This is an optimization exercise on Yosys and OpenROAD, whose aim is small area, a short achievable clock period and few clock cycles per item, not a production implementation.
At most, simulation tests tie the RTL to the original design; equivalence was not proved.
Some runs may be left out. An edit can pass the tests and still lose a function that they never use.
For runs 9 and 10, only the layout was checked, not whether the RTL still works.

$ cat design/flow/config.mk
export PLATFORM = sky130hd
export DESIGN_NAME = shapipe
export DESIGN_NICKNAME = shapipe
export VERILOG_FILES = /design/flow/design.v
export SDC_FILE = /design/flow/constraint.sdc
export NUM_CORES = 4
export LEC_CHECK = 0
export CAP_MARGIN = 20
export CORE_MARGIN = 2
export CORE_UTILIZATION = 30
export PLACE_DENSITY = 0.4
export SLEW_MARGIN = 20
export TNS_END_PERCENT = 100
$ cat design/flow/constraint.sdc
create_clock -name core_clock -period 11.0 [get_ports {clk}]
set_input_delay 2.2000 -clock core_clock [delete_from_list [all_inputs] [get_ports {clk}]]
set_output_delay 2.2000 -clock core_clock [all_outputs]
set_load 0.01 [all_outputs]
$ cat design/flow/design.v
`timescale 1ns/1ns
module shapipe(
    input wire [0:511] message,
    input wire clk,
    input wire reset,
    output wire ready,
    output wire [255:0] hashvalue);
    localparam [31:0] H0 = 32'h6a09e667, H1 = 32'hbb67ae85,
                      H2 = 32'h3c6ef372, H3 = 32'ha54ff53a,
                      H4 = 32'h510e527f, H5 = 32'h9b05688c,
                      H6 = 32'h1f83d9ab, H7 = 32'h5be0cd19;
    function [31:0] ror(input [31:0] x, input integer n);
        ror = (x >> n) | (x << (32 - n));
    endfunction
    function [31:0] bs0(input [31:0] x);    
        bs0 = ror(x, 2) ^ ror(x, 13) ^ ror(x, 22);
    endfunction
    function [31:0] bs1(input [31:0] x);    
        bs1 = ror(x, 6) ^ ror(x, 11) ^ ror(x, 25);
    endfunction
    function [31:0] ss0(input [31:0] x);    
        ss0 = ror(x, 7) ^ ror(x, 18) ^ (x >> 3);
    endfunction
    function [31:0] ss1(input [31:0] x);    
        ss1 = ror(x, 17) ^ ror(x, 19) ^ (x >> 10);
    endfunction
    function [31:0] ch(input [31:0] x, input [31:0] y, input [31:0] z);
        ch = (x & y) ^ (~x & z);
    endfunction
    function [31:0] maj(input [31:0] x, input [31:0] y, input [31:0] z);
        maj = (x & y) | (x & z) | (y & z);
    endfunction
    function [31:0] kc(input [5:0] i);
        case (i)
        6'd00: kc = 32'h428a2f98; 6'd01: kc = 32'h71374491; 6'd02: kc = 32'hb5c0fbcf; 6'd03: kc = 32'he9b5dba5;
        6'd04: kc = 32'h3956c25b; 6'd05: kc = 32'h59f111f1; 6'd06: kc = 32'h923f82a4; 6'd07: kc = 32'hab1c5ed5;
        6'd08: kc = 32'hd807aa98; 6'd09: kc = 32'h12835b01; 6'd10: kc = 32'h243185be; 6'd11: kc = 32'h550c7dc3;
        6'd12: kc = 32'h72be5d74; 6'd13: kc = 32'h80deb1fe; 6'd14: kc = 32'h9bdc06a7; 6'd15: kc = 32'hc19bf174;
        6'd16: kc = 32'he49b69c1; 6'd17: kc = 32'hefbe4786; 6'd18: kc = 32'h0fc19dc6; 6'd19: kc = 32'h240ca1cc;
        6'd20: kc = 32'h2de92c6f; 6'd21: kc = 32'h4a7484aa; 6'd22: kc = 32'h5cb0a9dc; 6'd23: kc = 32'h76f988da;
        6'd24: kc = 32'h983e5152; 6'd25: kc = 32'ha831c66d; 6'd26: kc = 32'hb00327c8; 6'd27: kc = 32'hbf597fc7;
        6'd28: kc = 32'hc6e00bf3; 6'd29: kc = 32'hd5a79147; 6'd30: kc = 32'h06ca6351; 6'd31: kc = 32'h14292967;
        6'd32: kc = 32'h27b70a85; 6'd33: kc = 32'h2e1b2138; 6'd34: kc = 32'h4d2c6dfc; 6'd35: kc = 32'h53380d13;
        6'd36: kc = 32'h650a7354; 6'd37: kc = 32'h766a0abb; 6'd38: kc = 32'h81c2c92e; 6'd39: kc = 32'h92722c85;
        6'd40: kc = 32'ha2bfe8a1; 6'd41: kc = 32'ha81a664b; 6'd42: kc = 32'hc24b8b70; 6'd43: kc = 32'hc76c51a3;
        6'd44: kc = 32'hd192e819; 6'd45: kc = 32'hd6990624; 6'd46: kc = 32'hf40e3585; 6'd47: kc = 32'h106aa070;
        6'd48: kc = 32'h19a4c116; 6'd49: kc = 32'h1e376c08; 6'd50: kc = 32'h2748774c; 6'd51: kc = 32'h34b0bcb5;
        6'd52: kc = 32'h391c0cb3; 6'd53: kc = 32'h4ed8aa4a; 6'd54: kc = 32'h5b9cca4f; 6'd55: kc = 32'h682e6ff3;
        6'd56: kc = 32'h748f82ee; 6'd57: kc = 32'h78a5636f; 6'd58: kc = 32'h84c87814; 6'd59: kc = 32'h8cc70208;
        6'd60: kc = 32'h90befffa; 6'd61: kc = 32'ha4506ceb; 6'd62: kc = 32'hbef9a3f7; default: kc = 32'hc67178f2;
        endcase
    endfunction
    function [31:0] kn(input [5:0] t);
        case (t)
        6'd62: kn = 32'hc67178f2 + H0;
        6'd63: kn = H7;
        default: kn = kc(t + 6'd1);
        endcase
    endfunction
    localparam [31:0] T1C = H7 + bs1(H4) + ch(H4, H5, H6) + 32'h428a2f98;
    localparam [31:0] CA  = T1C + bs0(H0) + maj(H0, H1, H2);
    localparam [31:0] CE  = T1C + H3;
    localparam [31:0] CK1 = H6 + 32'h71374491;
    reg  [6:0]  t;                  
    reg  [31:0] a, b, c, d, e, f, g, hk;
    reg  [31:0] w [0:15];
    wire        run  = ~t[6];
    wire        last = (t[5:0] == 6'd63);
    wire [31:0] s1e = bs1(e);
    wire [31:0] che = ch(e, f, g);
    wire [31:0] s0a = bs0(a);
    wire [31:0] mja = maj(a, b, c);
    wire [31:0] x1 = hk ^ s1e ^ che;
    wire [31:0] y1 = {maj(hk, s1e, che), 1'b0} ;
    wire [31:0] x2 = x1 ^ y1 ^ s0a;
    wire [31:0] y2 = {maj(x1, y1, s0a), 1'b0};
    wire [31:0] x3 = x2 ^ y2 ^ mja;
    wire [31:0] y3 = {maj(x2, y2, mja), 1'b0};
    wire [31:0] xe = x1 ^ y1 ^ d;
    wire [31:0] ye = {maj(x1, y1, d), 1'b0};
    wire [31:0] anew = x3 + y3;
    wire [31:0] enew = xe + ye;
    wire [31:0] wt   = last ? 32'd0 : w[2];
    wire [31:0] hkn  = g + kn(t[5:0]) + wt;
    wire [31:0] wnew = ss1(w[14]) + w[9] + ss0(w[1]) + w[0];
    wire [31:0] dadd = (t[5:0] == 6'd62) ? H4 - H0 : (last ? H3 : 32'd0);
    integer i;
    always @(posedge clk) begin
        if (reset) begin
            t  <= 7'd1;
            a  <= CA + message[0:31];
            b  <= H0;
            c  <= H1;
            d  <= H2;
            e  <= CE + message[0:31];
            f  <= H4;
            g  <= H5;
            hk <= CK1 + message[32:63];
        end else if (run) begin
            t  <= t + 7'd1;
            a  <= anew;
            e  <= enew;
            hk <= hkn;
            d  <= c + dadd;
            if (last) begin
                b <= a + H1;
                c <= b + H2;
                f <= e + H5;
                g <= f + H6;
            end else begin
                b <= a;
                c <= b;
                f <= e;
                g <= f;
            end
        end
    end
    always @(posedge clk) begin
        if (reset) begin
            for (i = 0; i < 16; i = i + 1)
                w[i] <= message[32*i +: 32];
        end else begin
            for (i = 0; i < 15; i = i + 1)
                w[i] <= w[i+1];
            w[15] <= wnew;
        end
    end
    assign ready = t[6];
    assign hashvalue = {a, b, c, d, e, f, g, hk};
endmodule
$ cat design/flow/run.sh
#!/bin/bash
# synth_recipe.tcl (not shown) runs the flow's synth.tcl, then flattens the netlist and writes it again
# the make line also repeats each setting of config.mk as NAME=value (left out here)
make -C /OpenROAD-flow-scripts/flow DESIGN_CONFIG=/design/flow/config.mk WORK_HOME=/design/flow/orfs CLKGATE_MAP_FILE= SYNTH_SCRIPT=/design/flow/synth_recipe.tcl finish
==> results.sh, run 1 <==
export IMPL_status="finished clean"
export IMPL_yosys_warnings=2
export IMPL_setup_viol=0
export IMPL_viasPerCell=5.11
export IMPL_synth_compound_area_share_pct=13.9
export IMPL_postRouteAntennaNets=0
export IMPL_fill_cells=16500
export IMPL_synth_top_family_by_area="adder cells"
export IMPL_ys_seq_elements=775
export IMPL_finalNetCount=6692
export IMPL_synthXorXnorAreaFrac_pct=10.5
export IMPL_grt_max_degree=179
export IMPL_finalCriticalPeriod_ns=7.75
export IMPL_gp_congestion=0.930
export IMPL_pin_count=771
export IMPL_clkTransAtPathRegs_ns=0.06
export IMPL_design_area_mm2=0.0619
export IMPL_rsz0062_at_grt="false"
export IMPL_drt_iter0_drc=3293
export IMPL_grt_pass1_wl_um=338000
export IMPL_final_max_slew_violation_count=0
export IMPL_wl_per_cell_um=30.8
export IMPL_netlist_area_mm2=0.0486
export IMPL_crit_path_end_kind="flip-flop"
export IMPL_cts_tree="yes"
export IMPL_ys_async_sr_fraction_pct=0
export IMPL_critPathKind="reg2reg"
export IMPL_placed_area_mm2=0.0585
export IMPL_path_max_fanout=55
export IMPL_area_growth_pct=27.3
export IMPL_ctsHoldBuffers=0
export IMPL_grt_overflow=0
export IMPL_drc=0
export IMPL_cts_setup_buffers=0
export IMPL_post_cts_resized=0
export IMPL_holdPathStages=1
export IMPL_finalSetupTns_ns=0
export IMPL_synth_seq_area_share_pct=33.9
export IMPL_grt_use_met2_pct=49.1
export IMPL_dp_hpwl_um=197000
export IMPL_synth_simple_gate_area_share_pct=9.84
export IMPL_first_global_vias=40900
export IMPL_clock_path_buffers=3
export IMPL_fin_crit_sh_pct=70.5
export IMPL_yosys_area_share_adder_pct=14.0
export IMPL_rows=147
export IMPL_r2r_cells=22
export IMPL_ys_flop_type="dfxtp_1"
export IMPL_synth_cell_types=98
export IMPL_maxCapViolations=0
export IMPL_critPathLaunchType="flip-flop"
export IMPL_cp_data_required_time_ns=11.48
export IMPL_holdCritPathClass="reg2reg"
export IMPL_synthMuxAreaShare_pct=12.4
export IMPL_synth_common_cells="dfxtp_1, mux2_2, nand2_1, inv_1, xnor2_1"
export IMPL_synth_edf_count=96
Testbench counts for the RTL of run 1, summed over its fixed seeds: cycles 20,800, items 320.
[run 1: layout make-up]
type / instances / area, µm² / share of cell area (%)
diodes: 14 / 35.0 / 0.0566
clock buffers: 145 / 2830 / 4.57
clock inverters: 39 / 538 / 0.869
inverters: 388 / 1460 / 2.36
multi-input cells: 3684 / 29600 / 47.8
flip-flops and latches: 775 / 16500 / 26.6
well taps: 2160 / 2700 / 4.37
repair buffers: 844 / 8280 / 13.4
[run 1: worst max-delay path, cell delays in order (launching register included)]
cell and delay, ns:
dfxtp_1 0.80, clkinv_1 0.51, ha_2 0.49, buf_4 0.42, buf_4 0.61, nand2_1 0.37
a21boi_0 0.24, a211oi_1 0.29, a2111oi_0 0.10, o21ai_0 0.38, fa_1 0.47, inv_1 0.06
ha_1 0.27, o21a_1 0.20, o21ai_0 0.27, o31ai_1 0.12, buf_4 0.16, a31oi_1 0.48
a31oi_1 0.38, a31oi_1 0.35, o21ai_0 0.18, nor4_1 0.19, a211oi_1 0.08
[run 1: cell usage in the layout (no fill, tap or decap), types with 38 or more instances in the layout]
master	synthesis	layout
o211ai_1	57	57
a21oi_1	320	320
a211oi_1	65	65
a21o_1	53	53
xor2_1	209	207
ha_1	170	169
nor3_1	62	62
a31oi_1	40	40
dfxtp_1	679	677
o21ai_0	306	305
fa_1	217	217
mux2i_1	50	50
edfxtp_1	96	96
xnor2_1	370	368
nand2_1	401	400
inv_1	382	380
and3_1	38	38
clkbuf_16	0	98
clkdlybuf4s50_1	0	769
buf_4	0	73
mux2_2	489	489
nor2_1	299	298
nand3_1	80	80
[run 1: state kept, by name (all words and copies together), names as in the netlist]
register / flops
a: 32
b: 32
c: 32
d: 32
e: 32
f: 32
g: 32
hk: 32
t: 7
w: 512
[run 1: metrics by stage]
step,hold slack [ns],worst slack [ns],cells
3_3_place_gp,0.437,3.43,7851
2_1_floorplan,0.430,4.97,5158
3_5_place_dp,0.441,3.51,7851
5_1_grt,0.465,2.75,8038
6_report,0.434,3.25,8049
4_1_cts,0.439,3.49,8035
[run 1: path summary, 6_finish.rpt]
kind                  from       end
setup / recovery      t[2]    hk[30]
hold reg to reg   w[13][3]  w[12][3]
hold / removal    w[13][3]  w[12][3]
setup reg to reg      t[2]    hk[30]
[run 1: routing by layer]
metal,share of wire [%],vias up
met5,0.15,-
met4,3.3,60
met3,7.0,359
met2,47,1590
met1,42,20200
li1,-,19000
[run 1: logic make-up (layout without fill, tap and decap cells)]
group | after synthesis | after routing
AO/OA/AOI/OAI | 1082 | 1082
AND/OR/NAND/NOR | 1061 | 1061
flip-flops | 775 | 775
buffers and inverters | 699 | 1416
XOR/XNOR | 581 | 581
multiplexers | 541 | 541
adder cells (fa/ha/maj) | 419 | 419
other | 0 | 14
run_1/clock_tree.png
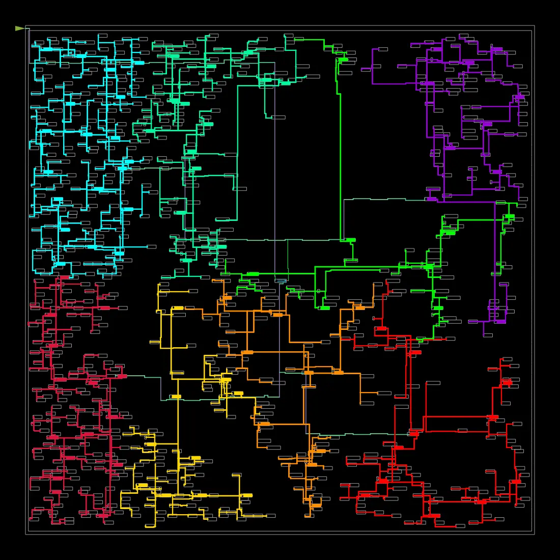
Sink Count: 775
clk root buf: clkbuf_16
H-tree levels: 3
number of flip-flops and latches: 775

run_1/clk_routes.png
(1 px per µm)
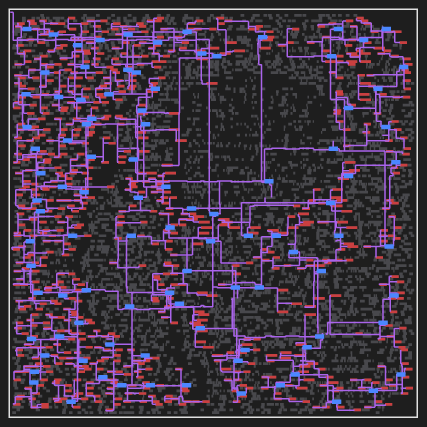
Key: blue = clock drivers [count 98]; red = flip-flops [count 775]; purple = clock wires [length 13900 µm]
Position of the flops: widely spread.
Worst Skew: 0.0658 ns
worst-skew pair later-pin latency: 0.77 ns

run_1/layer_met1.png
(1 px per µm) Supply wires on this layer in gray.
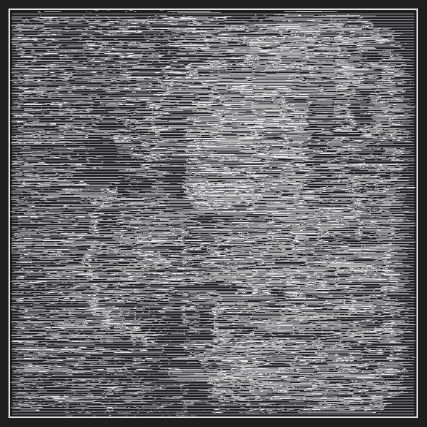
6174 nets have wire on it. The layer holds 42% of the routed length.
Post-Route WL: 248000 µm
via count: 41.2k
met1 Usage GRT: 37.7%

run_1/chip.png
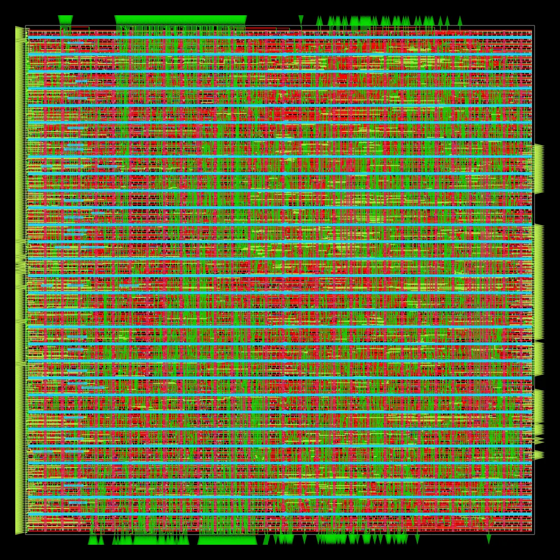
Die Y: 407 µm
DIE AREA: 0.165 mm²

run_1/detail.png
Window x 280 to 330, y 77 to 127 µm. Cells in gray, sequential cells in the stronger gray; small squares are vias.
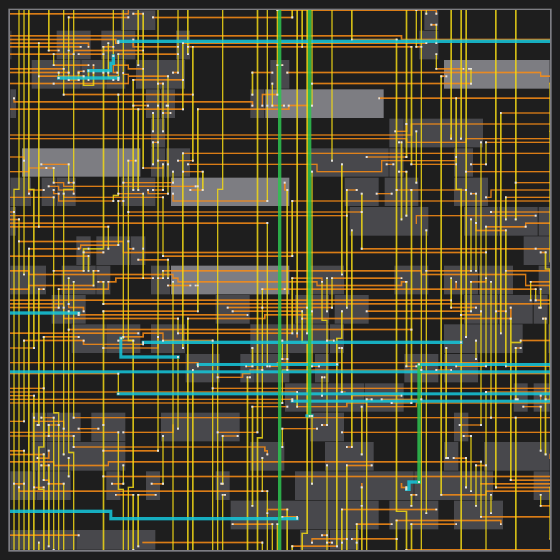

==> run 2, diff against run 1 <==
--- a/design/flow/config.mk
+++ b/design/flow/config.mk
@@ -5,9 +5,11 @@
 export SDC_FILE = /design/flow/constraint.sdc
 export NUM_CORES = 4
 export LEC_CHECK = 0
+export ABC_CLOCK_PERIOD_IN_PS = 4500
 export CAP_MARGIN = 20
 export CORE_MARGIN = 2
 export CORE_UTILIZATION = 30
 export PLACE_DENSITY = 0.4
+export SETUP_SLACK_MARGIN = 5
 export SLEW_MARGIN = 20
 export TNS_END_PERCENT = 100
run_2/detail.png
Window x 280 to 330, y 77 to 127 µm. Cells in gray, sequential cells in the stronger gray; small squares are vias.
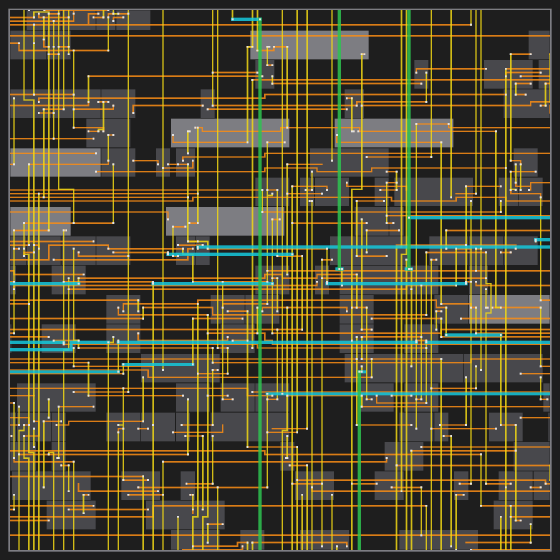
Key: cyan = metal 3; yellow = metal 2; orange = metal 1; green = metal 4
Netlist names of flops here include `a` (7). Sequential cells in the window: 7. 98 logic cells have their middle in the window. Most frequent: xor2_1 (19), xnor2_1 (17).

run_2/clock_tree.png
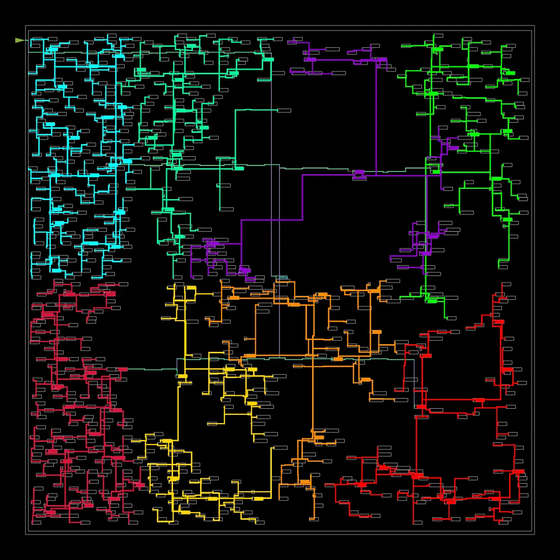
Num CTS Buffers: 98

run_2/chip.png
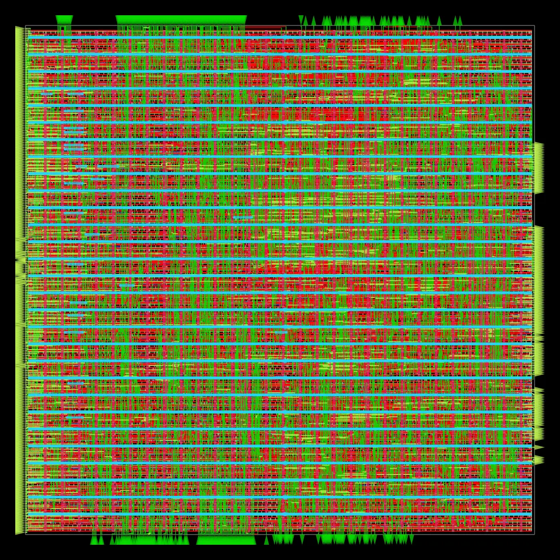
Die Span X: 407 µm
Layout Utilization: 39.0%
Layout Cell Area excl Fill: 0.0628 mm²
Rows: 147
Layout Cells excl Fill: 8085

==> run 2 against run 1 <==
Still clean; non-clock buffer count rose by 41; area after synthesis did not move; via count rose by 0.41%; register-to-register slack improved by 1.9 ns; sequential share of layout area fell by 0.34 points; cell count rose by 0.45%; critical path type unchanged; highest routed layer unchanged.
==> results.sh, run 2 <==
export IMPL_status="finished clean"
export IMPL_fill_cells=16300
export IMPL_wl_per_cell_um=31.0
export IMPL_largest_reg_flops=512
export IMPL_cp_data_required_time_ns=11.46
export IMPL_first_global_vias=41300
export IMPL_area_growth_pct=29.0
export IMPL_crit_path_end_kind="flip-flop"
export IMPL_holdPathStages=1
export IMPL_clkTransAtPathRegs_ns=0.06
export IMPL_reg2reg_to="hk[31]"
export IMPL_grt_max_degree=128
export IMPL_holdCritPathClass="reg2reg"
export IMPL_r2r_start="t[1]"
export IMPL_cp_top_family="compound AO/OA/AOI/OAI gates"
export IMPL_synth_common_cells="dfxtp_1, mux2_2, nand2_1, inv_1, xnor2_1"
export IMPL_finalSetupTns_ns=0
export IMPL_grt_overflow=0
export IMPL_fin_crit_sh_pct=52.9
export IMPL_min_to="w[12][5]"
export IMPL_grt_use_met2_pct=49.7
export IMPL_final_common_cell="clkdlybuf4s50_1"
export IMPL_cts_root_buf="clkbuf_16"
export IMPL_gp_congestion=0.970
export IMPL_maxCapViolations=0
export IMPL_crit_top_cell="buf_4"
export IMPL_worstPathBufferInverterCount=5
export IMPL_drc=0
run 2: cell counts after synthesis:
Identical to the previous run, type by type.
run 2: how the worst max path moves through the flow:
stage                        end  slack [ns]  depth (start not counted)
after global routing      hk[31]        4.98                         27
after CTS                 hk[30]        4.96                         19
final                     hk[31]        5.18                         21
after floorplan           hk[31]        5.11                         24
after global placement    hk[31]        3.82                         22
after detailed placement  hk[31]        3.82                         22
run 2: area by class of cell:
class                      instances  area, µm²  area share (%)
multi-input combinational       3686      29900            47.7
sequential                       775      16500            26.3
timing repair buffer             885       8800            14.0
clock buffer                     143       2930            4.66
tap                             2160       2700            4.31
inverter                         388       1470            2.34
clock inverter                    37        425           0.678
antenna                           11       27.5          0.0439
run 2: timing repair:
item                                    CTS  global route
hold buffers                              0             0
cloned                                    2             2
setup buffers                             8            25
pin swaps                                 3             7
endpoints found under the setup margin   24            21
resized for setup                        40            61
run 2: logic make-up (layout without fill, tap and decap cells):
logic type,Yosys count,in the layout,share of synthesized area [%]
AOI/OAI and AO/OA,1082,1082,13.9
xor gates and xnor gates,581,583,10.5
adders and majority gates,419,419,14.0
buffers and inverters,699,1453,5.47
DFF,775,775,33.9
muxes,541,541,12.4
other,0,11,0
and+or+nand+nor,1061,1061,9.84
run 2: worst register-to-register path, cell delays in order, from the launching register on:
cell and delay, ns:
dfxtp_4 0.38, buf_12 0.16, and3_2 0.35, xnor2_4 0.14, buf_4 0.31, buf_6 0.42
nand3_1 0.34, a311oi_1 0.51, nor3_4 0.10, fa_1 0.52, inv_1 0.04, ha_1 0.32
o211ai_1 0.25, a21oi_2 0.09, o21bai_2 0.20, a31oi_1 0.10, buf_4 0.17, a211oi_4 0.46
o31ai_4 0.15, a221oi_2 0.31, xnor2_1 0.16, mux2i_1 0.09
run 2: routing by layer:
metal  part of all wire, %  wire (µm)
met2                    47     119000
met4                   3.1       7760
met1                    42     105000
met5                  0.10        260
met3                   7.4      18600
run 2: per-stage QoR:
stage | hold slack [ns] | util (%) | setup WS (ns) | area, µm²
2_1_floorplan | 0.430 | - | 5.11 | 48600
3_3_place_gp | 0.437 | 36.4 | 3.82 | 58600
3_5_place_dp | 0.440 | 36.4 | 3.82 | 58600
4_1_cts | 0.413 | 38.7 | 4.96 | 62200
5_1_grt | 0.434 | 39.0 | 4.98 | 62700
6_report | 0.426 | 39.0 | 5.18 | 62800
run_2/layer_met1.png
(1 px per µm) Supply wires on this layer in gray.
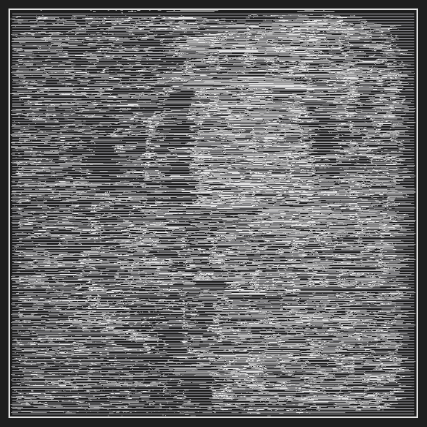

==> run 3, diff against run 2 <==
==> design/flow/flow/run.sh (new file) <==
#!/bin/bash
set -euo pipefail
export BUFFER_PORTS_ARGS="-buffer_cell sky130_fd_sc_hd__buf_1"
bash standard.sh > make_finish.log 2>&1
==> design/flow/standard.sh (new file) <==
#!/bin/bash
# synth_recipe.tcl (not shown) runs the flow's synth.tcl, then flattens the netlist and writes it again
# the make line also repeats each setting of config.mk as NAME=value (left out here)
make -C /OpenROAD-flow-scripts/flow DESIGN_CONFIG=/design/flow/config.mk WORK_HOME=/design/flow/orfs CLKGATE_MAP_FILE= SYNTH_SCRIPT=/design/flow/synth_recipe.tcl "${@:-finish}"
removed: design/flow/run.sh
run_3/layer_met1.png
(1 px per µm) Supply wires on this layer in gray.
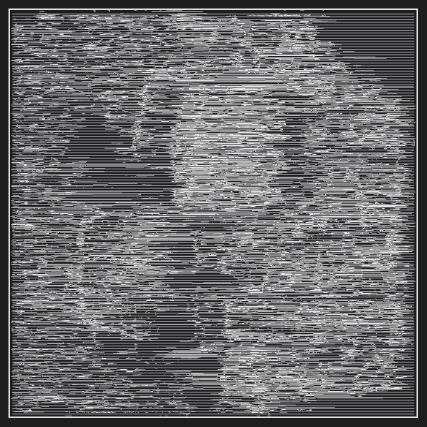
The longest straight run is 121 µm. The layer carries 100 mm of wire.
met1 Usage GRT: 35.9%
Post-Route WL: 240000 µm
via count: 41.2k

run_3/clk_routes.png
(1 px per µm)
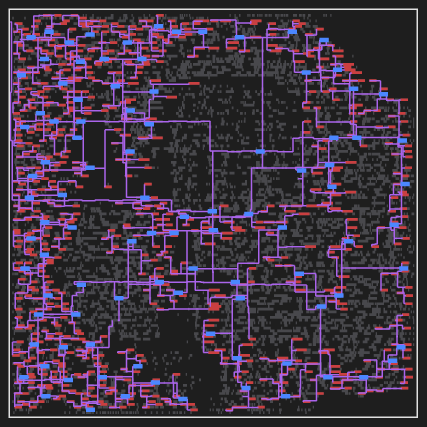
Key: red = flip-flops [count 775]; blue = clock drivers [count 97]; purple = clock wires [length 13000 µm]
There are 98 routed clock nets.
Worst Skew: 0.0633 ns
worst-skew pair later-pin latency: 0.76 ns

==> run 3 against run 2 <==
First-iteration DRC count down 7.5%; non-clock buffer count is 17 lower; design area shrank 8.1%; register-to-register slack hardly changed; largest cell class unchanged; clock skew is 0.014 ns higher; maximum frequency grew 0.11%; sequential share of layout area up 2.3 points; clock-buffer cell count up 3; critical endpoint is now a[31]; via count shrank 0.31%; core utilization fell by 3.2 points; highest routed layer unchanged.
==> results.sh, run 3 <==
export IMPL_fill_cells=16800
export IMPL_viasPerCell=5.11
export IMPL_final_util_pct=35.9
export IMPL_grt_max_degree=175
export IMPL_synth_cell_types=98
export IMPL_fin_crit_sh_pct=52.9
export IMPL_final_common_cell="buf_1"
export IMPL_cts_sinks=775
export IMPL_critPathLaunchType="flip-flop"
export IMPL_yosys_warnings=2
export IMPL_dp_hpwl_um=190000
export IMPL_holdCritPathClass="reg2reg"
export IMPL_ys_flop_type="dfxtp_1"
export IMPL_final_max_slew_violation_count=0
export IMPL_synth_seq_area_share_pct=33.9
export IMPL_final_cell_mix="buf_1, dfxtp_1, mux2_2"
export IMPL_postRouteAntennaNets=0
export IMPL_pin_count=771
export IMPL_ys_seq_elements=775
export IMPL_gp_congestion=0.959
export IMPL_maxCapViolations=0
export IMPL_die_h_um=407
export IMPL_finalSetupTns_ns=0
export IMPL_htreeDepth=3
export IMPL_die_w_um=407
export IMPL_grt_overflow=0
export IMPL_cts_tree="yes"
export IMPL_max_stage_delay_ns=0.66
export IMPL_largest_reg_flops=512
export IMPL_slowest_stage="edfxtp_1"
export IMPL_status="finished clean"
export IMPL_drt_iter0_drc=3292
export IMPL_cp_data_required_time_ns=11.44
export IMPL_first_global_vias=40600
export IMPL_cts_buffers_inserted=97
export IMPL_rows=147
export IMPL_synth_common_cells="dfxtp_1, mux2_2, nand2_1, inv_1, xnor2_1"
export IMPL_crit_top_cell="fa_1"
export IMPL_cp_cell_sequence="o21ai_0, fa_1, inv_1, fa_1, inv_1, fa_1, ha_1, and4_1, and3_1, a32oi_1, nand3_1, a31o_2, a211oi_1, a21oi_1, xnor2_1, mux2i_1"
export IMPL_clkTransAtPathRegs_ns=0.06
export IMPL_wl_per_cell_um=29.8
export IMPL_cts_root_buf="clkbuf_16"
export IMPL_critPathKind="reg2reg"
export IMPL_drc=0
export IMPL_setup_viol=0
export IMPL_area_growth_pct=18.6
run_3/detail.png
Window x 280 to 330, y 77 to 127 µm. Cells in gray, sequential cells in the stronger gray; small squares are vias.
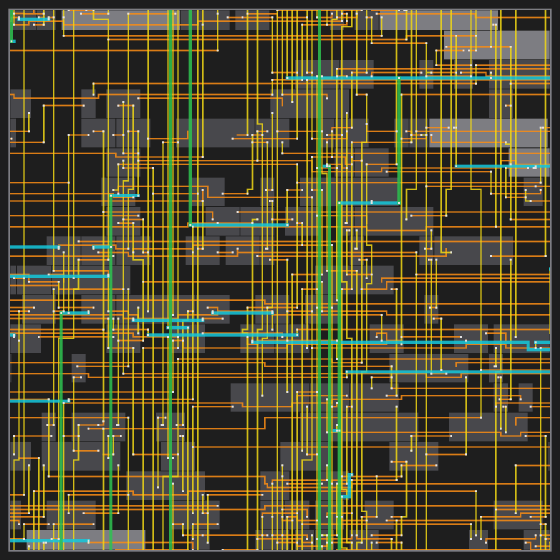
Key: green = metal 4; orange = metal 1; cyan = metal 3; yellow = metal 2
Most frequent: xor2_1 (17), xnor2_1 (17). 105 logic cells have their middle in the window. Sequential cells in the window: 5. Netlist names of flops here include `a` (5).

==> run 3: changes by cell type in the layout (fill, tap and decap cells not counted), sizes merged, moves of 2 or more <==
cell / delta
clkdlybuf4s50: -769
buf: +747
inv: -2
diode: -3
clkbuf: +7
==> run 3: logic make-up (layout without fill, tap and decap cells) <==
family	after synthesis	in the layout	share of synthesized area, %
and+or+nand+nor	1061	1061	9.84
AOI/OAI and AO/OA	1082	1082	13.9
DFF	775	775	33.9
buffers and inverters	699	1438	5.47
adders and majority gates	419	419	14.0
other	0	8	0
muxes	541	541	12.4
xor gates and xnor gates	581	582	10.5
==> run 3: through the flow <==
stage / hold slack, ns / area (µm²) / std cells / worst slack [ns]
5_1_grt: 0.448 / 57700 / 8060 / 4.99
3_5_place_dp: 0.440 / 53800 / 7859 / 3.58
2_1_floorplan: 0.430 / 48600 / 5158 / 5.11
4_1_cts: 0.427 / 57300 / 8046 / 5.00
6_report: 0.420 / 57700 / 8066 / 5.19
3_3_place_gp: 0.436 / 53800 / 7859 / 3.50
==> run 3: layer usage <==
| metal | up-vias | GRT usage (%) | routed length [µm] |
|---|---|---|---|
| met3 | 379 | 5.81 | 16400 |
| li1 | 19000 | - | - |
| met4 | 50 | 10.1 | 9520 |
| met2 | 1654 | 47.5 | 114000 |
| met5 | - | 0 | 326 |
| met1 | 20100 | 35.9 | 100000 |
==> run 3: timing repair <==
item	CTS	global route
gates cloned	2	3
setup endpoints to repair	26	18
gates resized for setup	41	41
pin swaps	3	9
buffers inserted	3	9
==> run 3: path summary, 6_finish.rpt <==
check            from       end  slack, ns  depth (start not counted)
min reg2reg  w[11][3]  w[10][3]       0.42                          1
min          w[11][3]  w[10][3]       0.42                          1
max             e[16]     a[31]       5.19                         16
max reg2reg     e[16]     a[31]       5.19                         16
==> run 3: cell type report <==
| class | count | area [µm²] | area share (%) |
|---|---|---|---|
| timing repair buffer | 868 | 3860 | 6.69 |
| clock inverter | 36 | 422 | 0.731 |
| sequential | 775 | 16500 | 28.6 |
| clock buffer | 146 | 2900 | 5.02 |
| multi-input combinational | 3685 | 29800 | 51.7 |
| antenna | 8 | 20.0 | 0.0347 |
| tap | 2160 | 2700 | 4.69 |
| inverter | 388 | 1470 | 2.55 |
==> run 3: critical path, delay by kind of cell (launching register included) <==
family / cells / cell delay (ns)
flops: 1 / 0.66
compound gates: 5 / 1.67
simple gates: 3 / 0.82
buf+inv: 2 / 0.32
mux: 1 / 0.09
xor+xnor: 1 / 0.20
fa+ha+maj: 4 / 1.77
run_3/chip.png
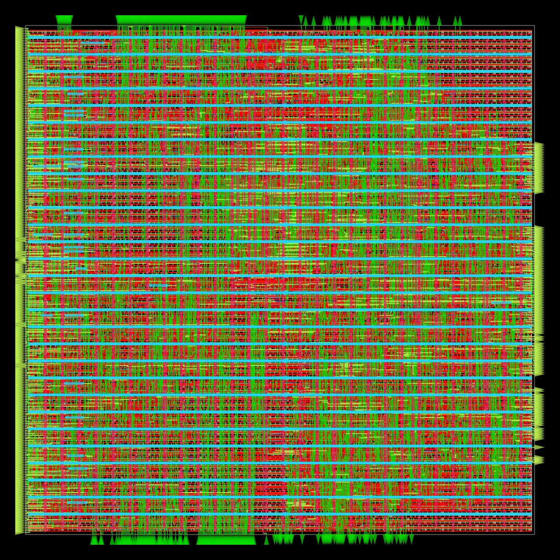

==> run 4, diff against run 3 <==
==> design/flow/flow/run.sh (replaced) <==
#!/bin/bash
set -euo pipefail
export BUFFER_PORTS_ARGS="-buffer_cell sky130_fd_sc_hd__buf_1"
export SETUP_SLACK_MARGIN=7
bash standard.sh > make_finish.log 2>&1
==> design/flow/config.mk (replaced) <==
export PLATFORM = sky130hd
export DESIGN_NAME = shapipe
export DESIGN_NICKNAME = shapipe
export VERILOG_FILES = /design/flow/design.v
export SDC_FILE = /design/flow/constraint.sdc
export NUM_CORES = 4
export LEC_CHECK = 0
export ABC_CLOCK_PERIOD_IN_PS = 4000
export CAP_MARGIN = 20
export CORE_MARGIN = 2
export CORE_UTILIZATION = 55
export PLACE_DENSITY = 0.65
export SLEW_MARGIN = 20
export TNS_END_PERCENT = 100
run_4/chip.png
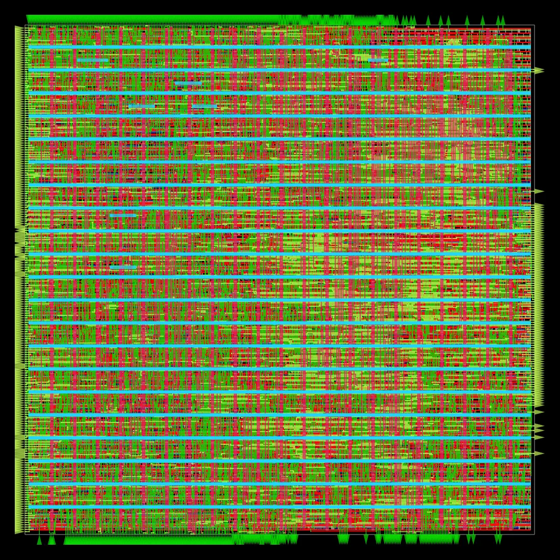
Die Y: 301 µm
DIE AREA: 0.0908 mm²
Die Span X: 301 µm

run_4/clock_tree.png
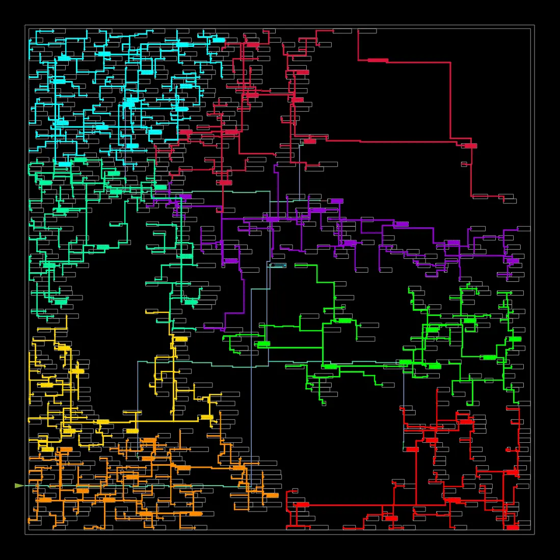
Num CTS Buffers: 83

==> run 4 against run 3 <==
Cell count fell by 9.5%; critical path depth rose by 3; clock skew fell by 0.022 ns; first-iteration DRC count rose by 51%; synthesized cell count did not move; critical endpoint is now hk[31]; largest cell class unchanged; highest routed layer unchanged.
==> results.sh, run 4 <==
export IMPL_crit_top_cell="a21oi_1"
export IMPL_final_max_slew_violation_count=0
export IMPL_clock_path_buffers=3
export IMPL_status="finished clean"
export IMPL_area_growth_pct=26.2
export IMPL_cp_cell_sequence="clkinv_4, ha_4, buf_4, buf_12, a21oi_1, o21ai_0, nand3_1, o311ai_0, o21ai_1, o21ai_1, fa_1, ha_1, a21oi_1, nor2b_1, nor2_1, a21oi_1, a221oi_2, xnor2_1, mux2i_1"
export IMPL_drc=0
export IMPL_cts_tree="yes"
export IMPL_final_common_cell="buf_1"
export IMPL_rows=109
export IMPL_holdCritPathClass="reg2reg"
export IMPL_fin_crit_sh_pct=45.9
export IMPL_critPathKind="reg2reg"
export IMPL_worstHoldStart="w[12][12]"
export IMPL_ys_flop_type="dfxtp_1"
export IMPL_reg2reg_to="hk[31]"
export IMPL_drt_iter0_drc=4976
export IMPL_crit_start="t[2]"
export IMPL_path_max_fanout=11
export IMPL_min_to="w[11][12]"
export IMPL_first_global_vias=42100
export IMPL_fin_skew_ns=0.0411
export IMPL_crit_path_end_kind="flip-flop"
export IMPL_clkTransAtPathRegs_ns=0.08
export IMPL_holdPathStages=1
export IMPL_cts_sinks=775
export IMPL_via_count=44400
export IMPL_gp_congestion=1.03
export IMPL_grt_pass1_wl_um=294000
export IMPL_cts_root_buf="clkbuf_16"
export IMPL_netlist_area_mm2=0.0486
export IMPL_finalCriticalPeriod_ns=5.04
export IMPL_pin_count=771
export IMPL_largest_reg_flops=512
export IMPL_yosys_warnings=2
export IMPL_largest_register="w"
export IMPL_max_stage_delay_ns=0.47
export IMPL_synth_cell_types=98
export IMPL_fill_cells=6908
export IMPL_rsz0062_at_grt="true"
run_4/detail.png
Window x 201 to 251, y 50 to 100 µm. Cells in gray, sequential cells in the stronger gray; small squares are vias.
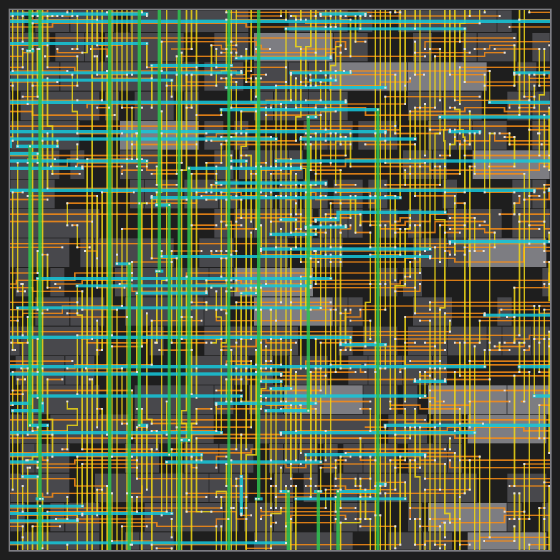
Key: orange = metal 1; cyan = metal 3; green = metal 4; yellow = metal 2
Netlist names of flops here include `b` (14). 201 logic cells have their middle in the window. Most frequent: inv_1 (21), xnor2_1 (17), maj3_1 (17). Sequential cells in the window: 14.

## run 4: cell counts after synthesis
Identical to the previous run, type by type.
## run 4: final cells by class
cell class              count  area, µm²  share of cell area (%)
clock buffers             114       2420                    3.94
flip-flops and latches    775      16600                    27.0
clock inverters            40        452                   0.736
diodes                     19       47.5                  0.0775
inverters                 388       1530                    2.50
repair inverters            3       33.8                  0.0551
well taps                1165       1460                    2.38
repair buffers           1115       6400                    10.4
multi-input cells        3684      32400                    52.9
## run 4: metal layers
metal  track usage (%)  vias to the layer above  wire [µm]
met5                 0                        -         94
met4              28.5                       14      17000
met3              13.1                      779      24800
met2              69.4                     2866      94200
met1              55.0                    21300      75800
li1                  -                    19500          -
## run 4: repair_timing
| item | in CTS | in global routing |
|---|---|---|
| cloned | 13 | 2 |
| endpoints found under the hold margin | 0 | 0 |
| endpoints found under the setup margin | 486 | 321 |
| setup buffers | 218 | 76 |
| pin swaps | 189 | 203 |
| resized for setup | 416 | 255 |
## run 4: cell families (layout without fill, tap and decap cells)
| group | count (synthesis) | count (layout) | synth area share [%] |
|---|---|---|---|
| adder cells (fa/ha/maj) | 419 | 419 | 14.0 |
| XOR/XNOR | 581 | 581 | 10.5 |
| other | 0 | 19 | 0 |
| AO/OA/AOI/OAI | 1082 | 1082 | 13.9 |
| flip-flops | 775 | 775 | 33.9 |
| buffers and inverters | 699 | 1660 | 5.47 |
| AND/OR/NAND/NOR | 1061 | 1061 | 9.84 |
| multiplexers | 541 | 541 | 12.4 |
## run 4: metrics by stage
step / std cells / hold WS, ns / setup slack (ns) / area [µm²]
finish: 7303 / 0.444 / 5.96 / 61400
global route: 7293 / 0.453 / 5.80 / 61300
CTS: 7206 / 0.443 / 5.95 / 59500
detailed placement: 6821 / 0.440 / 4.31 / 52900
global placement: 6821 / 0.436 / 4.38 / 52900
floorplan: 5158 / 0.430 / 6.10 / 49700
## run 4: worst max-delay path by stage
stage | to | slack [ns] | depth (start not counted)
2_1_floorplan | hk[31] | 6.10 | 24
3_3_place_gp | hk[31] | 4.38 | 20
3_5_place_dp | hk[31] | 4.31 | 20
4_1_cts | hk[29] | 5.95 | 22
5_1_grt | hk[29] | 5.80 | 23
6_report | hk[31] | 5.96 | 19
## run 4: worst register-to-register path, delay by kind of cell, from the launching register on
family / cells / cell delay [ns]
compound gates: 8 / 2.23
xor+xnor: 1 / 0.15
fa+ha+maj: 3 / 1.13
buf+inv: 3 / 0.42
flops: 1 / 0.42
mux: 1 / 0.08
simple gates: 3 / 0.33
run_4/layer_met1.png
(1 px per µm) Supply wires on this layer in gray.
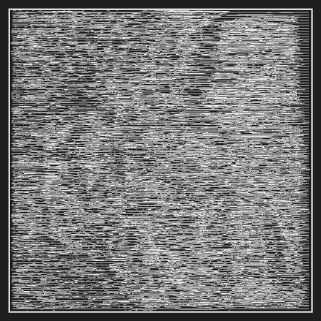

==> run 5, diff against run 4 <==
==> design/flow/flow/run.sh (replaced) <==
#!/bin/bash
set -euo pipefail
export BUFFER_PORTS_ARGS="-buffer_cell sky130_fd_sc_hd__buf_1"
export SETUP_SLACK_MARGIN=6
bash standard.sh > make_finish.log 2>&1
run_5/layer_met1.png
(1 px per µm) Supply wires on this layer in gray.
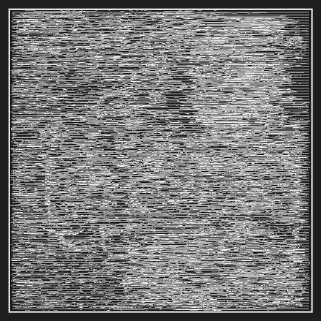
6375 nets have wire on it. The wires run mostly horizontal.

run_5/clock_tree.png
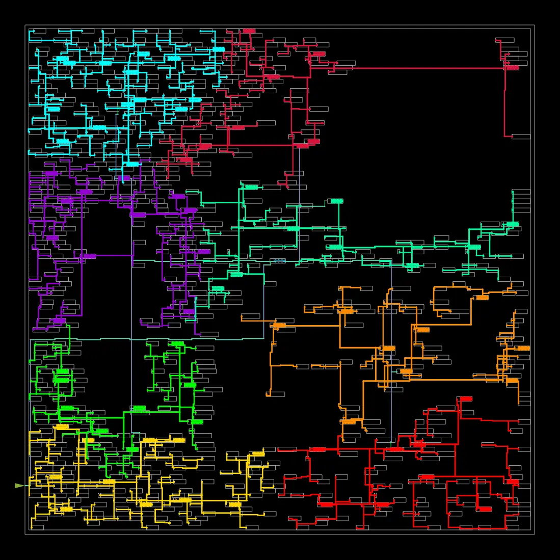
Num CTS Buffers: 84

==> run 5 against run 4 <==
Maximum frequency down 4.2%; sequential share of layout area up 1.2 points; clock-buffer cell count up 2; core utilization down 3.4 points; non-clock buffer count down 113; cell count down 1.7%.
==> results.sh, run 5 <==
export IMPL_drc=0
export IMPL_cp_cell_sequence="buf_12, buf_4, and3_4, xnor2_4, buf_12, buf_16, nand2_1, nand2_1, a21oi_1, a211oi_1, o21ai_0, a31oi_1, fa_1, inv_1, ha_1, a21o_1, a21o_1, a21o_1, a31oi_1, o21ai_1, nor4_1, a211oi_1"
export IMPL_synth_cell_types=98
export IMPL_postRouteAntennaNets=0
export IMPL_worstHoldStart="w[13][18]"
export IMPL_final_common_cell="buf_1"
export IMPL_r2r_cells=22
export IMPL_r2r_start="t[0]"
export IMPL_fin_crit_sh_pct=47.9
export IMPL_wl_per_cell_um=29.1
export IMPL_final_max_slew_violation_count=0
export IMPL_cts_tree="yes"
export IMPL_holdCritPathClass="reg2reg"
export IMPL_htreeDepth=3
export IMPL_path_max_fanout=32
export IMPL_ctsHoldBuffers=0
export IMPL_ys_async_sr_fraction_pct=0
export IMPL_gp_congestion=1.01
export IMPL_setup_viol=0
export IMPL_holdPathStages=1
export IMPL_clkTransAtPathRegs_ns=0.06
export IMPL_synth_edf_count=96
export IMPL_ff2ff_setup_slack_ns=5.73
export IMPL_clk_latency_ns=0.69
export IMPL_hold_ws_ns=0.444
export IMPL_rsz0062_at_grt="true"
export IMPL_first_global_vias=41400
export IMPL_ys_flop_type="dfxtp_1"
export IMPL_ys_seq_elements=775
export IMPL_die_w_um=301
export IMPL_via_count=43800
export IMPL_largest_register="w"
export IMPL_synth_seq_area_share_pct=33.9
export IMPL_final_cell_mix="buf_1, dfxtp_1, mux2_2"
export IMPL_critPathLaunchType="flip-flop"
export IMPL_yosys_warnings=2
export IMPL_finalSetupTns_ns=0
export IMPL_grt_pass1_wl_um=292000
export IMPL_area_growth_pct=20.1
export IMPL_netlist_area_mm2=0.0486
export IMPL_synth_common_cells="dfxtp_1, mux2_2, nand2_1, inv_1, xnor2_1"
export IMPL_max_stage_delay_ns=0.68
export IMPL_critPathKind="reg2reg"
export IMPL_cp_data_required_time_ns=11.42
export IMPL_finalNetCount=6839
export IMPL_dp_hpwl_um=157000
export IMPL_slowest_stage="a31oi_1"
export IMPL_crit_start="t[0]"
export IMPL_grt_max_degree=205
export IMPL_crit_path_end_kind="flip-flop"
export IMPL_status="finished clean"
export IMPL_dpl_cell_count=6837
export IMPL_maxCapViolations=0
export IMPL_largest_reg_flops=512
run_5/chip.png
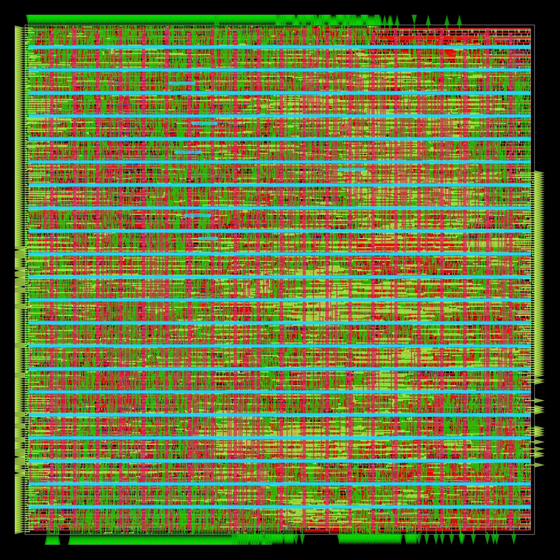
Layout Cells excl Fill: 7179
Post-Route WL: 209000 µm
Layout Utilization: 66.4%
I/O pin count: 771
Rows: 109

-- run 5: what timing repair did --
| item | CTS | global route |
|---|---|---|
| gates resized for setup | 205 | 122 |
| pin swaps | 53 | 61 |
| gates cloned | 15 | 0 |
| endpoints found under the setup margin | 75 | 104 |
| setup buffers | 125 | 39 |
-- run 5: cells by family (layout without fill, tap and decap cells) --
kind of cell    count (synthesis)  in the layout  share of synthesized area (%)
fa+ha+maj                     419            419                           14.0
buf+inv                       699           1544                           5.47
compound gates               1082           1082                           13.9
mux                           541            541                           12.4
other cells                     0             10                              0
flops                         775            775                           33.9
xor+xnor                      581            582                           10.5
simple gates                 1061           1061                           9.84
-- run 5: critical path, delay by kind of cell (launching register included) --
family                     cells  cell delay, ns
AOI/OAI and AO/OA             10            2.07
and+or+nand+nor                4            0.82
adders and majority gates      2            0.82
buffers and inverters          5            0.72
DFF                            1            0.35
xor gates and xnor gates       1            0.20
-- run 5: worst max-delay path by stage --
stage                        end
after floorplan           hk[20]
after global placement    hk[30]
after detailed placement  hk[30]
after CTS                 hk[30]
after global routing      hk[30]
final                     hk[30]
-- run 5: area by class of cell --
class,count,area (µm²)
multi-input combinational,3685,30700
fill,7261,29600
sequential,775,16500
timing repair buffer,1002,5280
clock buffer,116,2430
inverter,388,1510
tap,1165,1460
clock inverter,36,460
antenna,10,25.0
timing repair inverter,2,20.0
-- run 5: layer usage --
layer  GRT usage (%)  wire length [µm]  up-vias
met4            29.4             16600       12
met3            13.8             24200      712
met5               0                77        -
li1                -                 -    19300
met2            67.8             91200     2777
met1            54.4             76600    21000
-- run 5: through the flow --
stage	instance area [µm²]	utilization (%)	setup slack [ns]
after floorplan	48800	-	6.00
after global placement	52400	59.6	3.83
after detailed placement	52400	59.6	3.84
after CTS	57500	65.4	5.85
after global routing	58400	66.4	5.61
final	58400	66.4	5.73
run_5/clk_routes.png
(1.5 px per µm)
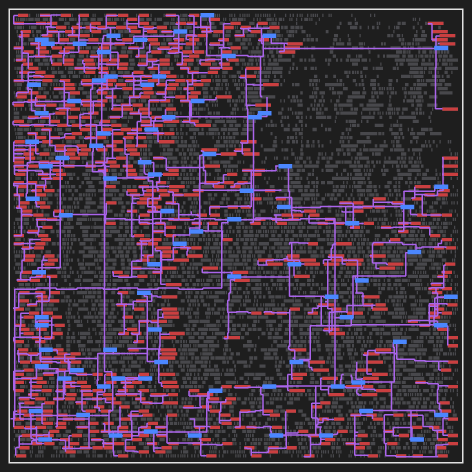

==> run 6, diff against run 5 <==
--- a/design/flow/design.v
+++ b/design/flow/design.v
@@ -82,7 +82,7 @@
     wire [31:0] enew = xe + ye;
     wire [31:0] wt   = last ? 32'd0 : w[2];
     wire [31:0] hkn  = g + kn(t[5:0]) + wt;
-    wire [31:0] wnew = ss1(w[14]) + w[9] + ss0(w[1]) + w[0];
+    wire [31:0] wnew = ss1(w[14]) + ~w[9] + ss0(~w[1]) + w[0];
     wire [31:0] dadd = (t[5:0] == 6'd62) ? H4 - H0 : (last ? H3 : 32'd0);
     integer i;
     always @(posedge clk) begin
@@ -118,11 +118,11 @@
     always @(posedge clk) begin
         if (reset) begin
             for (i = 0; i < 16; i = i + 1)
-                w[i] <= message[32*i +: 32];
+                w[i] <= (i % 2) ? ~message[32*i +: 32] : message[32*i +: 32];
         end else begin
             for (i = 0; i < 15; i = i + 1)
-                w[i] <= w[i+1];
-            w[15] <= wnew;
+                w[i] <= ~w[i+1];
+            w[15] <= ~wnew;
         end
     end
     assign ready = t[6];
run_6/clk_routes.png
(1.5 px per µm)
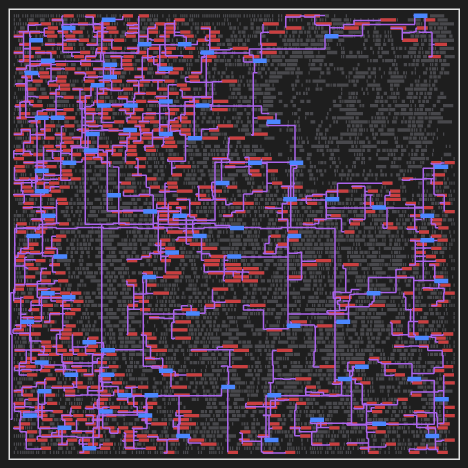
Key: purple = clock wires [length 10300 µm]; blue = clock drivers [count 85]; red = flip-flops [count 775]
Position of the flops: widely spread.

run_6/clock_tree.png
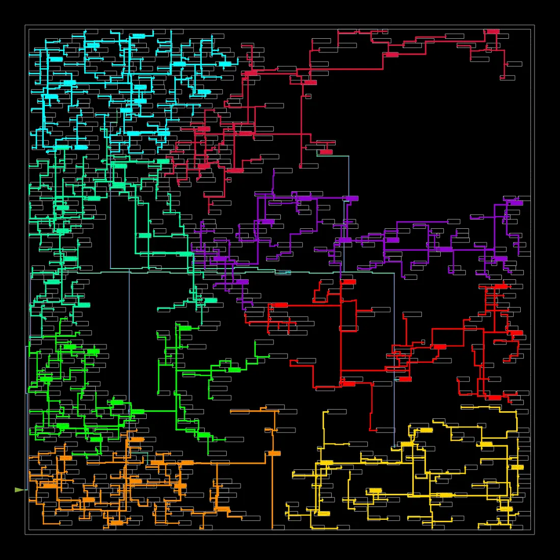
Num CTS Buffers: 85

run_6/layer_met1.png
(1 px per µm) Supply wires on this layer in gray.
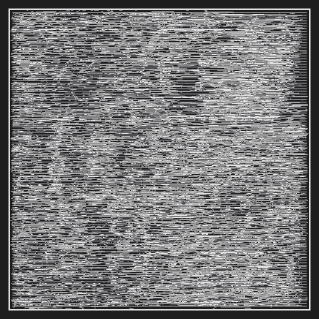
The layer carries 76.6 mm of wire. The layer holds 36% of the routed length. The wires run mostly horizontal. 6585 nets have wire on it. The longest straight run is 71.3 µm.
via count: 45.1k
Post-Route WL: 211000 µm
met1 Usage GRT: 56.6%

==> run 6 against run 5 <==
First-iteration DRC count is 17% higher; critical path type unchanged; cell count increased by 3.1%; flip-flop and latch count unchanged.
==> results.sh, run 6 <==
export IMPL_status="finished clean"
export IMPL_path_max_fanout=6
export IMPL_postRouteAntennaNets=0
export IMPL_critPathKind="reg2reg"
export IMPL_dieArea_mm2=0.0894
export IMPL_synth_cell_types=90
export IMPL_layout_area_seq_mm2=0.0165
export IMPL_pin_count=771
export IMPL_yosys_warnings=2
export IMPL_final_max_slew_violation_count=0
export IMPL_ctsHoldBuffers=0
export IMPL_holdCritPathClass="reg2reg"
export IMPL_ff2ff_setup_slack_ns=5.84
export IMPL_dp_hpwl_um=157000
export IMPL_die_h_um=299
export IMPL_final_util_pct=67.1
export IMPL_grt_busiest_layer="met2"
export IMPL_finalNetCount=7053
export IMPL_final_common_cell="buf_1"
export IMPL_setup_viol=0
export IMPL_grtUsageMet3_pct=12.8
export IMPL_synth_common_cells="dfxtp_1, nand2_1, o21ai_0, xnor2_1, inv_1"
export IMPL_drt_iter0_drc=5766
export IMPL_fin_skew_ns=0.0337
export IMPL_clk_latency_ns=0.70
export IMPL_fin_crit_sh_pct=46.9
export IMPL_clock_path_buffers=3
export IMPL_final_cell_mix="buf_1, dfxtp_1, nand2_1"
export IMPL_first_global_vias=42300
export IMPL_clkTransAtPathRegs_ns=0.06
export IMPL_grt_use_met2_pct=69.3
export IMPL_cts_tree="yes"
export IMPL_ys_seq_elements=775
export IMPL_largest_reg_flops=512
export IMPL_wl_per_cell_um=28.6
export IMPL_die_w_um=299
export IMPL_cts_root_buf="clkbuf_16"
export IMPL_synth_seq_area_share_pct=34.4
export IMPL_maxCapViolations=0
Testbench counts for the RTL of run 6, summed over its fixed seeds: cycles 20,800, items 320.
## run 6: cell families after synthesis
kind of cell / count (synthesis) / share of synthesized area, %
flip-flops: 775 / 34.4
AND/OR/NAND/NOR: 1301 / 11.9
buffers and inverters: 715 / 5.74
multiplexers: 320 / 6.92
XOR/XNOR: 563 / 10.3
adder cells (fa/ha/maj): 419 / 14.2
AO/OA/AOI/OAI: 1309 / 16.5
## run 6: critical path, stage by stage (launching register included)
cell	delay [ns]
dfxtp_4	0.41
ha_4	0.19
inv_6	0.04
ha_4	0.42
inv_8	0.08
buf_12	0.16
ha_2	0.23
a211oi_1	0.22
a21oi_1	0.09
o211ai_1	0.46
fa_1	0.55
ha_4	0.26
a211oi_2	0.21
nor2_2	0.08
a211oi_4	0.31
nand4b_1	0.28
a31oi_4	0.27
buf_6	0.13
o21bai_1	0.05
a21oi_1	0.17
xor2_1	0.18
a21oi_1	0.08
## run 6: cell type report
| type | instances | share of cell area [%] |
|---|---|---|
| multi-input combinational | 3912 | 52.0 |
| inverter | 372 | 2.48 |
| tap | 1155 | 2.49 |
| sequential | 775 | 28.4 |
| timing repair buffer | 1007 | 9.30 |
| clock buffer | 117 | 4.34 |
| antenna | 19 | 0.0819 |
| clock inverter | 42 | 0.905 |
## run 6: stage by stage
stage | std cells | hold WS, ns
final | 7399 | 0.384
after global routing | 7395 | 0.410
after detailed placement | 7028 | 0.392
after floorplan | 5402 | 0.387
after global placement | 7028 | 0.389
after CTS | 7332 | 0.396
## run 6: path summary, 6_finish.rpt
kind,startpoint,endpoint,cells after the start
max,t[0],hk[28],21
min,w[4][21],w[3][21],1
max reg2reg,t[0],hk[28],21
min reg2reg,w[4][21],w[3][21],1
## run 6: repair_timing
action | in CTS | in global routing
pin swaps | 63 | 78
endpoints found under the setup margin | 76 | 207
cloned | 11 | 5
buffers inserted | 134 | 43
gates resized for setup | 235 | 174
## run 6: layer usage
layer / vias to the layer above / wire length [µm]
li1: 20000 / -
met5: - / 127
met3: 730 / 25600
met1: 21400 / 76600
met2: 3040 / 92300
met4: 20 / 16600
run_6/detail.png
Window x 199 to 249, y 50 to 100 µm. Cells in gray, sequential cells in the stronger gray; small squares are vias.
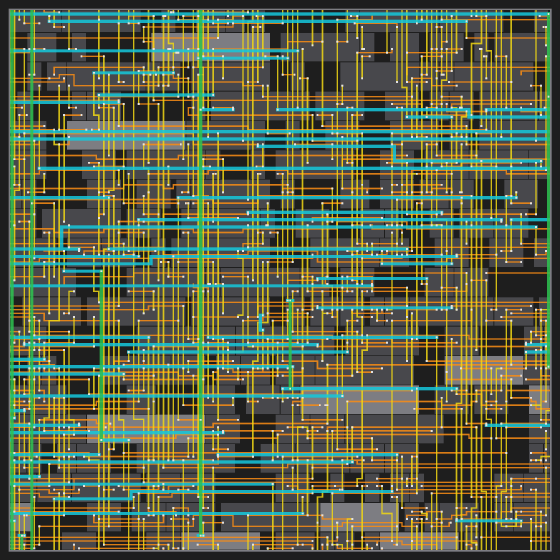

==> run 7, diff against run 6 <==
--- a/design/flow/config.mk
+++ b/design/flow/config.mk
@@ -9,6 +9,8 @@
 export CAP_MARGIN = 20
 export CORE_MARGIN = 2
 export CORE_UTILIZATION = 55
+export CTS_CLUSTER_DIAMETER = 100
+export CTS_CLUSTER_SIZE = 25
 export PLACE_DENSITY = 0.65
 export SLEW_MARGIN = 20
 export TNS_END_PERCENT = 100
run_7/detail.png
Window x 199 to 249, y 50 to 100 µm. Cells in gray, sequential cells in the stronger gray; small squares are vias.
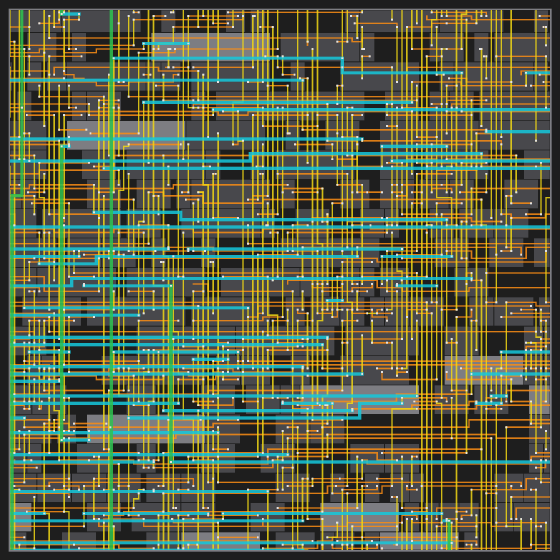
Key: green = metal 4; cyan = metal 3; yellow = metal 2; orange = metal 1
Sequential cells in the window: 8. Most frequent: xor2_1 (25), inv_1 (24), xnor2_1 (23). Netlist names of flops here include `a` (4), `b` (2), `d` (2). 180 logic cells have their middle in the window.

run_7/layer_met1.png
(1 px per µm) Supply wires on this layer in gray.
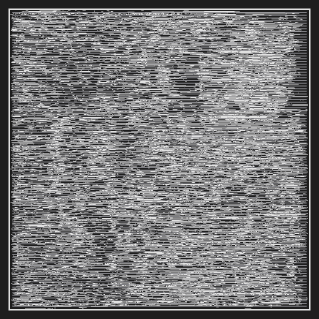
The layer holds 37% of the routed length. The layer carries 75.7 mm of wire. The wires run mostly horizontal.
Post-Route WL: 207000 µm
met1 Usage GRT: 55.8%
via count: 44.5k

run_7/chip.png
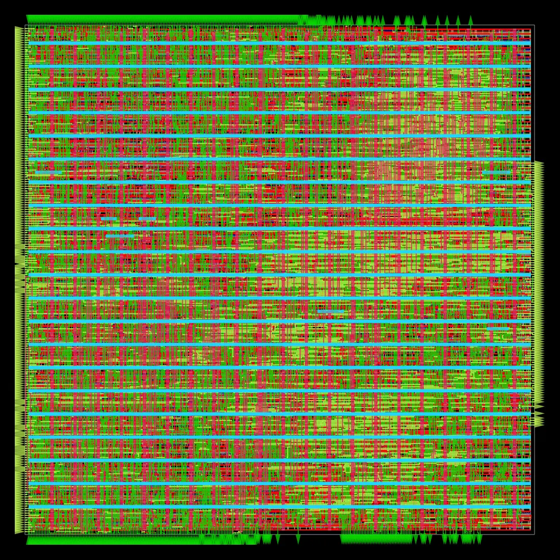
Die Y: 299 µm
Die Span X: 299 µm
Layout Cells excl Fill: 7283

==> run 7 against run 6 <==
Die area stayed put; worst hold slack better by 0.00070 ns; critical path depth shrank 3; register-to-register slack better by 0.02 ns; critical path type unchanged; critical endpoint is now a[20].
==> results.sh, run 7 <==
export IMPL_postRouteAntennaNets=0
export IMPL_path_max_fanout=4
export IMPL_ys_flop_type="dfxtp_1"
export IMPL_grt_max_degree=212
export IMPL_finalNetCount=6984
export IMPL_wl_per_cell_um=28.5
export IMPL_ctsHoldBuffers=0
export IMPL_rsz0062_at_grt="true"
export IMPL_first_global_vias=41100
export IMPL_holdCritPathClass="reg2reg"
export IMPL_grt_overflow=0
export IMPL_critPathLaunchType="flip-flop"
export IMPL_drc=0
export IMPL_maxCapViolations=0
export IMPL_max_stage_delay_ns=0.56
export IMPL_grt_pass1_wl_um=288000
export IMPL_ys_async_sr_fraction_pct=0
export IMPL_finalSetupTns_ns=0
export IMPL_cts_buffers_inserted=42
export IMPL_yosys_warnings=2
export IMPL_post_place_ws_ns=4.27
export IMPL_drt_iter0_drc=5787
export IMPL_status="finished clean"
export IMPL_critPathKind="reg2reg"
export IMPL_synth_seq_area_share_pct=34.4
export IMPL_viasPerCell=6.11
export IMPL_setup_viol=0
export IMPL_fill_cells=7577
export IMPL_largest_reg_flops=512
export IMPL_gp_congestion=1.06
export IMPL_hold_ws_ns=0.384
export IMPL_dieArea_mm2=0.0894
export IMPL_crit_path_end_kind="flip-flop"
export IMPL_fin_crit_sh_pct=46.7
export IMPL_htreeDepth=2
export IMPL_area_growth_pct=16.9
[run 7: cell families after synthesis]
kind of cell    after synthesis  synth area share, %
xor+xnor                    563                 10.3
fa+ha+maj                   419                 14.2
simple gates               1301                 11.9
flops                       775                 34.4
compound gates             1309                 16.5
buf+inv                     715                 5.74
mux                         320                 6.92
[run 7: worst max-delay path, delay by kind of cell (launching register included)]
family | cells | cell delay (ns)
AO/OA/AOI/OAI | 5 | 1.03
flip-flops | 1 | 0.56
buffers and inverters | 3 | 0.34
adder cells (fa/ha/maj) | 4 | 1.81
XOR/XNOR | 3 | 0.43
AND/OR/NAND/NOR | 3 | 0.68
[run 7: area by class of cell]
class / count / area, µm² / area share (%)
multi-input cells: 3912 / 30100 / 53.9
flip-flops and latches: 775 / 16500 / 29.5
repair buffers: 981 / 5030 / 8.99
well taps: 1155 / 1450 / 2.58
inverters: 372 / 1430 / 2.55
clock buffers: 49 / 1100 / 1.96
clock inverters: 17 / 263 / 0.470
diodes: 22 / 55.1 / 0.0984
[run 7: worst paths after layout]
path              startpoint      end  slack, ns  depth (start not counted)
setup reg to reg       e[18]    a[20]       5.87                         18
hold reg to reg      w[3][0]  w[2][0]       0.38                          1
setup / recovery       e[18]    a[20]       5.87                         18
hold / removal       w[3][0]  w[2][0]       0.38                          1
[run 7: routing by layer]
layer	global-route usage [%]	vias up	wire length (µm)
met3	12.0	698	24900
met1	55.8	21100	75700
met4	25.7	14	15500
met5	0	-	83
met2	68.3	2959	91200
li1	-	19800	-
[run 7: per-stage QoR]
| step | area [µm²] | std cells | util (%) |
|---|---|---|---|
| 4_1_cts | 54800 | 7223 | 63.3 |
| 6_report | 55900 | 7283 | 64.7 |
| 3_5_place_dp | 51400 | 7028 | 59.4 |
| 2_1_floorplan | 48000 | 5402 | - |
| 3_3_place_gp | 51400 | 7028 | 59.4 |
| 5_1_grt | 55900 | 7274 | 64.7 |
[run 7: repair_timing]
action                     4_1_cts  5_1_grt
gates resized for setup        202      181
hold endpoints to repair         0        0
pin swaps                       57       68
setup endpoints to repair       80      101
setup buffers                  123       32
gates cloned                     6        6
run_7/clk_routes.png
(1.5 px per µm)
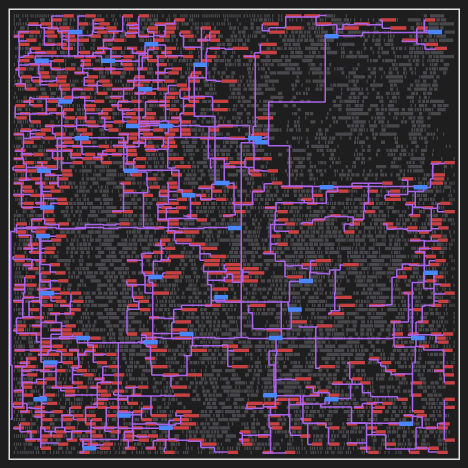

==> run 8, diff against run 7 <==
--- a/design/flow/config.mk
+++ b/design/flow/config.mk
@@ -9,8 +9,7 @@
 export CAP_MARGIN = 20
 export CORE_MARGIN = 2
 export CORE_UTILIZATION = 55
-export CTS_CLUSTER_DIAMETER = 100
-export CTS_CLUSTER_SIZE = 25
+export CTS_BUF_LIST = sky130_fd_sc_hd__clkbuf_8 sky130_fd_sc_hd__clkbuf_4
 export PLACE_DENSITY = 0.65
 export SLEW_MARGIN = 20
 export TNS_END_PERCENT = 100
run_8/clk_routes.png
(1.5 px per µm)
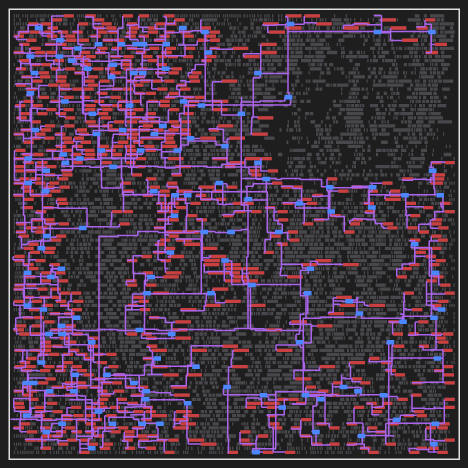
Key: blue = clock drivers [count 138]; purple = clock wires [length 10900 µm]; red = flip-flops [count 775]
There are 139 routed clock nets.
worst-skew pair later-pin latency: 0.87 ns

run_8/clock_tree.png
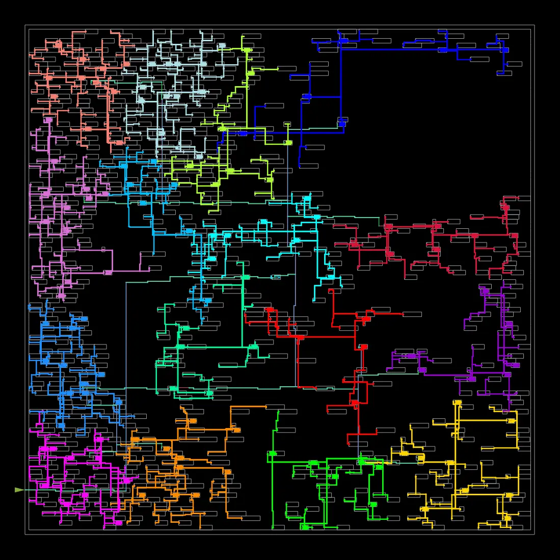
Num CTS Buffers: 138
H-tree levels: 4

run_8/detail.png
Window x 199 to 249, y 50 to 100 µm. Cells in gray, sequential cells in the stronger gray; small squares are vias.
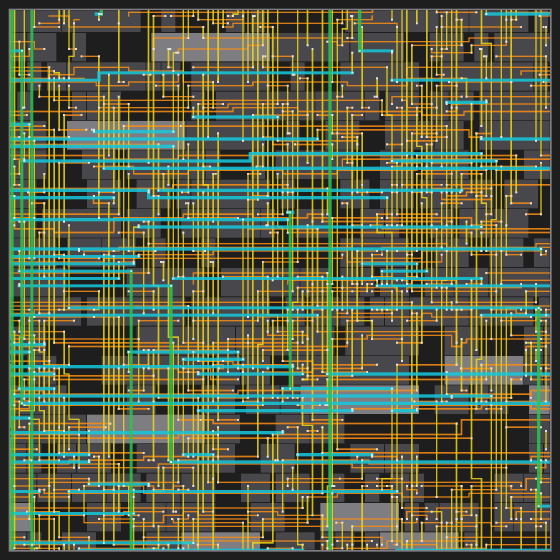
Key: orange = metal 1; yellow = metal 2; green = metal 4; cyan = metal 3
Sequential cells in the window: 8. Most frequent: xor2_1 (25), inv_1 (25), xnor2_1 (23). 187 logic cells have their middle in the window. Netlist names of flops here include `a` (4), `b` (2), `d` (2).

==> run 8 against run 7 <==
Flip-flop and latch count unchanged; core utilization grew 2.5 points; first-iteration DRC count shrank 3.0%; die area stayed put; still clean; cell count grew 2.7%; routed wire length rose by 1.8%; critical path depth decreased by 1; worst hold slack improved by 0.0026 ns; clock-buffer cell count up 147.
==> results.sh, run 8 <==
export IMPL_finalSetupTns_ns=0
export IMPL_via_count=45700
export IMPL_cts_tree="yes"
export IMPL_path_max_fanout=4
export IMPL_ys_flop_type="dfxtp_1"
export IMPL_drt_iter0_drc=5614
export IMPL_dp_hpwl_um=157000
export IMPL_synth_common_cells="dfxtp_1, nand2_1, o21ai_0, xnor2_1, inv_1"
export IMPL_synth_edf_count=96
export IMPL_grt_overflow=0
export IMPL_synth_cell_types=90
export IMPL_ctsHoldBuffers=0
export IMPL_critPathKind="reg2reg"
export IMPL_rsz0062_at_grt="true"
export IMPL_wl_um=211000
export IMPL_maxCapViolations=0
export IMPL_synth_seq_area_share_pct=34.4
export IMPL_critPathLaunchType="flip-flop"
export IMPL_cts_sinks=775
export IMPL_wl_per_cell_um=28.3
export IMPL_final_max_slew_violation_count=0
export IMPL_finalWorstSetupSlack_ns=5.82
export IMPL_ys_seq_elements=775
export IMPL_synth_top_area_share_pct=28.4
export IMPL_status="finished clean"
export IMPL_largest_reg_flops=512
export IMPL_postRouteAntennaNets=0
export IMPL_fin_crit_sh_pct=47.0
export IMPL_post_place_ws_ns=4.27
export IMPL_final_common_cell="buf_1"
export IMPL_clkTransAtPathRegs_ns=0.06
export IMPL_yosys_warnings=2
export IMPL_clock_path_buffers=3
export IMPL_die_h_um=299
export IMPL_ys_async_sr_fraction_pct=0
export IMPL_viasPerCell=6.11
export IMPL_setup_viol=0
export IMPL_area_growth_pct=21.5
export IMPL_largest_register="w"
export IMPL_drc=0
export IMPL_pin_count=771
export IMPL_first_global_vias=42500
export IMPL_grt_max_degree=212
export IMPL_cp_data_required_time_ns=11.61
export IMPL_gp_congestion=1.06
export IMPL_crit_path_end_kind="flip-flop"
export IMPL_finalNetCount=7106
export IMPL_netlist_area_mm2=0.0479
export IMPL_die_w_um=299
export IMPL_rows=108
export IMPL_grt_pass1_wl_um=294000
export IMPL_fin_skew_ns=0.0459
export IMPL_final_cell_mix="buf_1, dfxtp_1, nand2_1"
-- run 8: changes by cell type in the layout (fill, tap and decap cells not counted), sizes merged, moves of 4 or more --
| cell | previous run | this run |
|---|---|---|
| bufinv | 1 | 7 |
| clkinv | 5 | 23 |
| bufbuf | 5 | 9 |
| buf | 970 | 994 |
| clkbuf | 55 | 200 |
-- run 8: layout make-up --
class	instances	area, µm²
clock buffers	196	2500
diodes	19	47.5
flip-flops and latches	775	16500
multi-input cells	3912	30300
well taps	1155	1450
fillers	7339	28400
repair buffers	1007	5370
clock inverters	41	477
inverters	372	1440
-- run 8: critical path, stage by stage, from the launching register on --
cell	delay [ns]
edfxtp_1	0.53
buf_6	0.19
mux2_4	0.31
fa_1	0.50
inv_2	0.07
fa_1	0.50
inv_2	0.05
fa_2	0.56
ha_4	0.22
a211o_1	0.26
o21bai_1	0.17
a311o_1	0.32
or3_1	0.38
o21ai_2	0.18
o21ai_1	0.08
a31oi_1	0.22
xnor2_1	0.15
mux2_4	0.27
-- run 8: final timing paths --
check        slack [ns]      from  endpoint  depth (start not counted)
min reg2reg        0.39  w[5][22]  w[4][22]                          1
max reg2reg        5.82     e[18]     a[31]                         17
max                5.82     e[18]     a[31]                         17
min                0.39  w[5][22]  w[4][22]                          1
-- run 8: layer usage --
layer  wire length, µm  vias to the layer above  part of all wire (%)  track usage, %
li1                  -                    20100                     -               -
met2             92200                     3198                    44            68.9
met1             76200                    21600                    36            55.7
met3             26200                      816                    12            14.2
met4             16600                       18                   7.8            28.7
met5               127                        -                 0.060               0
-- run 8: metrics by stage --
stage	util (%)	instances	hold slack (ns)	area (µm²)
after floorplan	-	5402	0.387	48000
after global placement	59.4	7028	0.389	51400
after detailed placement	59.4	7028	0.392	51400
after CTS	65.6	7401	0.396	56700
after global routing	67.2	7470	0.404	58100
final	67.2	7477	0.387	58100
-- run 8: cell families (layout without fill, tap and decap cells) --
kind of cell    after synthesis  in the layout  share of synthesized area [%]
buf+inv                     715           1616                           5.74
flops                       775            775                           34.4
fa+ha+maj                   419            419                           14.2
simple gates               1301           1301                           11.9
xor+xnor                    563            563                           10.3
other cells                   0             19                              0
mux                         320            320                           6.92
compound gates             1309           1309                           16.5
-- run 8: repair_timing --
| item | CTS | global route |
|---|---|---|
| pin swaps | 59 | 90 |
| gates resized for setup | 228 | 214 |
| setup buffers | 125 | 52 |
| setup endpoints to repair | 71 | 121 |
| hold endpoints to repair | 0 | 0 |
| gates cloned | 11 | 5 |
run_8/chip.png
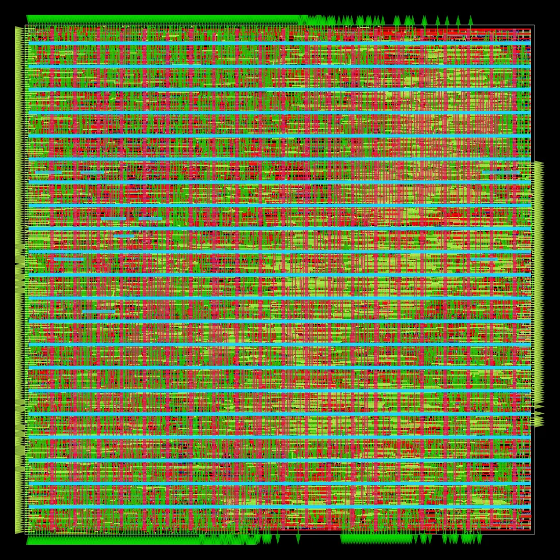

==> run 9, diff against run 8 <==
--- a/design/flow/design.v
+++ b/design/flow/design.v
@@ -64,44 +64,56 @@
     reg  [6:0]  t;                  
     reg  [31:0] a, b, c, d, e, f, g, hk;
     reg  [31:0] w [0:15];
-    wire        run  = ~t[6];
+    wire        done = t[6];
     wire        last = (t[5:0] == 6'd63);
-    wire [31:0] s1e = bs1(e);
-    wire [31:0] che = ch(e, f, g);
-    wire [31:0] s0a = bs0(a);
-    wire [31:0] mja = maj(a, b, c);
-    wire [31:0] x1 = hk ^ s1e ^ che;
-    wire [31:0] y1 = {maj(hk, s1e, che), 1'b0} ;
+    wire [31:0] em  = done ? 32'd0 : e;
+    wire [31:0] am  = done ? 32'd0 : a;
+    wire [31:0] hkm = done ? 32'd0 : hk;
+    wire [31:0] s1e = bs1(em);
+    wire [31:0] che = ch(e, done ? 32'd0 : f, done ? 32'd0 : g);
+    wire [31:0] s0a = bs0(am);
+    wire [31:0] mja = done ? a : maj(a, b, c);
+    wire [31:0] dd  = done ? e : d;
+    wire [31:0] x1 = hkm ^ s1e ^ che;
+    wire [31:0] y1 = {maj(hkm, s1e, che), 1'b0} ;
     wire [31:0] x2 = x1 ^ y1 ^ s0a;
     wire [31:0] y2 = {maj(x1, y1, s0a), 1'b0};
     wire [31:0] x3 = x2 ^ y2 ^ mja;
     wire [31:0] y3 = {maj(x2, y2, mja), 1'b0};
-    wire [31:0] xe = x1 ^ y1 ^ d;
-    wire [31:0] ye = {maj(x1, y1, d), 1'b0};
+    wire [31:0] xe = x1 ^ y1 ^ dd;
+    wire [31:0] ye = {maj(x1, y1, dd), 1'b0};
     wire [31:0] anew = x3 + y3;
     wire [31:0] enew = xe + ye;
-    wire [31:0] wt   = last ? 32'd0 : w[2];
-    wire [31:0] hkn  = g + kn(t[5:0]) + wt;
+    wire [31:0] wt   = (last | done) ? 32'd0 : w[2];
+    wire [31:0] gk   = done ? hk : g;
+    wire [31:0] kk   = done ? 32'd0 : kn(t[5:0]);
+    wire [31:0] hkn  = gk + kk + wt;
     wire [31:0] wnew = ss1(w[14]) + ~w[9] + ss0(~w[1]) + w[0];
     wire [31:0] dadd = (t[5:0] == 6'd62) ? H4 - H0 : (last ? H3 : 32'd0);
+    wire [31:0] dnew = (done ? d : c) + (done ? 32'd0 : dadd);
     integer i;
     always @(posedge clk) begin
         if (reset) begin
-            t  <= 7'd1;
             a  <= CA + message[0:31];
-            b  <= H0;
-            c  <= H1;
+            e  <= CE + message[0:31];
+            hk <= CK1 + message[32:63];
             d  <= H2;
-            e  <= CE + message[0:31];
-            f  <= H4;
-            g  <= H5;
-            hk <= CK1 + message[32:63];
-        end else if (run) begin
-            t  <= t + 7'd1;
+        end else begin
             a  <= anew;
             e  <= enew;
             hk <= hkn;
-            d  <= c + dadd;
+            d  <= dnew;
+        end
+    end
+    always @(posedge clk) begin
+        if (reset) begin
+            t  <= 7'd1;
+            b  <= H0;
+            c  <= H1;
+            f  <= H4;
+            g  <= H5;
+        end else if (!done) begin
+            t  <= t + 7'd1;
             if (last) begin
                 b <= a + H1;
                 c <= b + H2;
@@ -125,6 +137,6 @@
             w[15] <= ~wnew;
         end
     end
-    assign ready = t[6];
+    assign ready = done;
     assign hashvalue = {a, b, c, d, e, f, g, hk};
 endmodule
run_9/chip.png
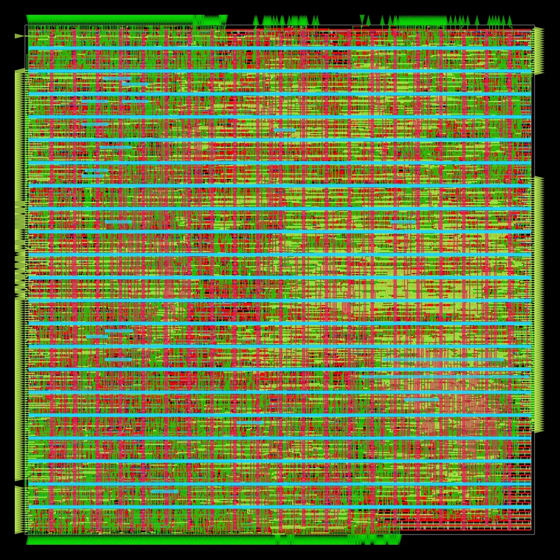
Post-Route WL: 220000 µm
Die Span X: 302 µm
Layout Utilization: 66.3%
Layout Cell Area excl Fill: 0.0585 mm²

run_9/layer_met1.png
(1 px per µm) Supply wires on this layer in gray.
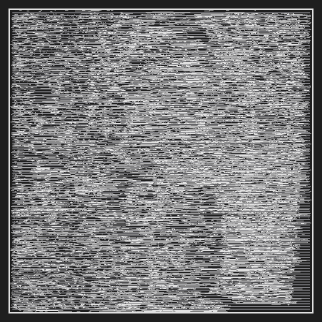
The layer holds 37% of the routed length. The wires run mostly horizontal. The layer carries 80.5 mm of wire. 6838 nets have wire on it.

run_9/clock_tree.png
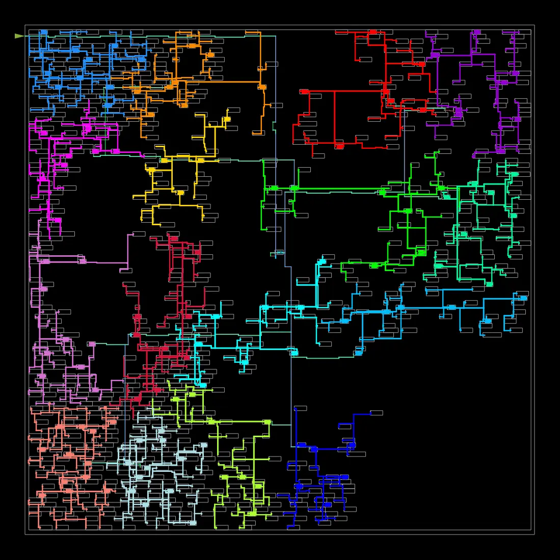
clk root buf: clkbuf_8
Num CTS Buffers: 133

==> run 9 against run 8 <==
Still clean on timing, DRC and antenna; die area rose by 2.0%; non-clock buffer count shrank 61; critical endpoint is now a[31]; largest cell class unchanged; highest routed layer unchanged.
==> results.sh, run 9 <==
export IMPL_fill_cells=7561
export IMPL_fin_crit_sh_pct=47.3
export IMPL_final_cell_mix="buf_1, dfxtp_1, nand2_1"
export IMPL_cp_cell_sequence="mux2i_1, nor2_1, fa_1, inv_1, fa_1, fa_1, inv_1, ha_2, inv_2, fa_2, nand2b_4, a21oi_4, o2111ai_4, a2111oi_4, o2111ai_2, a31oi_4, o211ai_1, a21o_1, a31o_2"
export IMPL_critPathKind="reg2reg"
export IMPL_ys_flop_type="dfxtp_1"
export IMPL_largest_reg_flops=512
export IMPL_finalCriticalPeriod_ns=5.21
export IMPL_cp_top_family="adder cells"
export IMPL_synth_top_area_share_pct=31.8
export IMPL_fin_skew_ns=0.0532
export IMPL_gp_congestion=1.03
export IMPL_cts_tree="yes"
export IMPL_crit_top_cell="fa_1"
export IMPL_finalNetCount=7372
export IMPL_final_max_slew_violation_count=0
export IMPL_status="finished clean"
export IMPL_dp_hpwl_um=164000
export IMPL_synth_edf_count=0
export IMPL_ys_async_sr_fraction_pct=0
export IMPL_yosys_warnings=2
export IMPL_placed_area_mm2=0.0523
export IMPL_r2r_start="e[1]"
export IMPL_ys_seq_elements=775
export IMPL_reg2reg_to="a[31]"
export IMPL_min_to="w[14][18]"
export IMPL_synth_seq_area_share_pct=31.8
export IMPL_r2r_cells=19
export IMPL_maxCapViolations=0
export IMPL_grt_pass1_wl_um=305000
export IMPL_netlist_area_mm2=0.0488
export IMPL_clkTransAtPathRegs_ns=0.07
export IMPL_viasPerCell=6.18
export IMPL_first_global_vias=44500
export IMPL_pin_count=771
export IMPL_dieArea_mm2=0.0912
export IMPL_finalSetupTns_ns=0
export IMPL_synth_common_cells="dfxtp_1, nand2_1, o21ai_0, nor2_1, xnor2_1"
export IMPL_rows=109
export IMPL_wl_per_cell_um=28.3
## run 9: worst reg2reg max path, stage by stage (launching register included)
cell and delay [ns]:
dfxtp_2 0.63, mux2i_1 0.25, nor2_1 0.07, fa_1 0.53, inv_1 0.06, fa_1 0.51
fa_1 0.42, inv_1 0.08, ha_2 0.19, inv_2 0.04, fa_2 0.38, nand2b_4 0.16
a21oi_4 0.21, o2111ai_4 0.19, a2111oi_4 0.37, o2111ai_2 0.22, a31oi_4 0.23, o211ai_1 0.17
a21o_1 0.21, a31o_2 0.22
## run 9: area by class of cell
cell class	count	area, µm²	share of cell area [%]
antenna	33	82.6	0.141
clock buffer	198	2460	4.21
clock inverter	30	437	0.747
inverter	357	1420	2.43
multi-input combinational	4253	32100	54.8
sequential	775	15600	26.7
tap	1165	1460	2.49
timing repair buffer	946	4920	8.41
timing repair inverter	1	11.3	0.0193
## run 9: cells by family after synthesis
group | Yosys count | synth area share [%]
flip-flops | 775 | 31.8
AO/OA/AOI/OAI | 1408 | 17.6
XOR/XNOR | 565 | 10.1
buffers and inverters | 735 | 5.73
multiplexers | 391 | 8.14
AND/OR/NAND/NOR | 1497 | 13.3
adder cells (fa/ha/maj) | 392 | 13.4
## run 9: worst max path at each step
| stage | start | endpoint | slack [ns] | cells past startpoint |
|---|---|---|---|---|
| after CTS | e[26] | a[31] | 5.73 | 21 |
| after global routing | e[26] | a[31] | 5.68 | 21 |
| after detailed placement | t[1] | hk[31] | 3.98 | 22 |
| after floorplan | t[6] | a[31] | 5.82 | 24 |
| after global placement | t[1] | hk[31] | 3.99 | 22 |
| final | e[1] | a[31] | 5.79 | 19 |
## run 9: routing by layer
| layer | up-vias | wire (µm) | track usage, % |
|---|---|---|---|
| li1 | 21100 | - | - |
| met1 | 22600 | 80500 | 57.1 |
| met2 | 3391 | 94300 | 69.0 |
| met3 | 825 | 29100 | 16.7 |
| met4 | 38 | 15600 | 28.3 |
| met5 | - | 400 | 0 |
## run 9: per-stage QoR
| stage | instances | hold WS (ns) |
|---|---|---|
| after floorplan | 5763 | 0.387 |
| after CTS | 7674 | 0.396 |
| final | 7758 | 0.396 |
| after global placement | 7367 | 0.389 |
| after global routing | 7743 | 0.403 |
| after detailed placement | 7367 | 0.392 |
## run 9: what timing repair did
item / CTS / global route
gates cloned: 10 / 7
pin swaps: 60 / 92
resized for setup: 252 / 216
endpoints found under the setup margin: 102 / 55
buffers inserted: 69 / 44
run_9/detail.png
Window x 202 to 252, y 51 to 101 µm. Cells in gray, sequential cells in the stronger gray; small squares are vias.
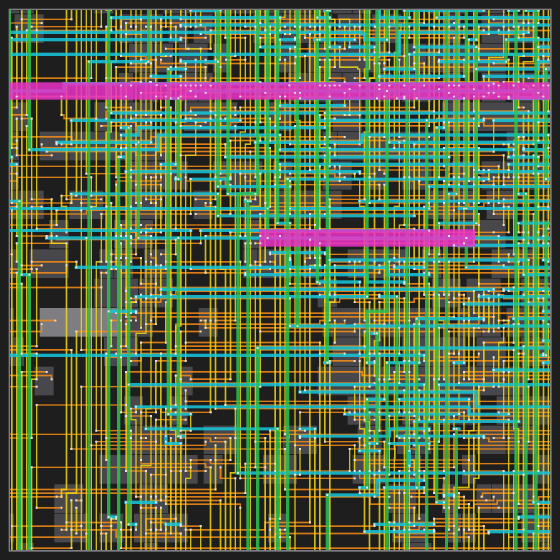

==> run 10, diff against run 9 <==
--- a/design/flow/design.v
+++ b/design/flow/design.v
@@ -66,22 +66,23 @@
     reg  [31:0] w [0:15];
     wire        done = t[6];
     wire        last = (t[5:0] == 6'd63);
-    wire [31:0] em  = done ? 32'd0 : e;
-    wire [31:0] am  = done ? 32'd0 : a;
-    wire [31:0] hkm = done ? 32'd0 : hk;
-    wire [31:0] s1e = bs1(em);
-    wire [31:0] che = ch(e, done ? 32'd0 : f, done ? 32'd0 : g);
-    wire [31:0] s0a = bs0(am);
+    wire [31:0] s1e = bs1(e);
+    wire [31:0] che = ch(e, f, g);
+    wire [31:0] s0a = bs0(a);
     wire [31:0] mja = done ? a : maj(a, b, c);
     wire [31:0] dd  = done ? e : d;
-    wire [31:0] x1 = hkm ^ s1e ^ che;
-    wire [31:0] y1 = {maj(hkm, s1e, che), 1'b0} ;
+    wire [31:0] x1 = hk ^ s1e ^ che;
+    wire [31:0] y1 = {maj(hk, s1e, che), 1'b0} ;
     wire [31:0] x2 = x1 ^ y1 ^ s0a;
     wire [31:0] y2 = {maj(x1, y1, s0a), 1'b0};
-    wire [31:0] x3 = x2 ^ y2 ^ mja;
-    wire [31:0] y3 = {maj(x2, y2, mja), 1'b0};
-    wire [31:0] xe = x1 ^ y1 ^ dd;
-    wire [31:0] ye = {maj(x1, y1, dd), 1'b0};
+    wire [31:0] x2m = done ? 32'd0 : x2;
+    wire [31:0] y2m = done ? 32'd0 : y2;
+    wire [31:0] x3 = x2m ^ y2m ^ mja;
+    wire [31:0] y3 = {maj(x2m, y2m, mja), 1'b0};
+    wire [31:0] x1m = done ? 32'd0 : x1;
+    wire [31:0] y1m = done ? 32'd0 : y1;
+    wire [31:0] xe = x1m ^ y1m ^ dd;
+    wire [31:0] ye = {maj(x1m, y1m, dd), 1'b0};
     wire [31:0] anew = x3 + y3;
     wire [31:0] enew = xe + ye;
     wire [31:0] wt   = (last | done) ? 32'd0 : w[2];
run_10/detail.png
Window x 201 to 251, y 50 to 100 µm. Cells in gray, sequential cells in the stronger gray; small squares are vias.
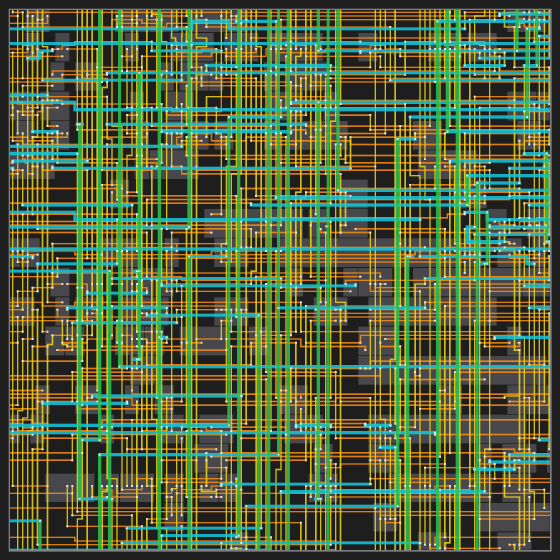
Key: orange = metal 1; green = metal 4; cyan = metal 3; yellow = metal 2
130 logic cells have their middle in the window. Sequential cells in the window: 0. Most frequent: nand2_1 (22), o21ai_0 (13).

run_10/clk_routes.png
(1.5 px per µm)
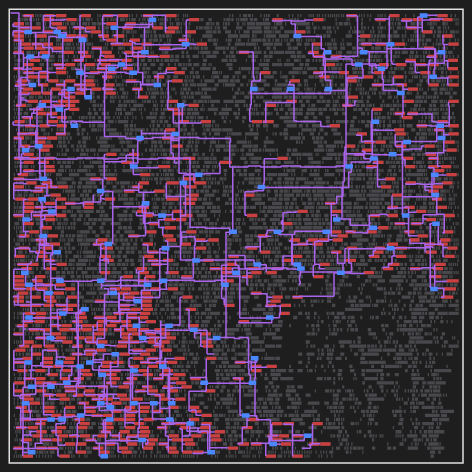
Key: blue = clock drivers [count 132]; red = flip-flops [count 775]; purple = clock wires [length 10700 µm]
There are 133 routed clock nets.
worst-skew pair later-pin latency: 0.88 ns

==> run 10 against run 9 <==
Highest routed layer unchanged; flip-flop and latch count stayed put; design area increased by 0.42%; worst hold slack got worse by 0.021 ns; routed wire length decreased by 0.43%.
==> results.sh, run 10 <==
export IMPL_yosys_warnings=2
export IMPL_finalCriticalPeriod_ns=5.20
export IMPL_cts_tree="yes"
export IMPL_synth_edf_count=0
export IMPL_dp_hpwl_um=164000
export IMPL_critPathKind="reg2reg"
export IMPL_final_common_cell="buf_1"
export IMPL_synth_common_cells="dfxtp_1, nand2_1, o21ai_0, nor2_1, a21oi_1"
export IMPL_die_w_um=302
export IMPL_rows=109
export IMPL_final_util_pct=66.7
export IMPL_clkTransAtPathRegs_ns=0.07
export IMPL_htreeDepth=4
export IMPL_finalWorstSetupSlack_ns=5.80
export IMPL_gp_congestion=1.02
export IMPL_netlist_area_mm2=0.0487
export IMPL_status="finished clean"
export IMPL_layout_cells_non_filler=7747
export IMPL_finalSetupTns_ns=0
export IMPL_clock_path_buffers=3
export IMPL_setup_viol=0
export IMPL_cp_data_required_time_ns=11.72
export IMPL_synth_top_area_share_pct=31.9
export IMPL_cts_root_buf="clkbuf_8"
export IMPL_final_max_slew_violation_count=0
export IMPL_fin_crit_sh_pct=47.3
export IMPL_ys_async_sr_fraction_pct=0
export IMPL_fill_cells=7457
export IMPL_ff2ff_setup_slack_ns=5.80
export IMPL_grt_pass1_wl_um=305000
export IMPL_fin_skew_ns=0.0650
export IMPL_largest_register="w"
export IMPL_grt_max_degree=230
export IMPL_maxCapViolations=0
export IMPL_post_place_ws_ns=4.23
export IMPL_layout_area_seq_mm2=0.0156
export IMPL_cp_cell_sequence="inv_1, buf_4, nor2_4, and3_4, xor2_4, mux4_2, nand2_2, nand2_2, fa_1, inv_2, ha_4, a21o_1, a21o_1, a221o_1, a211o_1, o21ai_2, nand3_1, a21oi_2, xor2_1, mux2i_1"
export IMPL_first_global_vias=44200
export IMPL_synth_seq_area_share_pct=31.9
export IMPL_rsz0062_at_grt="true"
export IMPL_drc=0
export IMPL_viasPerCell=6.10
export IMPL_finalNetCount=7358
export IMPL_postRouteAntennaNets=0
export IMPL_critPathLaunchType="flip-flop"
export IMPL_dpl_cell_count=7319
export IMPL_crit_path_end_kind="flip-flop"
export IMPL_via_count=47300
export IMPL_cts_sinks=775
export IMPL_ys_flop_type="dfxtp_1"
export IMPL_largest_reg_flops=512
export IMPL_max_stage_delay_ns=0.64
export IMPL_wl_um=219000
export IMPL_synth_cell_types=102
export IMPL_multi_input_area_mm2=0.0319
run_10/clock_tree.png
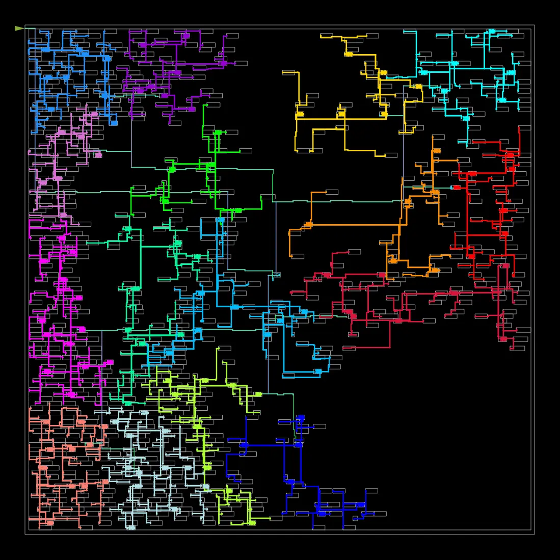
Num CTS Buffers: 132

[run 10: final timing paths]
check             cells past startpoint  endpoint  startpoint
hold / removal                        1  w[11][1]    w[12][1]
setup reg to reg                     20    hk[26]        t[2]
setup / recovery                     20    hk[26]        t[2]
hold reg to reg                       1  w[11][1]    w[12][1]
[run 10: layer usage]
metal	GRT usage, %	wire length [µm]	vias up
li1	-	-	21000
met1	56.1	80300	22300
met2	69.9	94300	3169
met3	16.6	27800	802
met4	29.2	16400	20
met5	0	135	-
[run 10: final cells by class]
class	count	share of cell area (%)
antenna	27	0.115
clock buffer	204	4.29
clock inverter	32	0.686
inverter	321	2.11
multi-input combinational	4221	54.3
sequential	775	26.6
tap	1165	2.48
timing repair buffer	1002	9.40
[run 10: critical path, delay by kind of cell, from the launching register on]
family,cells,cell delay (ns)
buffers and inverters,3,0.36
XOR/XNOR,2,0.48
multiplexers,2,0.72
AO/OA/AOI/OAI,6,1.38
adder cells (fa/ha/maj),2,0.82
flip-flops,1,0.41
AND/OR/NAND/NOR,5,0.86
[run 10: timing repair]
item / 4_1_cts / 5_1_grt
setup buffers: 79 / 69
hold buffers: 0 / 0
resized for setup: 275 / 197
pin swaps: 75 / 122
setup endpoints to repair: 76 / 47
gates cloned: 15 / 2
[run 10: metrics by stage]
stage,area [µm²],hold WS [ns]
after global placement,52200,0.390
after global routing,58700,0.395
after floorplan,48700,0.387
final,58700,0.374
after detailed placement,52200,0.393
after CTS,57200,0.373
[run 10: kinds of logic (layout without fill, tap and decap cells)]
| kind of cell | count (synthesis) | after routing | share of synthesized area [%] |
|---|---|---|---|
| AOI/OAI and AO/OA | 1404 | 1404 | 17.6 |
| xor gates and xnor gates | 571 | 571 | 10.3 |
| adders and majority gates | 394 | 394 | 13.5 |
| buffers and inverters | 697 | 1559 | 5.58 |
| DFF | 775 | 775 | 31.9 |
| muxes | 397 | 397 | 8.30 |
| other | 0 | 27 | 0 |
| and+or+nand+nor | 1455 | 1455 | 12.9 |
run_10/chip.png
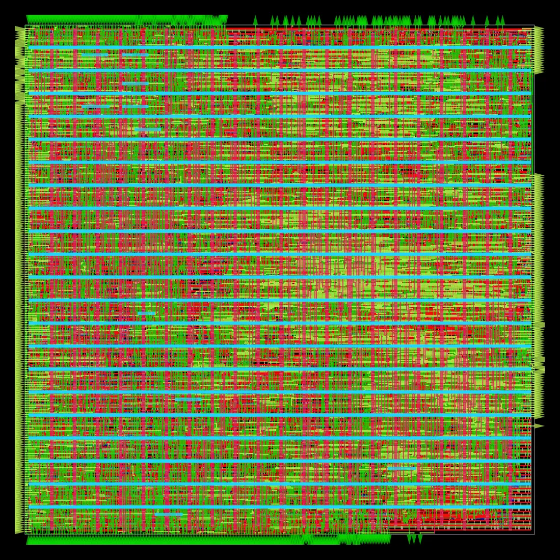

==> run 11, diff against run 10 <==
--- a/design/flow/design.v
+++ b/design/flow/design.v
@@ -57,64 +57,71 @@
         default: kn = kc(t + 6'd1);
         endcase
     endfunction
+    function [31:0] knx(input [5:0] t);
+        case (t)
+        6'd61: knx = 32'hc67178f2 + H0;
+        6'd62: knx = H7;
+        default: knx = kc(t + 6'd2);
+        endcase
+    endfunction
     localparam [31:0] T1C = H7 + bs1(H4) + ch(H4, H5, H6) + 32'h428a2f98;
     localparam [31:0] CA  = T1C + bs0(H0) + maj(H0, H1, H2);
     localparam [31:0] CE  = T1C + H3;
     localparam [31:0] CK1 = H6 + 32'h71374491;
     reg  [6:0]  t;                  
-    reg  [31:0] a, b, c, d, e, f, g, hk;
+    reg  [31:0] a, b, c, d, e, f, g, hk, kq;
     reg  [31:0] w [0:15];
-    wire        done = t[6];
-    wire        last = (t[5:0] == 6'd63);
+    wire        run  = ~t[6];
+    reg         last, pen;          
     wire [31:0] s1e = bs1(e);
     wire [31:0] che = ch(e, f, g);
     wire [31:0] s0a = bs0(a);
-    wire [31:0] mja = done ? a : maj(a, b, c);
-    wire [31:0] dd  = done ? e : d;
+    wire [31:0] mja = maj(a, b, c);
     wire [31:0] x1 = hk ^ s1e ^ che;
     wire [31:0] y1 = {maj(hk, s1e, che), 1'b0} ;
     wire [31:0] x2 = x1 ^ y1 ^ s0a;
     wire [31:0] y2 = {maj(x1, y1, s0a), 1'b0};
-    wire [31:0] x2m = done ? 32'd0 : x2;
-    wire [31:0] y2m = done ? 32'd0 : y2;
-    wire [31:0] x3 = x2m ^ y2m ^ mja;
-    wire [31:0] y3 = {maj(x2m, y2m, mja), 1'b0};
-    wire [31:0] x1m = done ? 32'd0 : x1;
-    wire [31:0] y1m = done ? 32'd0 : y1;
-    wire [31:0] xe = x1m ^ y1m ^ dd;
-    wire [31:0] ye = {maj(x1m, y1m, dd), 1'b0};
+    wire [31:0] x3 = x2 ^ y2 ^ mja;
+    wire [31:0] y3 = {maj(x2, y2, mja), 1'b0};
+    wire [31:0] xe = x1 ^ y1 ^ d;
+    wire [31:0] ye = {maj(x1, y1, d), 1'b0};
     wire [31:0] anew = x3 + y3;
     wire [31:0] enew = xe + ye;
-    wire [31:0] wt   = (last | done) ? 32'd0 : w[2];
-    wire [31:0] gk   = done ? hk : g;
-    wire [31:0] kk   = done ? 32'd0 : kn(t[5:0]);
-    wire [31:0] hkn  = gk + kk + wt;
-    wire [31:0] wnew = ss1(w[14]) + ~w[9] + ss0(~w[1]) + w[0];
-    wire [31:0] dadd = (t[5:0] == 6'd62) ? H4 - H0 : (last ? H3 : 32'd0);
-    wire [31:0] dnew = (done ? d : c) + (done ? 32'd0 : dadd);
+    wire [31:0] wt   = last ? 32'd0 : w[2];
+    wire [31:0] xh   = g ^ kq ^ wt;
+    wire [31:0] yh   = {maj(g, kq, wt), 1'b0};
+    wire [31:0] hkn  = xh + yh;
+    wire [31:0] s0w  = ss0(~w[1]);
+    wire [31:0] xw   = ~w[9] ^ s0w ^ w[0];
+    wire [31:0] yw   = {maj(~w[9], s0w, w[0]), 1'b0};
+    wire [31:0] s1w  = ss1(w[14]);
+    wire [31:0] xw2  = xw ^ yw ^ s1w;
+    wire [31:0] yw2  = {maj(xw, yw, s1w), 1'b0};
+    wire [31:0] wnew = xw2 + yw2;
+    wire [31:0] dadd = pen ? H4 - H0 : (last ? H3 : 32'd0);
+    always @(posedge clk) begin
+        pen  <= ~reset & (t == 7'd61);
+        last <= ~reset & (t == 7'd62);
+        kq   <= reset ? kc(6'd2) : knx(t[5:0]);
+    end
     integer i;
     always @(posedge clk) begin
         if (reset) begin
+            t  <= 7'd1;
             a  <= CA + message[0:31];
+            b  <= H0;
+            c  <= H1;
+            d  <= H2;
             e  <= CE + message[0:31];
+            f  <= H4;
+            g  <= H5;
             hk <= CK1 + message[32:63];
-            d  <= H2;
-        end else begin
+        end else if (run) begin
+            t  <= t + 7'd1;
             a  <= anew;
             e  <= enew;
             hk <= hkn;
-            d  <= dnew;
-        end
-    end
-    always @(posedge clk) begin
-        if (reset) begin
-            t  <= 7'd1;
-            b  <= H0;
-            c  <= H1;
-            f  <= H4;
-            g  <= H5;
-        end else if (!done) begin
-            t  <= t + 7'd1;
+            d  <= c + dadd;
             if (last) begin
                 b <= a + H1;
                 c <= b + H2;
@@ -138,6 +145,6 @@
             w[15] <= ~wnew;
         end
     end
-    assign ready = done;
+    assign ready = t[6];
     assign hashvalue = {a, b, c, d, e, f, g, hk};
 endmodule
--- a/design/flow/config.mk
+++ b/design/flow/config.mk
@@ -9,7 +9,6 @@
 export CAP_MARGIN = 20
 export CORE_MARGIN = 2
 export CORE_UTILIZATION = 55
-export CTS_BUF_LIST = sky130_fd_sc_hd__clkbuf_8 sky130_fd_sc_hd__clkbuf_4
 export PLACE_DENSITY = 0.65
 export SLEW_MARGIN = 20
 export TNS_END_PERCENT = 100
run_11/chip.png
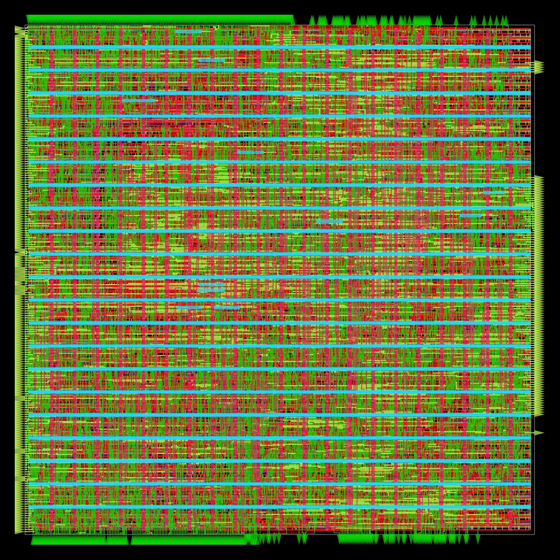
Die Span X: 301 µm
Post-Route WL: 204000 µm
DIE AREA: 0.0909 mm²
Layout Cell Area excl Fill: 0.0559 mm²
Layout Utilization: 63.5%

run_11/layer_met1.png
(1 px per µm) Supply wires on this layer in gray.
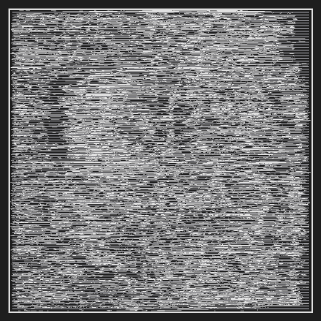
The longest straight run is 125 µm. 6477 nets have wire on it.
via count: 43.6k
met1 Usage GRT: 53.5%

run_11/detail.png
Window x 201 to 251, y 50 to 100 µm. Cells in gray, sequential cells in the stronger gray; small squares are vias.
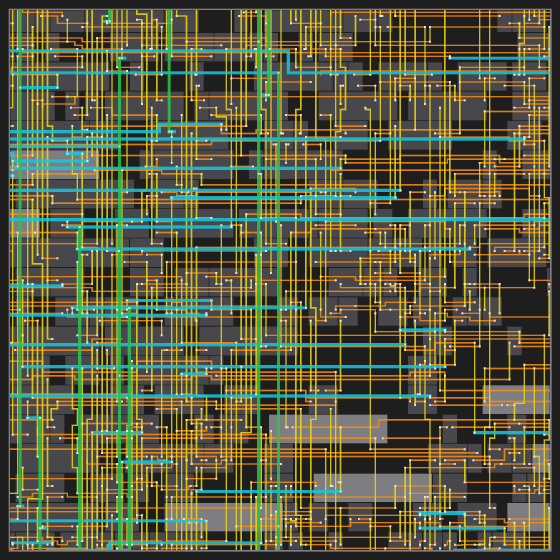
Key: cyan = metal 3; orange = metal 1; green = metal 4; yellow = metal 2
179 logic cells have their middle in the window. Netlist names of flops here include `a` (5), `b` (1). Most frequent: inv_1 (31), xor2_1 (21), fa_1 (21). Sequential cells in the window: 6.

==> run 11 against run 10 <==
Non-clock buffer count down 129; first-iteration DRC count is 17% lower; cell count is 5.9% lower; routed wire length is 6.8% lower; critical path depth decreased by 2; largest cell class unchanged; highest routed layer unchanged.
==> results.sh, run 11 <==
export IMPL_min_to="w[2][14]"
export IMPL_grt_use_met2_pct=68.0
export IMPL_grt_max_degree=225
export IMPL_synth_seq_area_share_pct=35.3
export IMPL_synth_cell_types=97
export IMPL_clock_path_buffers=3
export IMPL_ff2ff_setup_slack_ns=6.00
export IMPL_area_growth_pct=14.8
export IMPL_path_max_fanout=6
export IMPL_ys_seq_elements=809
export IMPL_reg2reg_to="a[29]"
export IMPL_dp_hpwl_um=161000
export IMPL_holdPathStages=1
export IMPL_finalCriticalPeriod_ns=5.00
export IMPL_worstHoldStart="w[3][14]"
export IMPL_status="finished clean"
export IMPL_cts_sinks=809
export IMPL_largest_reg_flops=512
export IMPL_largest_register="w"
export IMPL_grtUsageMet3_pct=11.8
export IMPL_maxCapViolations=0
export IMPL_finalSetupTns_ns=0
export IMPL_max_stage_delay_ns=0.51
export IMPL_first_global_vias=41200
export IMPL_final_cell_mix="buf_1, dfxtp_1, nand2_1"
export IMPL_r2r_cells=18
export IMPL_crit_path_end_kind="flip-flop"
export IMPL_clk_latency_ns=0.70
export IMPL_critPathLaunchType="flip-flop"
export IMPL_fin_skew_ns=0.0415
export IMPL_gp_congestion=1.02
export IMPL_grt_busiest_layer="met2"
export IMPL_viasPerCell=5.97
export IMPL_htreeDepth=3
export IMPL_hold_ws_ns=0.387
export IMPL_yosys_warnings=2
export IMPL_cts_buffers_inserted=87
export IMPL_ctsHoldBuffers=0
export IMPL_drt_iter0_drc=5021
export IMPL_grt_pass1_wl_um=286000
export IMPL_fin_crit_sh_pct=45.4
export IMPL_drc=0
export IMPL_crit_start="e[25]"
export IMPL_setup_viol=0
export IMPL_ys_flop_type="dfxtp_1"
export IMPL_cp_data_required_time_ns=11.50
export IMPL_rsz0062_at_grt="true"
export IMPL_rows=109
export IMPL_final_max_slew_violation_count=0
export IMPL_pin_count=771
export IMPL_postRouteAntennaNets=0
export IMPL_r2r_start="e[25]"
export IMPL_crit_top_cell="fa_1"
export IMPL_netlist_area_mm2=0.0487
export IMPL_final_common_cell="buf_1"
export IMPL_cp_cell_sequence="buf_4, xnor2_1, xnor2_1, fa_1, inv_2, fa_1, inv_1, fa_1, ha_1, nand2_1, nand2_1, a21o_1, a211oi_4, o311ai_4, o211a_4, o31a_1, o21a_1, o31ai_1"
Testbench counts for the RTL of run 11, summed over its fixed seeds: cycles 20,800, items 320.
## run 11: kinds of logic after synthesis
group | synth area share [%]
simple gates | 11.6
compound gates | 16.0
flops | 35.3
buf+inv | 5.83
xor+xnor | 10.1
fa+ha+maj | 14.1
mux | 7.12
## run 11: what timing repair did
item,CTS,global route
endpoints found under the setup margin,24,41
setup buffers,35,21
hold endpoints to repair,0,0
resized for setup,14,48
pin swaps,2,16
## run 11: worst max path at each step
stage                  to  slack (ns)
floorplan           a[28]        6.19
global placement    a[28]        5.56
detailed placement  a[28]        5.53
CTS                 a[28]        5.95
global route        a[29]        5.93
finish              a[29]        6.00
## run 11: metal layers
metal / routed length [µm] / up-vias
li1: - / 19600
met1: 75900 / 20900
met2: 91400 / 2425
met3: 21600 / 593
met4: 15100 / 22
met5: 149 / -
## run 11: area by class of cell
cell class | instances | area (µm²) | area share (%)
Clock buffer | 119 | 2500 | 4.47
Clock inverter | 37 | 418 | 0.748
Tap cell | 1165 | 1460 | 2.61
Multi-Input combinational cell | 3852 | 29000 | 51.9
Sequential cell | 809 | 17200 | 30.7
Timing Repair Buffer | 873 | 3700 | 6.62
Antenna cell | 8 | 20.0 | 0.0358
Inverter | 430 | 1620 | 2.91
## run 11: per-stage QoR
step / setup slack (ns) / instances / area, µm²
3_3_place_gp: 5.56 / 7073 / 52200
3_5_place_dp: 5.53 / 7073 / 52200
5_1_grt: 5.93 / 7290 / 55900
6_report: 6.00 / 7293 / 55900
4_1_cts: 5.95 / 7264 / 55500
2_1_floorplan: 6.19 / 5406 / 48700
## run 11: worst max-delay path, delay by kind of cell, from the launching register on
kind / cells / cell delay (ns)
adders and majority gates: 4 / 1.84
AOI/OAI and AO/OA: 7 / 1.68
DFF: 1 / 0.45
xor gates and xnor gates: 2 / 0.34
buffers and inverters: 3 / 0.33
and+or+nand+nor: 2 / 0.14
run_11/clock_tree.png
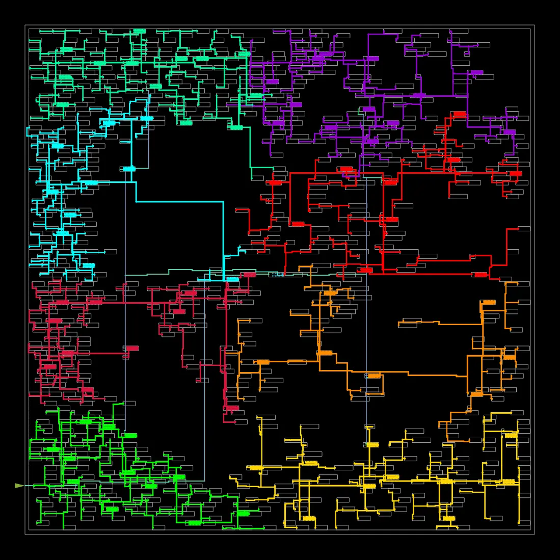

==> run 12, diff against run 11 <==
==> design/flow/flow/run.sh (replaced) <==
#!/bin/bash
set -euo pipefail
export BUFFER_PORTS_ARGS="-buffer_cell sky130_fd_sc_hd__buf_1"
export SETUP_SLACK_MARGIN=7
bash standard.sh > make_finish.log 2>&1
run_12/clock_tree.png
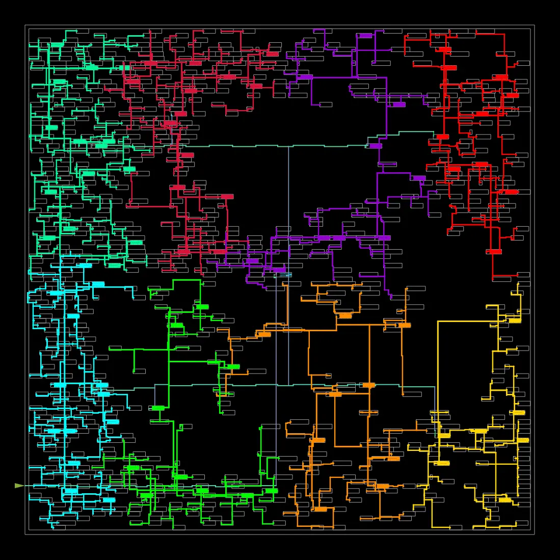
clk root buf: clkbuf_16
Num CTS Buffers: 89
number of flip-flops and latches: 809
Sink Count: 809

run_12/detail.png
Window x 201 to 251, y 50 to 100 µm. Cells in gray, sequential cells in the stronger gray; small squares are vias.
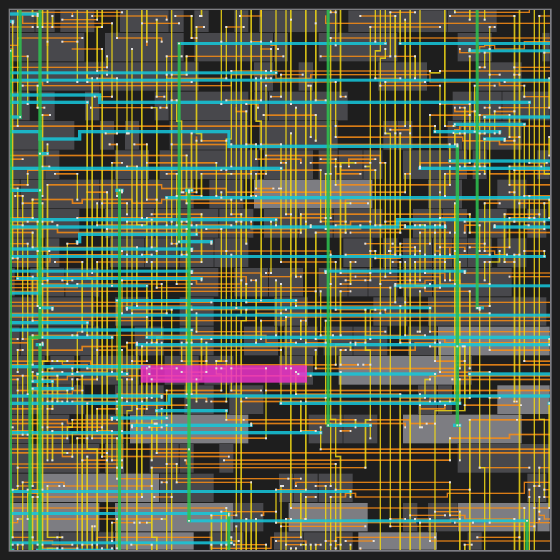
Key: cyan = metal 3; magenta = metal 5; yellow = metal 2; green = metal 4; orange = metal 1
Most frequent: inv_1 (23), xor2_1 (17). Netlist names of flops here include `a` (8), `d` (4). Sequential cells in the window: 12. 161 logic cells have their middle in the window.

==> run 12 against run 11 <==
Still clean on timing, DRC and antenna; cell count up 1.5%; first-iteration DRC count up 21%; non-clock buffer count up 91; clock-buffer cell count down 3; core utilization up 3.0 points; area after synthesis unchanged; worst hold slack better by 0.0075 ns; setup slack better by 0.094 ns; flip-flop and latch count unchanged; routed wire length up 4.7%; critical path type unchanged; critical endpoint is now a[27]; largest cell class unchanged; highest routed layer unchanged.
==> results.sh, run 12 <==
export IMPL_status="finished clean"
export IMPL_clkTransAtPathRegs_ns=0.06
export IMPL_htreeDepth=3
export IMPL_yosys_warnings=2
export IMPL_finalCriticalPeriod_ns=4.90
export IMPL_drt_iter0_drc=6068
export IMPL_dpl_cell_count=7069
export IMPL_largest_reg_flops=512
export IMPL_ys_seq_elements=809
export IMPL_max_stage_delay_ns=0.53
export IMPL_placed_area_mm2=0.0525
export IMPL_dp_hpwl_um=164000
export IMPL_crit_path_end_kind="flip-flop"
export IMPL_wl_per_cell_um=28.9
export IMPL_synth_top_area_share_pct=29.3
export IMPL_gp_congestion=1.06
export IMPL_rsz0062_at_grt="true"
export IMPL_synth_cell_types=97
export IMPL_dieArea_mm2=0.0909
export IMPL_synth_seq_area_share_pct=35.3
export IMPL_slowest_stage="edfxtp_1"
export IMPL_via_count=45200
export IMPL_fin_skew_ns=0.0545
export IMPL_rows=109
export IMPL_postRouteAntennaNets=0
export IMPL_final_cell_mix="buf_1, dfxtp_1, nand2_1"
export IMPL_grt_max_degree=230
export IMPL_first_global_vias=42000
export IMPL_die_w_um=301
export IMPL_post_place_ws_ns=5.83
export IMPL_grt_overflow=0
export IMPL_clk_latency_ns=0.71
export IMPL_grt_pass1_wl_um=295000
export IMPL_largest_register="w"
export IMPL_pin_count=771
export IMPL_crit_start="e[24]"
export IMPL_synth_edf_count=96
export IMPL_viasPerCell=6.10
export IMPL_critPathLaunchType="flip-flop"
export IMPL_cp_cell_sequence="xnor2_1, xnor2_1, fa_1, inv_1, fa_1, inv_1, fa_1, ha_1, a21o_1, a21o_1, a21oi_1, nor2b_2, a21o_1, o211a_4, o31ai_2, nor3b_2, o31ai_1"
export IMPL_ys_async_sr_fraction_pct=0
run_12/chip.png
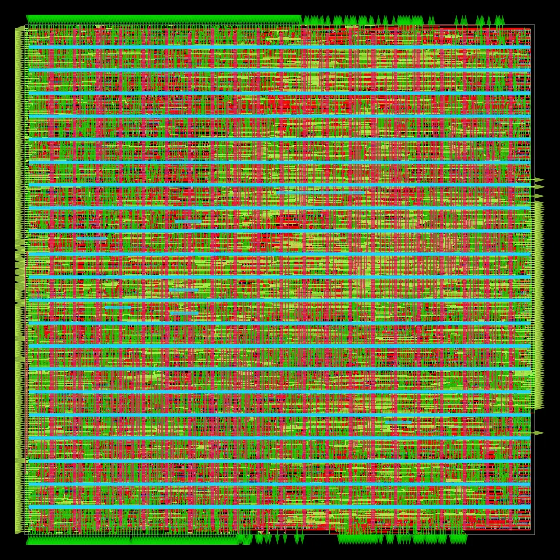
Die Y: 301 µm
Post-Route WL: 214000 µm
Layout Cell Area excl Fill: 0.0585 mm²

run 12: cell counts after synthesis:
Identical to the previous run, type by type.
run 12: path summary, 6_finish.rpt:
path | slack, ns | endpoint | cells after the start
max | 6.10 | a[27] | 17
min | 0.39 | w[14][3] | 1
max reg2reg | 6.10 | a[27] | 17
min reg2reg | 0.39 | w[14][3] | 1
run 12: critical path, delay by kind of cell, from the launching register on:
family	cells	cell delay, ns
adders and majority gates	4	1.77
xor gates and xnor gates	2	0.48
buffers and inverters	2	0.25
DFF	1	0.53
and+or+nand+nor	2	0.30
AOI/OAI and AO/OA	7	1.29
run 12: layout make-up:
cell class                 count  area (µm²)
multi-input combinational   3852       30400
clock inverter                49         626
timing repair buffer         964        4610
antenna                       19        47.5
sequential                   809       17200
fill                        7434       29400
inverter                     430        1630
tap                         1165        1460
clock buffer                 116        2530
run 12: through the flow:
stage	utilization [%]	hold WS [ns]
final	66.5	0.394
after CTS	64.9	0.399
after global placement	59.7	0.388
after global routing	66.5	0.402
after floorplan	-	0.387
after detailed placement	59.7	0.392
run 12: routing by layer:
metal	part of all wire, %	GRT usage (%)	up-vias
met1	37	56.0	21700
li1	-	-	19800
met4	7.9	28.5	14
met5	0.065	0	-
met2	44	68.1	2975
met3	12	14.0	665
run 12: logic make-up after synthesis:
kind of cell	share of synthesized area [%]
AND/OR/NAND/NOR	11.6
AO/OA/AOI/OAI	16.0
flip-flops	35.3
buffers and inverters	5.83
XOR/XNOR	10.1
adder cells (fa/ha/maj)	14.1
multiplexers	7.12
run 12: timing repair:
| action | in CTS | in global routing |
|---|---|---|
| hold endpoints to repair | 0 | 0 |
| resized for setup | 175 | 191 |
| gates cloned | 0 | 2 |
| endpoints found under the setup margin | 122 | 221 |
| buffers inserted | 87 | 62 |
| hold buffers | 0 | 0 |
| pin swaps | 73 | 100 |

==> notes/layouts.md <==
Pictures saved along the way, in no particular order.

Signal wires on met1.
(1 px per µm) Supply wires on this layer in gray.
image #1
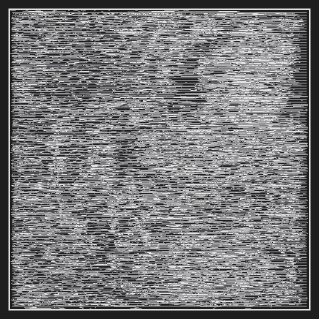
image #2
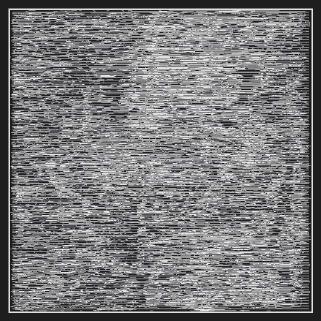
image #3
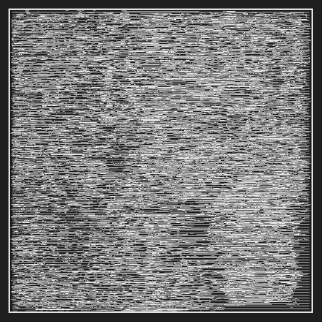
| picture | from |
|---|---|
| image #2 | run 12 |
| image #1 | run 8 |
| image #3 | run 10 |

Key to image #2:
The wires run mostly horizontal. 6577 nets have wire on it.


==> gallery <==
Routed clock nets over the placement.
Plate I
(1 px per µm)
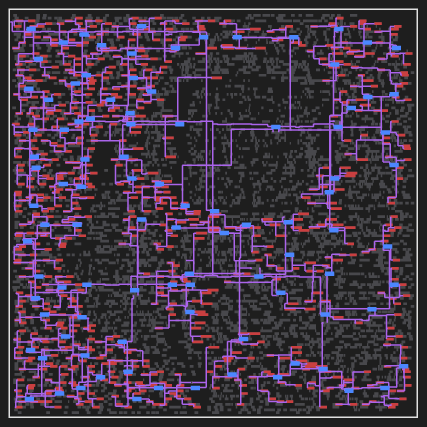
Plate II
(1.5 px per µm)
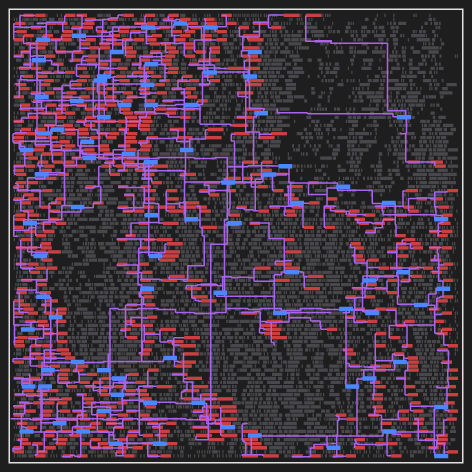
Plate III
(1.5 px per µm)
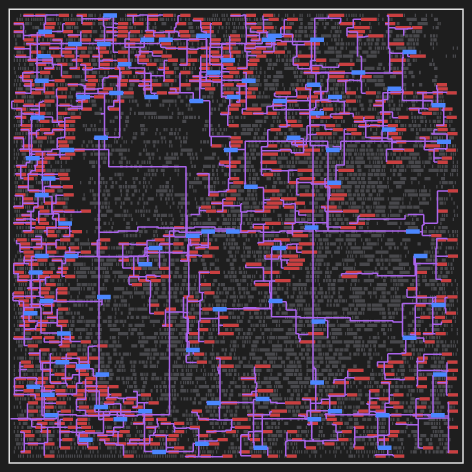
Plate IV
(1.5 px per µm)
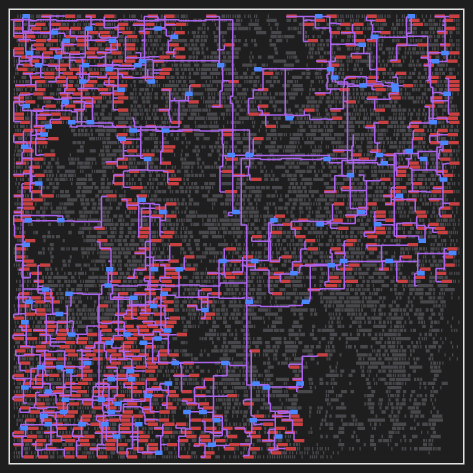
- largest die: Plate I
Plate II is run 4.
Plate IV is run 9.
Plate I is run 2.
Plate III is run 11.

Key to Plate IV:
Key: blue = clock drivers [count 133]; red = flip-flops [count 775]; purple = clock wires [length 10400 µm]
There are 134 routed clock nets.

port drivers added, routing unchanged:
Ports are ideal in the flow. The routed layouts listed here were re-timed in OpenROAD. Step 1 assumes that a clkbuf_16 drives the clock port and a buf_2 every other input. Step 2 moves the port delays by t, midway between the first and last clock arrival at a register: inputs arrive t later, outputs are due t later. That takes back most of the time a late clock gives input paths. Slacks: ideal ports / drivers / drivers and shift; pairs: ideal ports / drivers.
run	shift t [ns]	setup WS [ns]	latest minus earliest clock arrival (ns)	cell pins on the clock port's net
run 1	0.831	3.250 / 3.250 / 3.250	0.071 / 0.071	1
run 2	0.820	5.179 / 5.179 / 4.981	0.050 / 0.050	1
run 3	0.812	5.185 / 5.185 / 5.185	0.065 / 0.065	1
run 4	0.758	5.956 / 5.956 / 5.728	0.041 / 0.041	1
run 5	0.750	5.733 / 5.733 / 5.389	0.038 / 0.039	1
run 6	0.762	5.842 / 5.842 / 5.329	0.034 / 0.034	1
run 7	0.726	5.867 / 5.867 / 5.405	0.045 / 0.045	1
run 8	0.920	5.825 / 5.825 / 5.364	0.047 / 0.047	1
run 9	0.909	5.795 / 5.795 / 5.399	0.053 / 0.053	1
run 10	0.923	5.802 / 5.802 / 5.443	0.065 / 0.065	1
run 11	0.751	6.001 / 6.001 / 5.481	0.044 / 0.044	1
run 12	0.760	6.095 / 6.095 / 5.821	0.055 / 0.055	1
After both steps setup and hold are still met in every run listed. For run 11, which loses most, drivers alone change the setup slack by 0.000 ns; drivers and shift together by -0.520 ns.
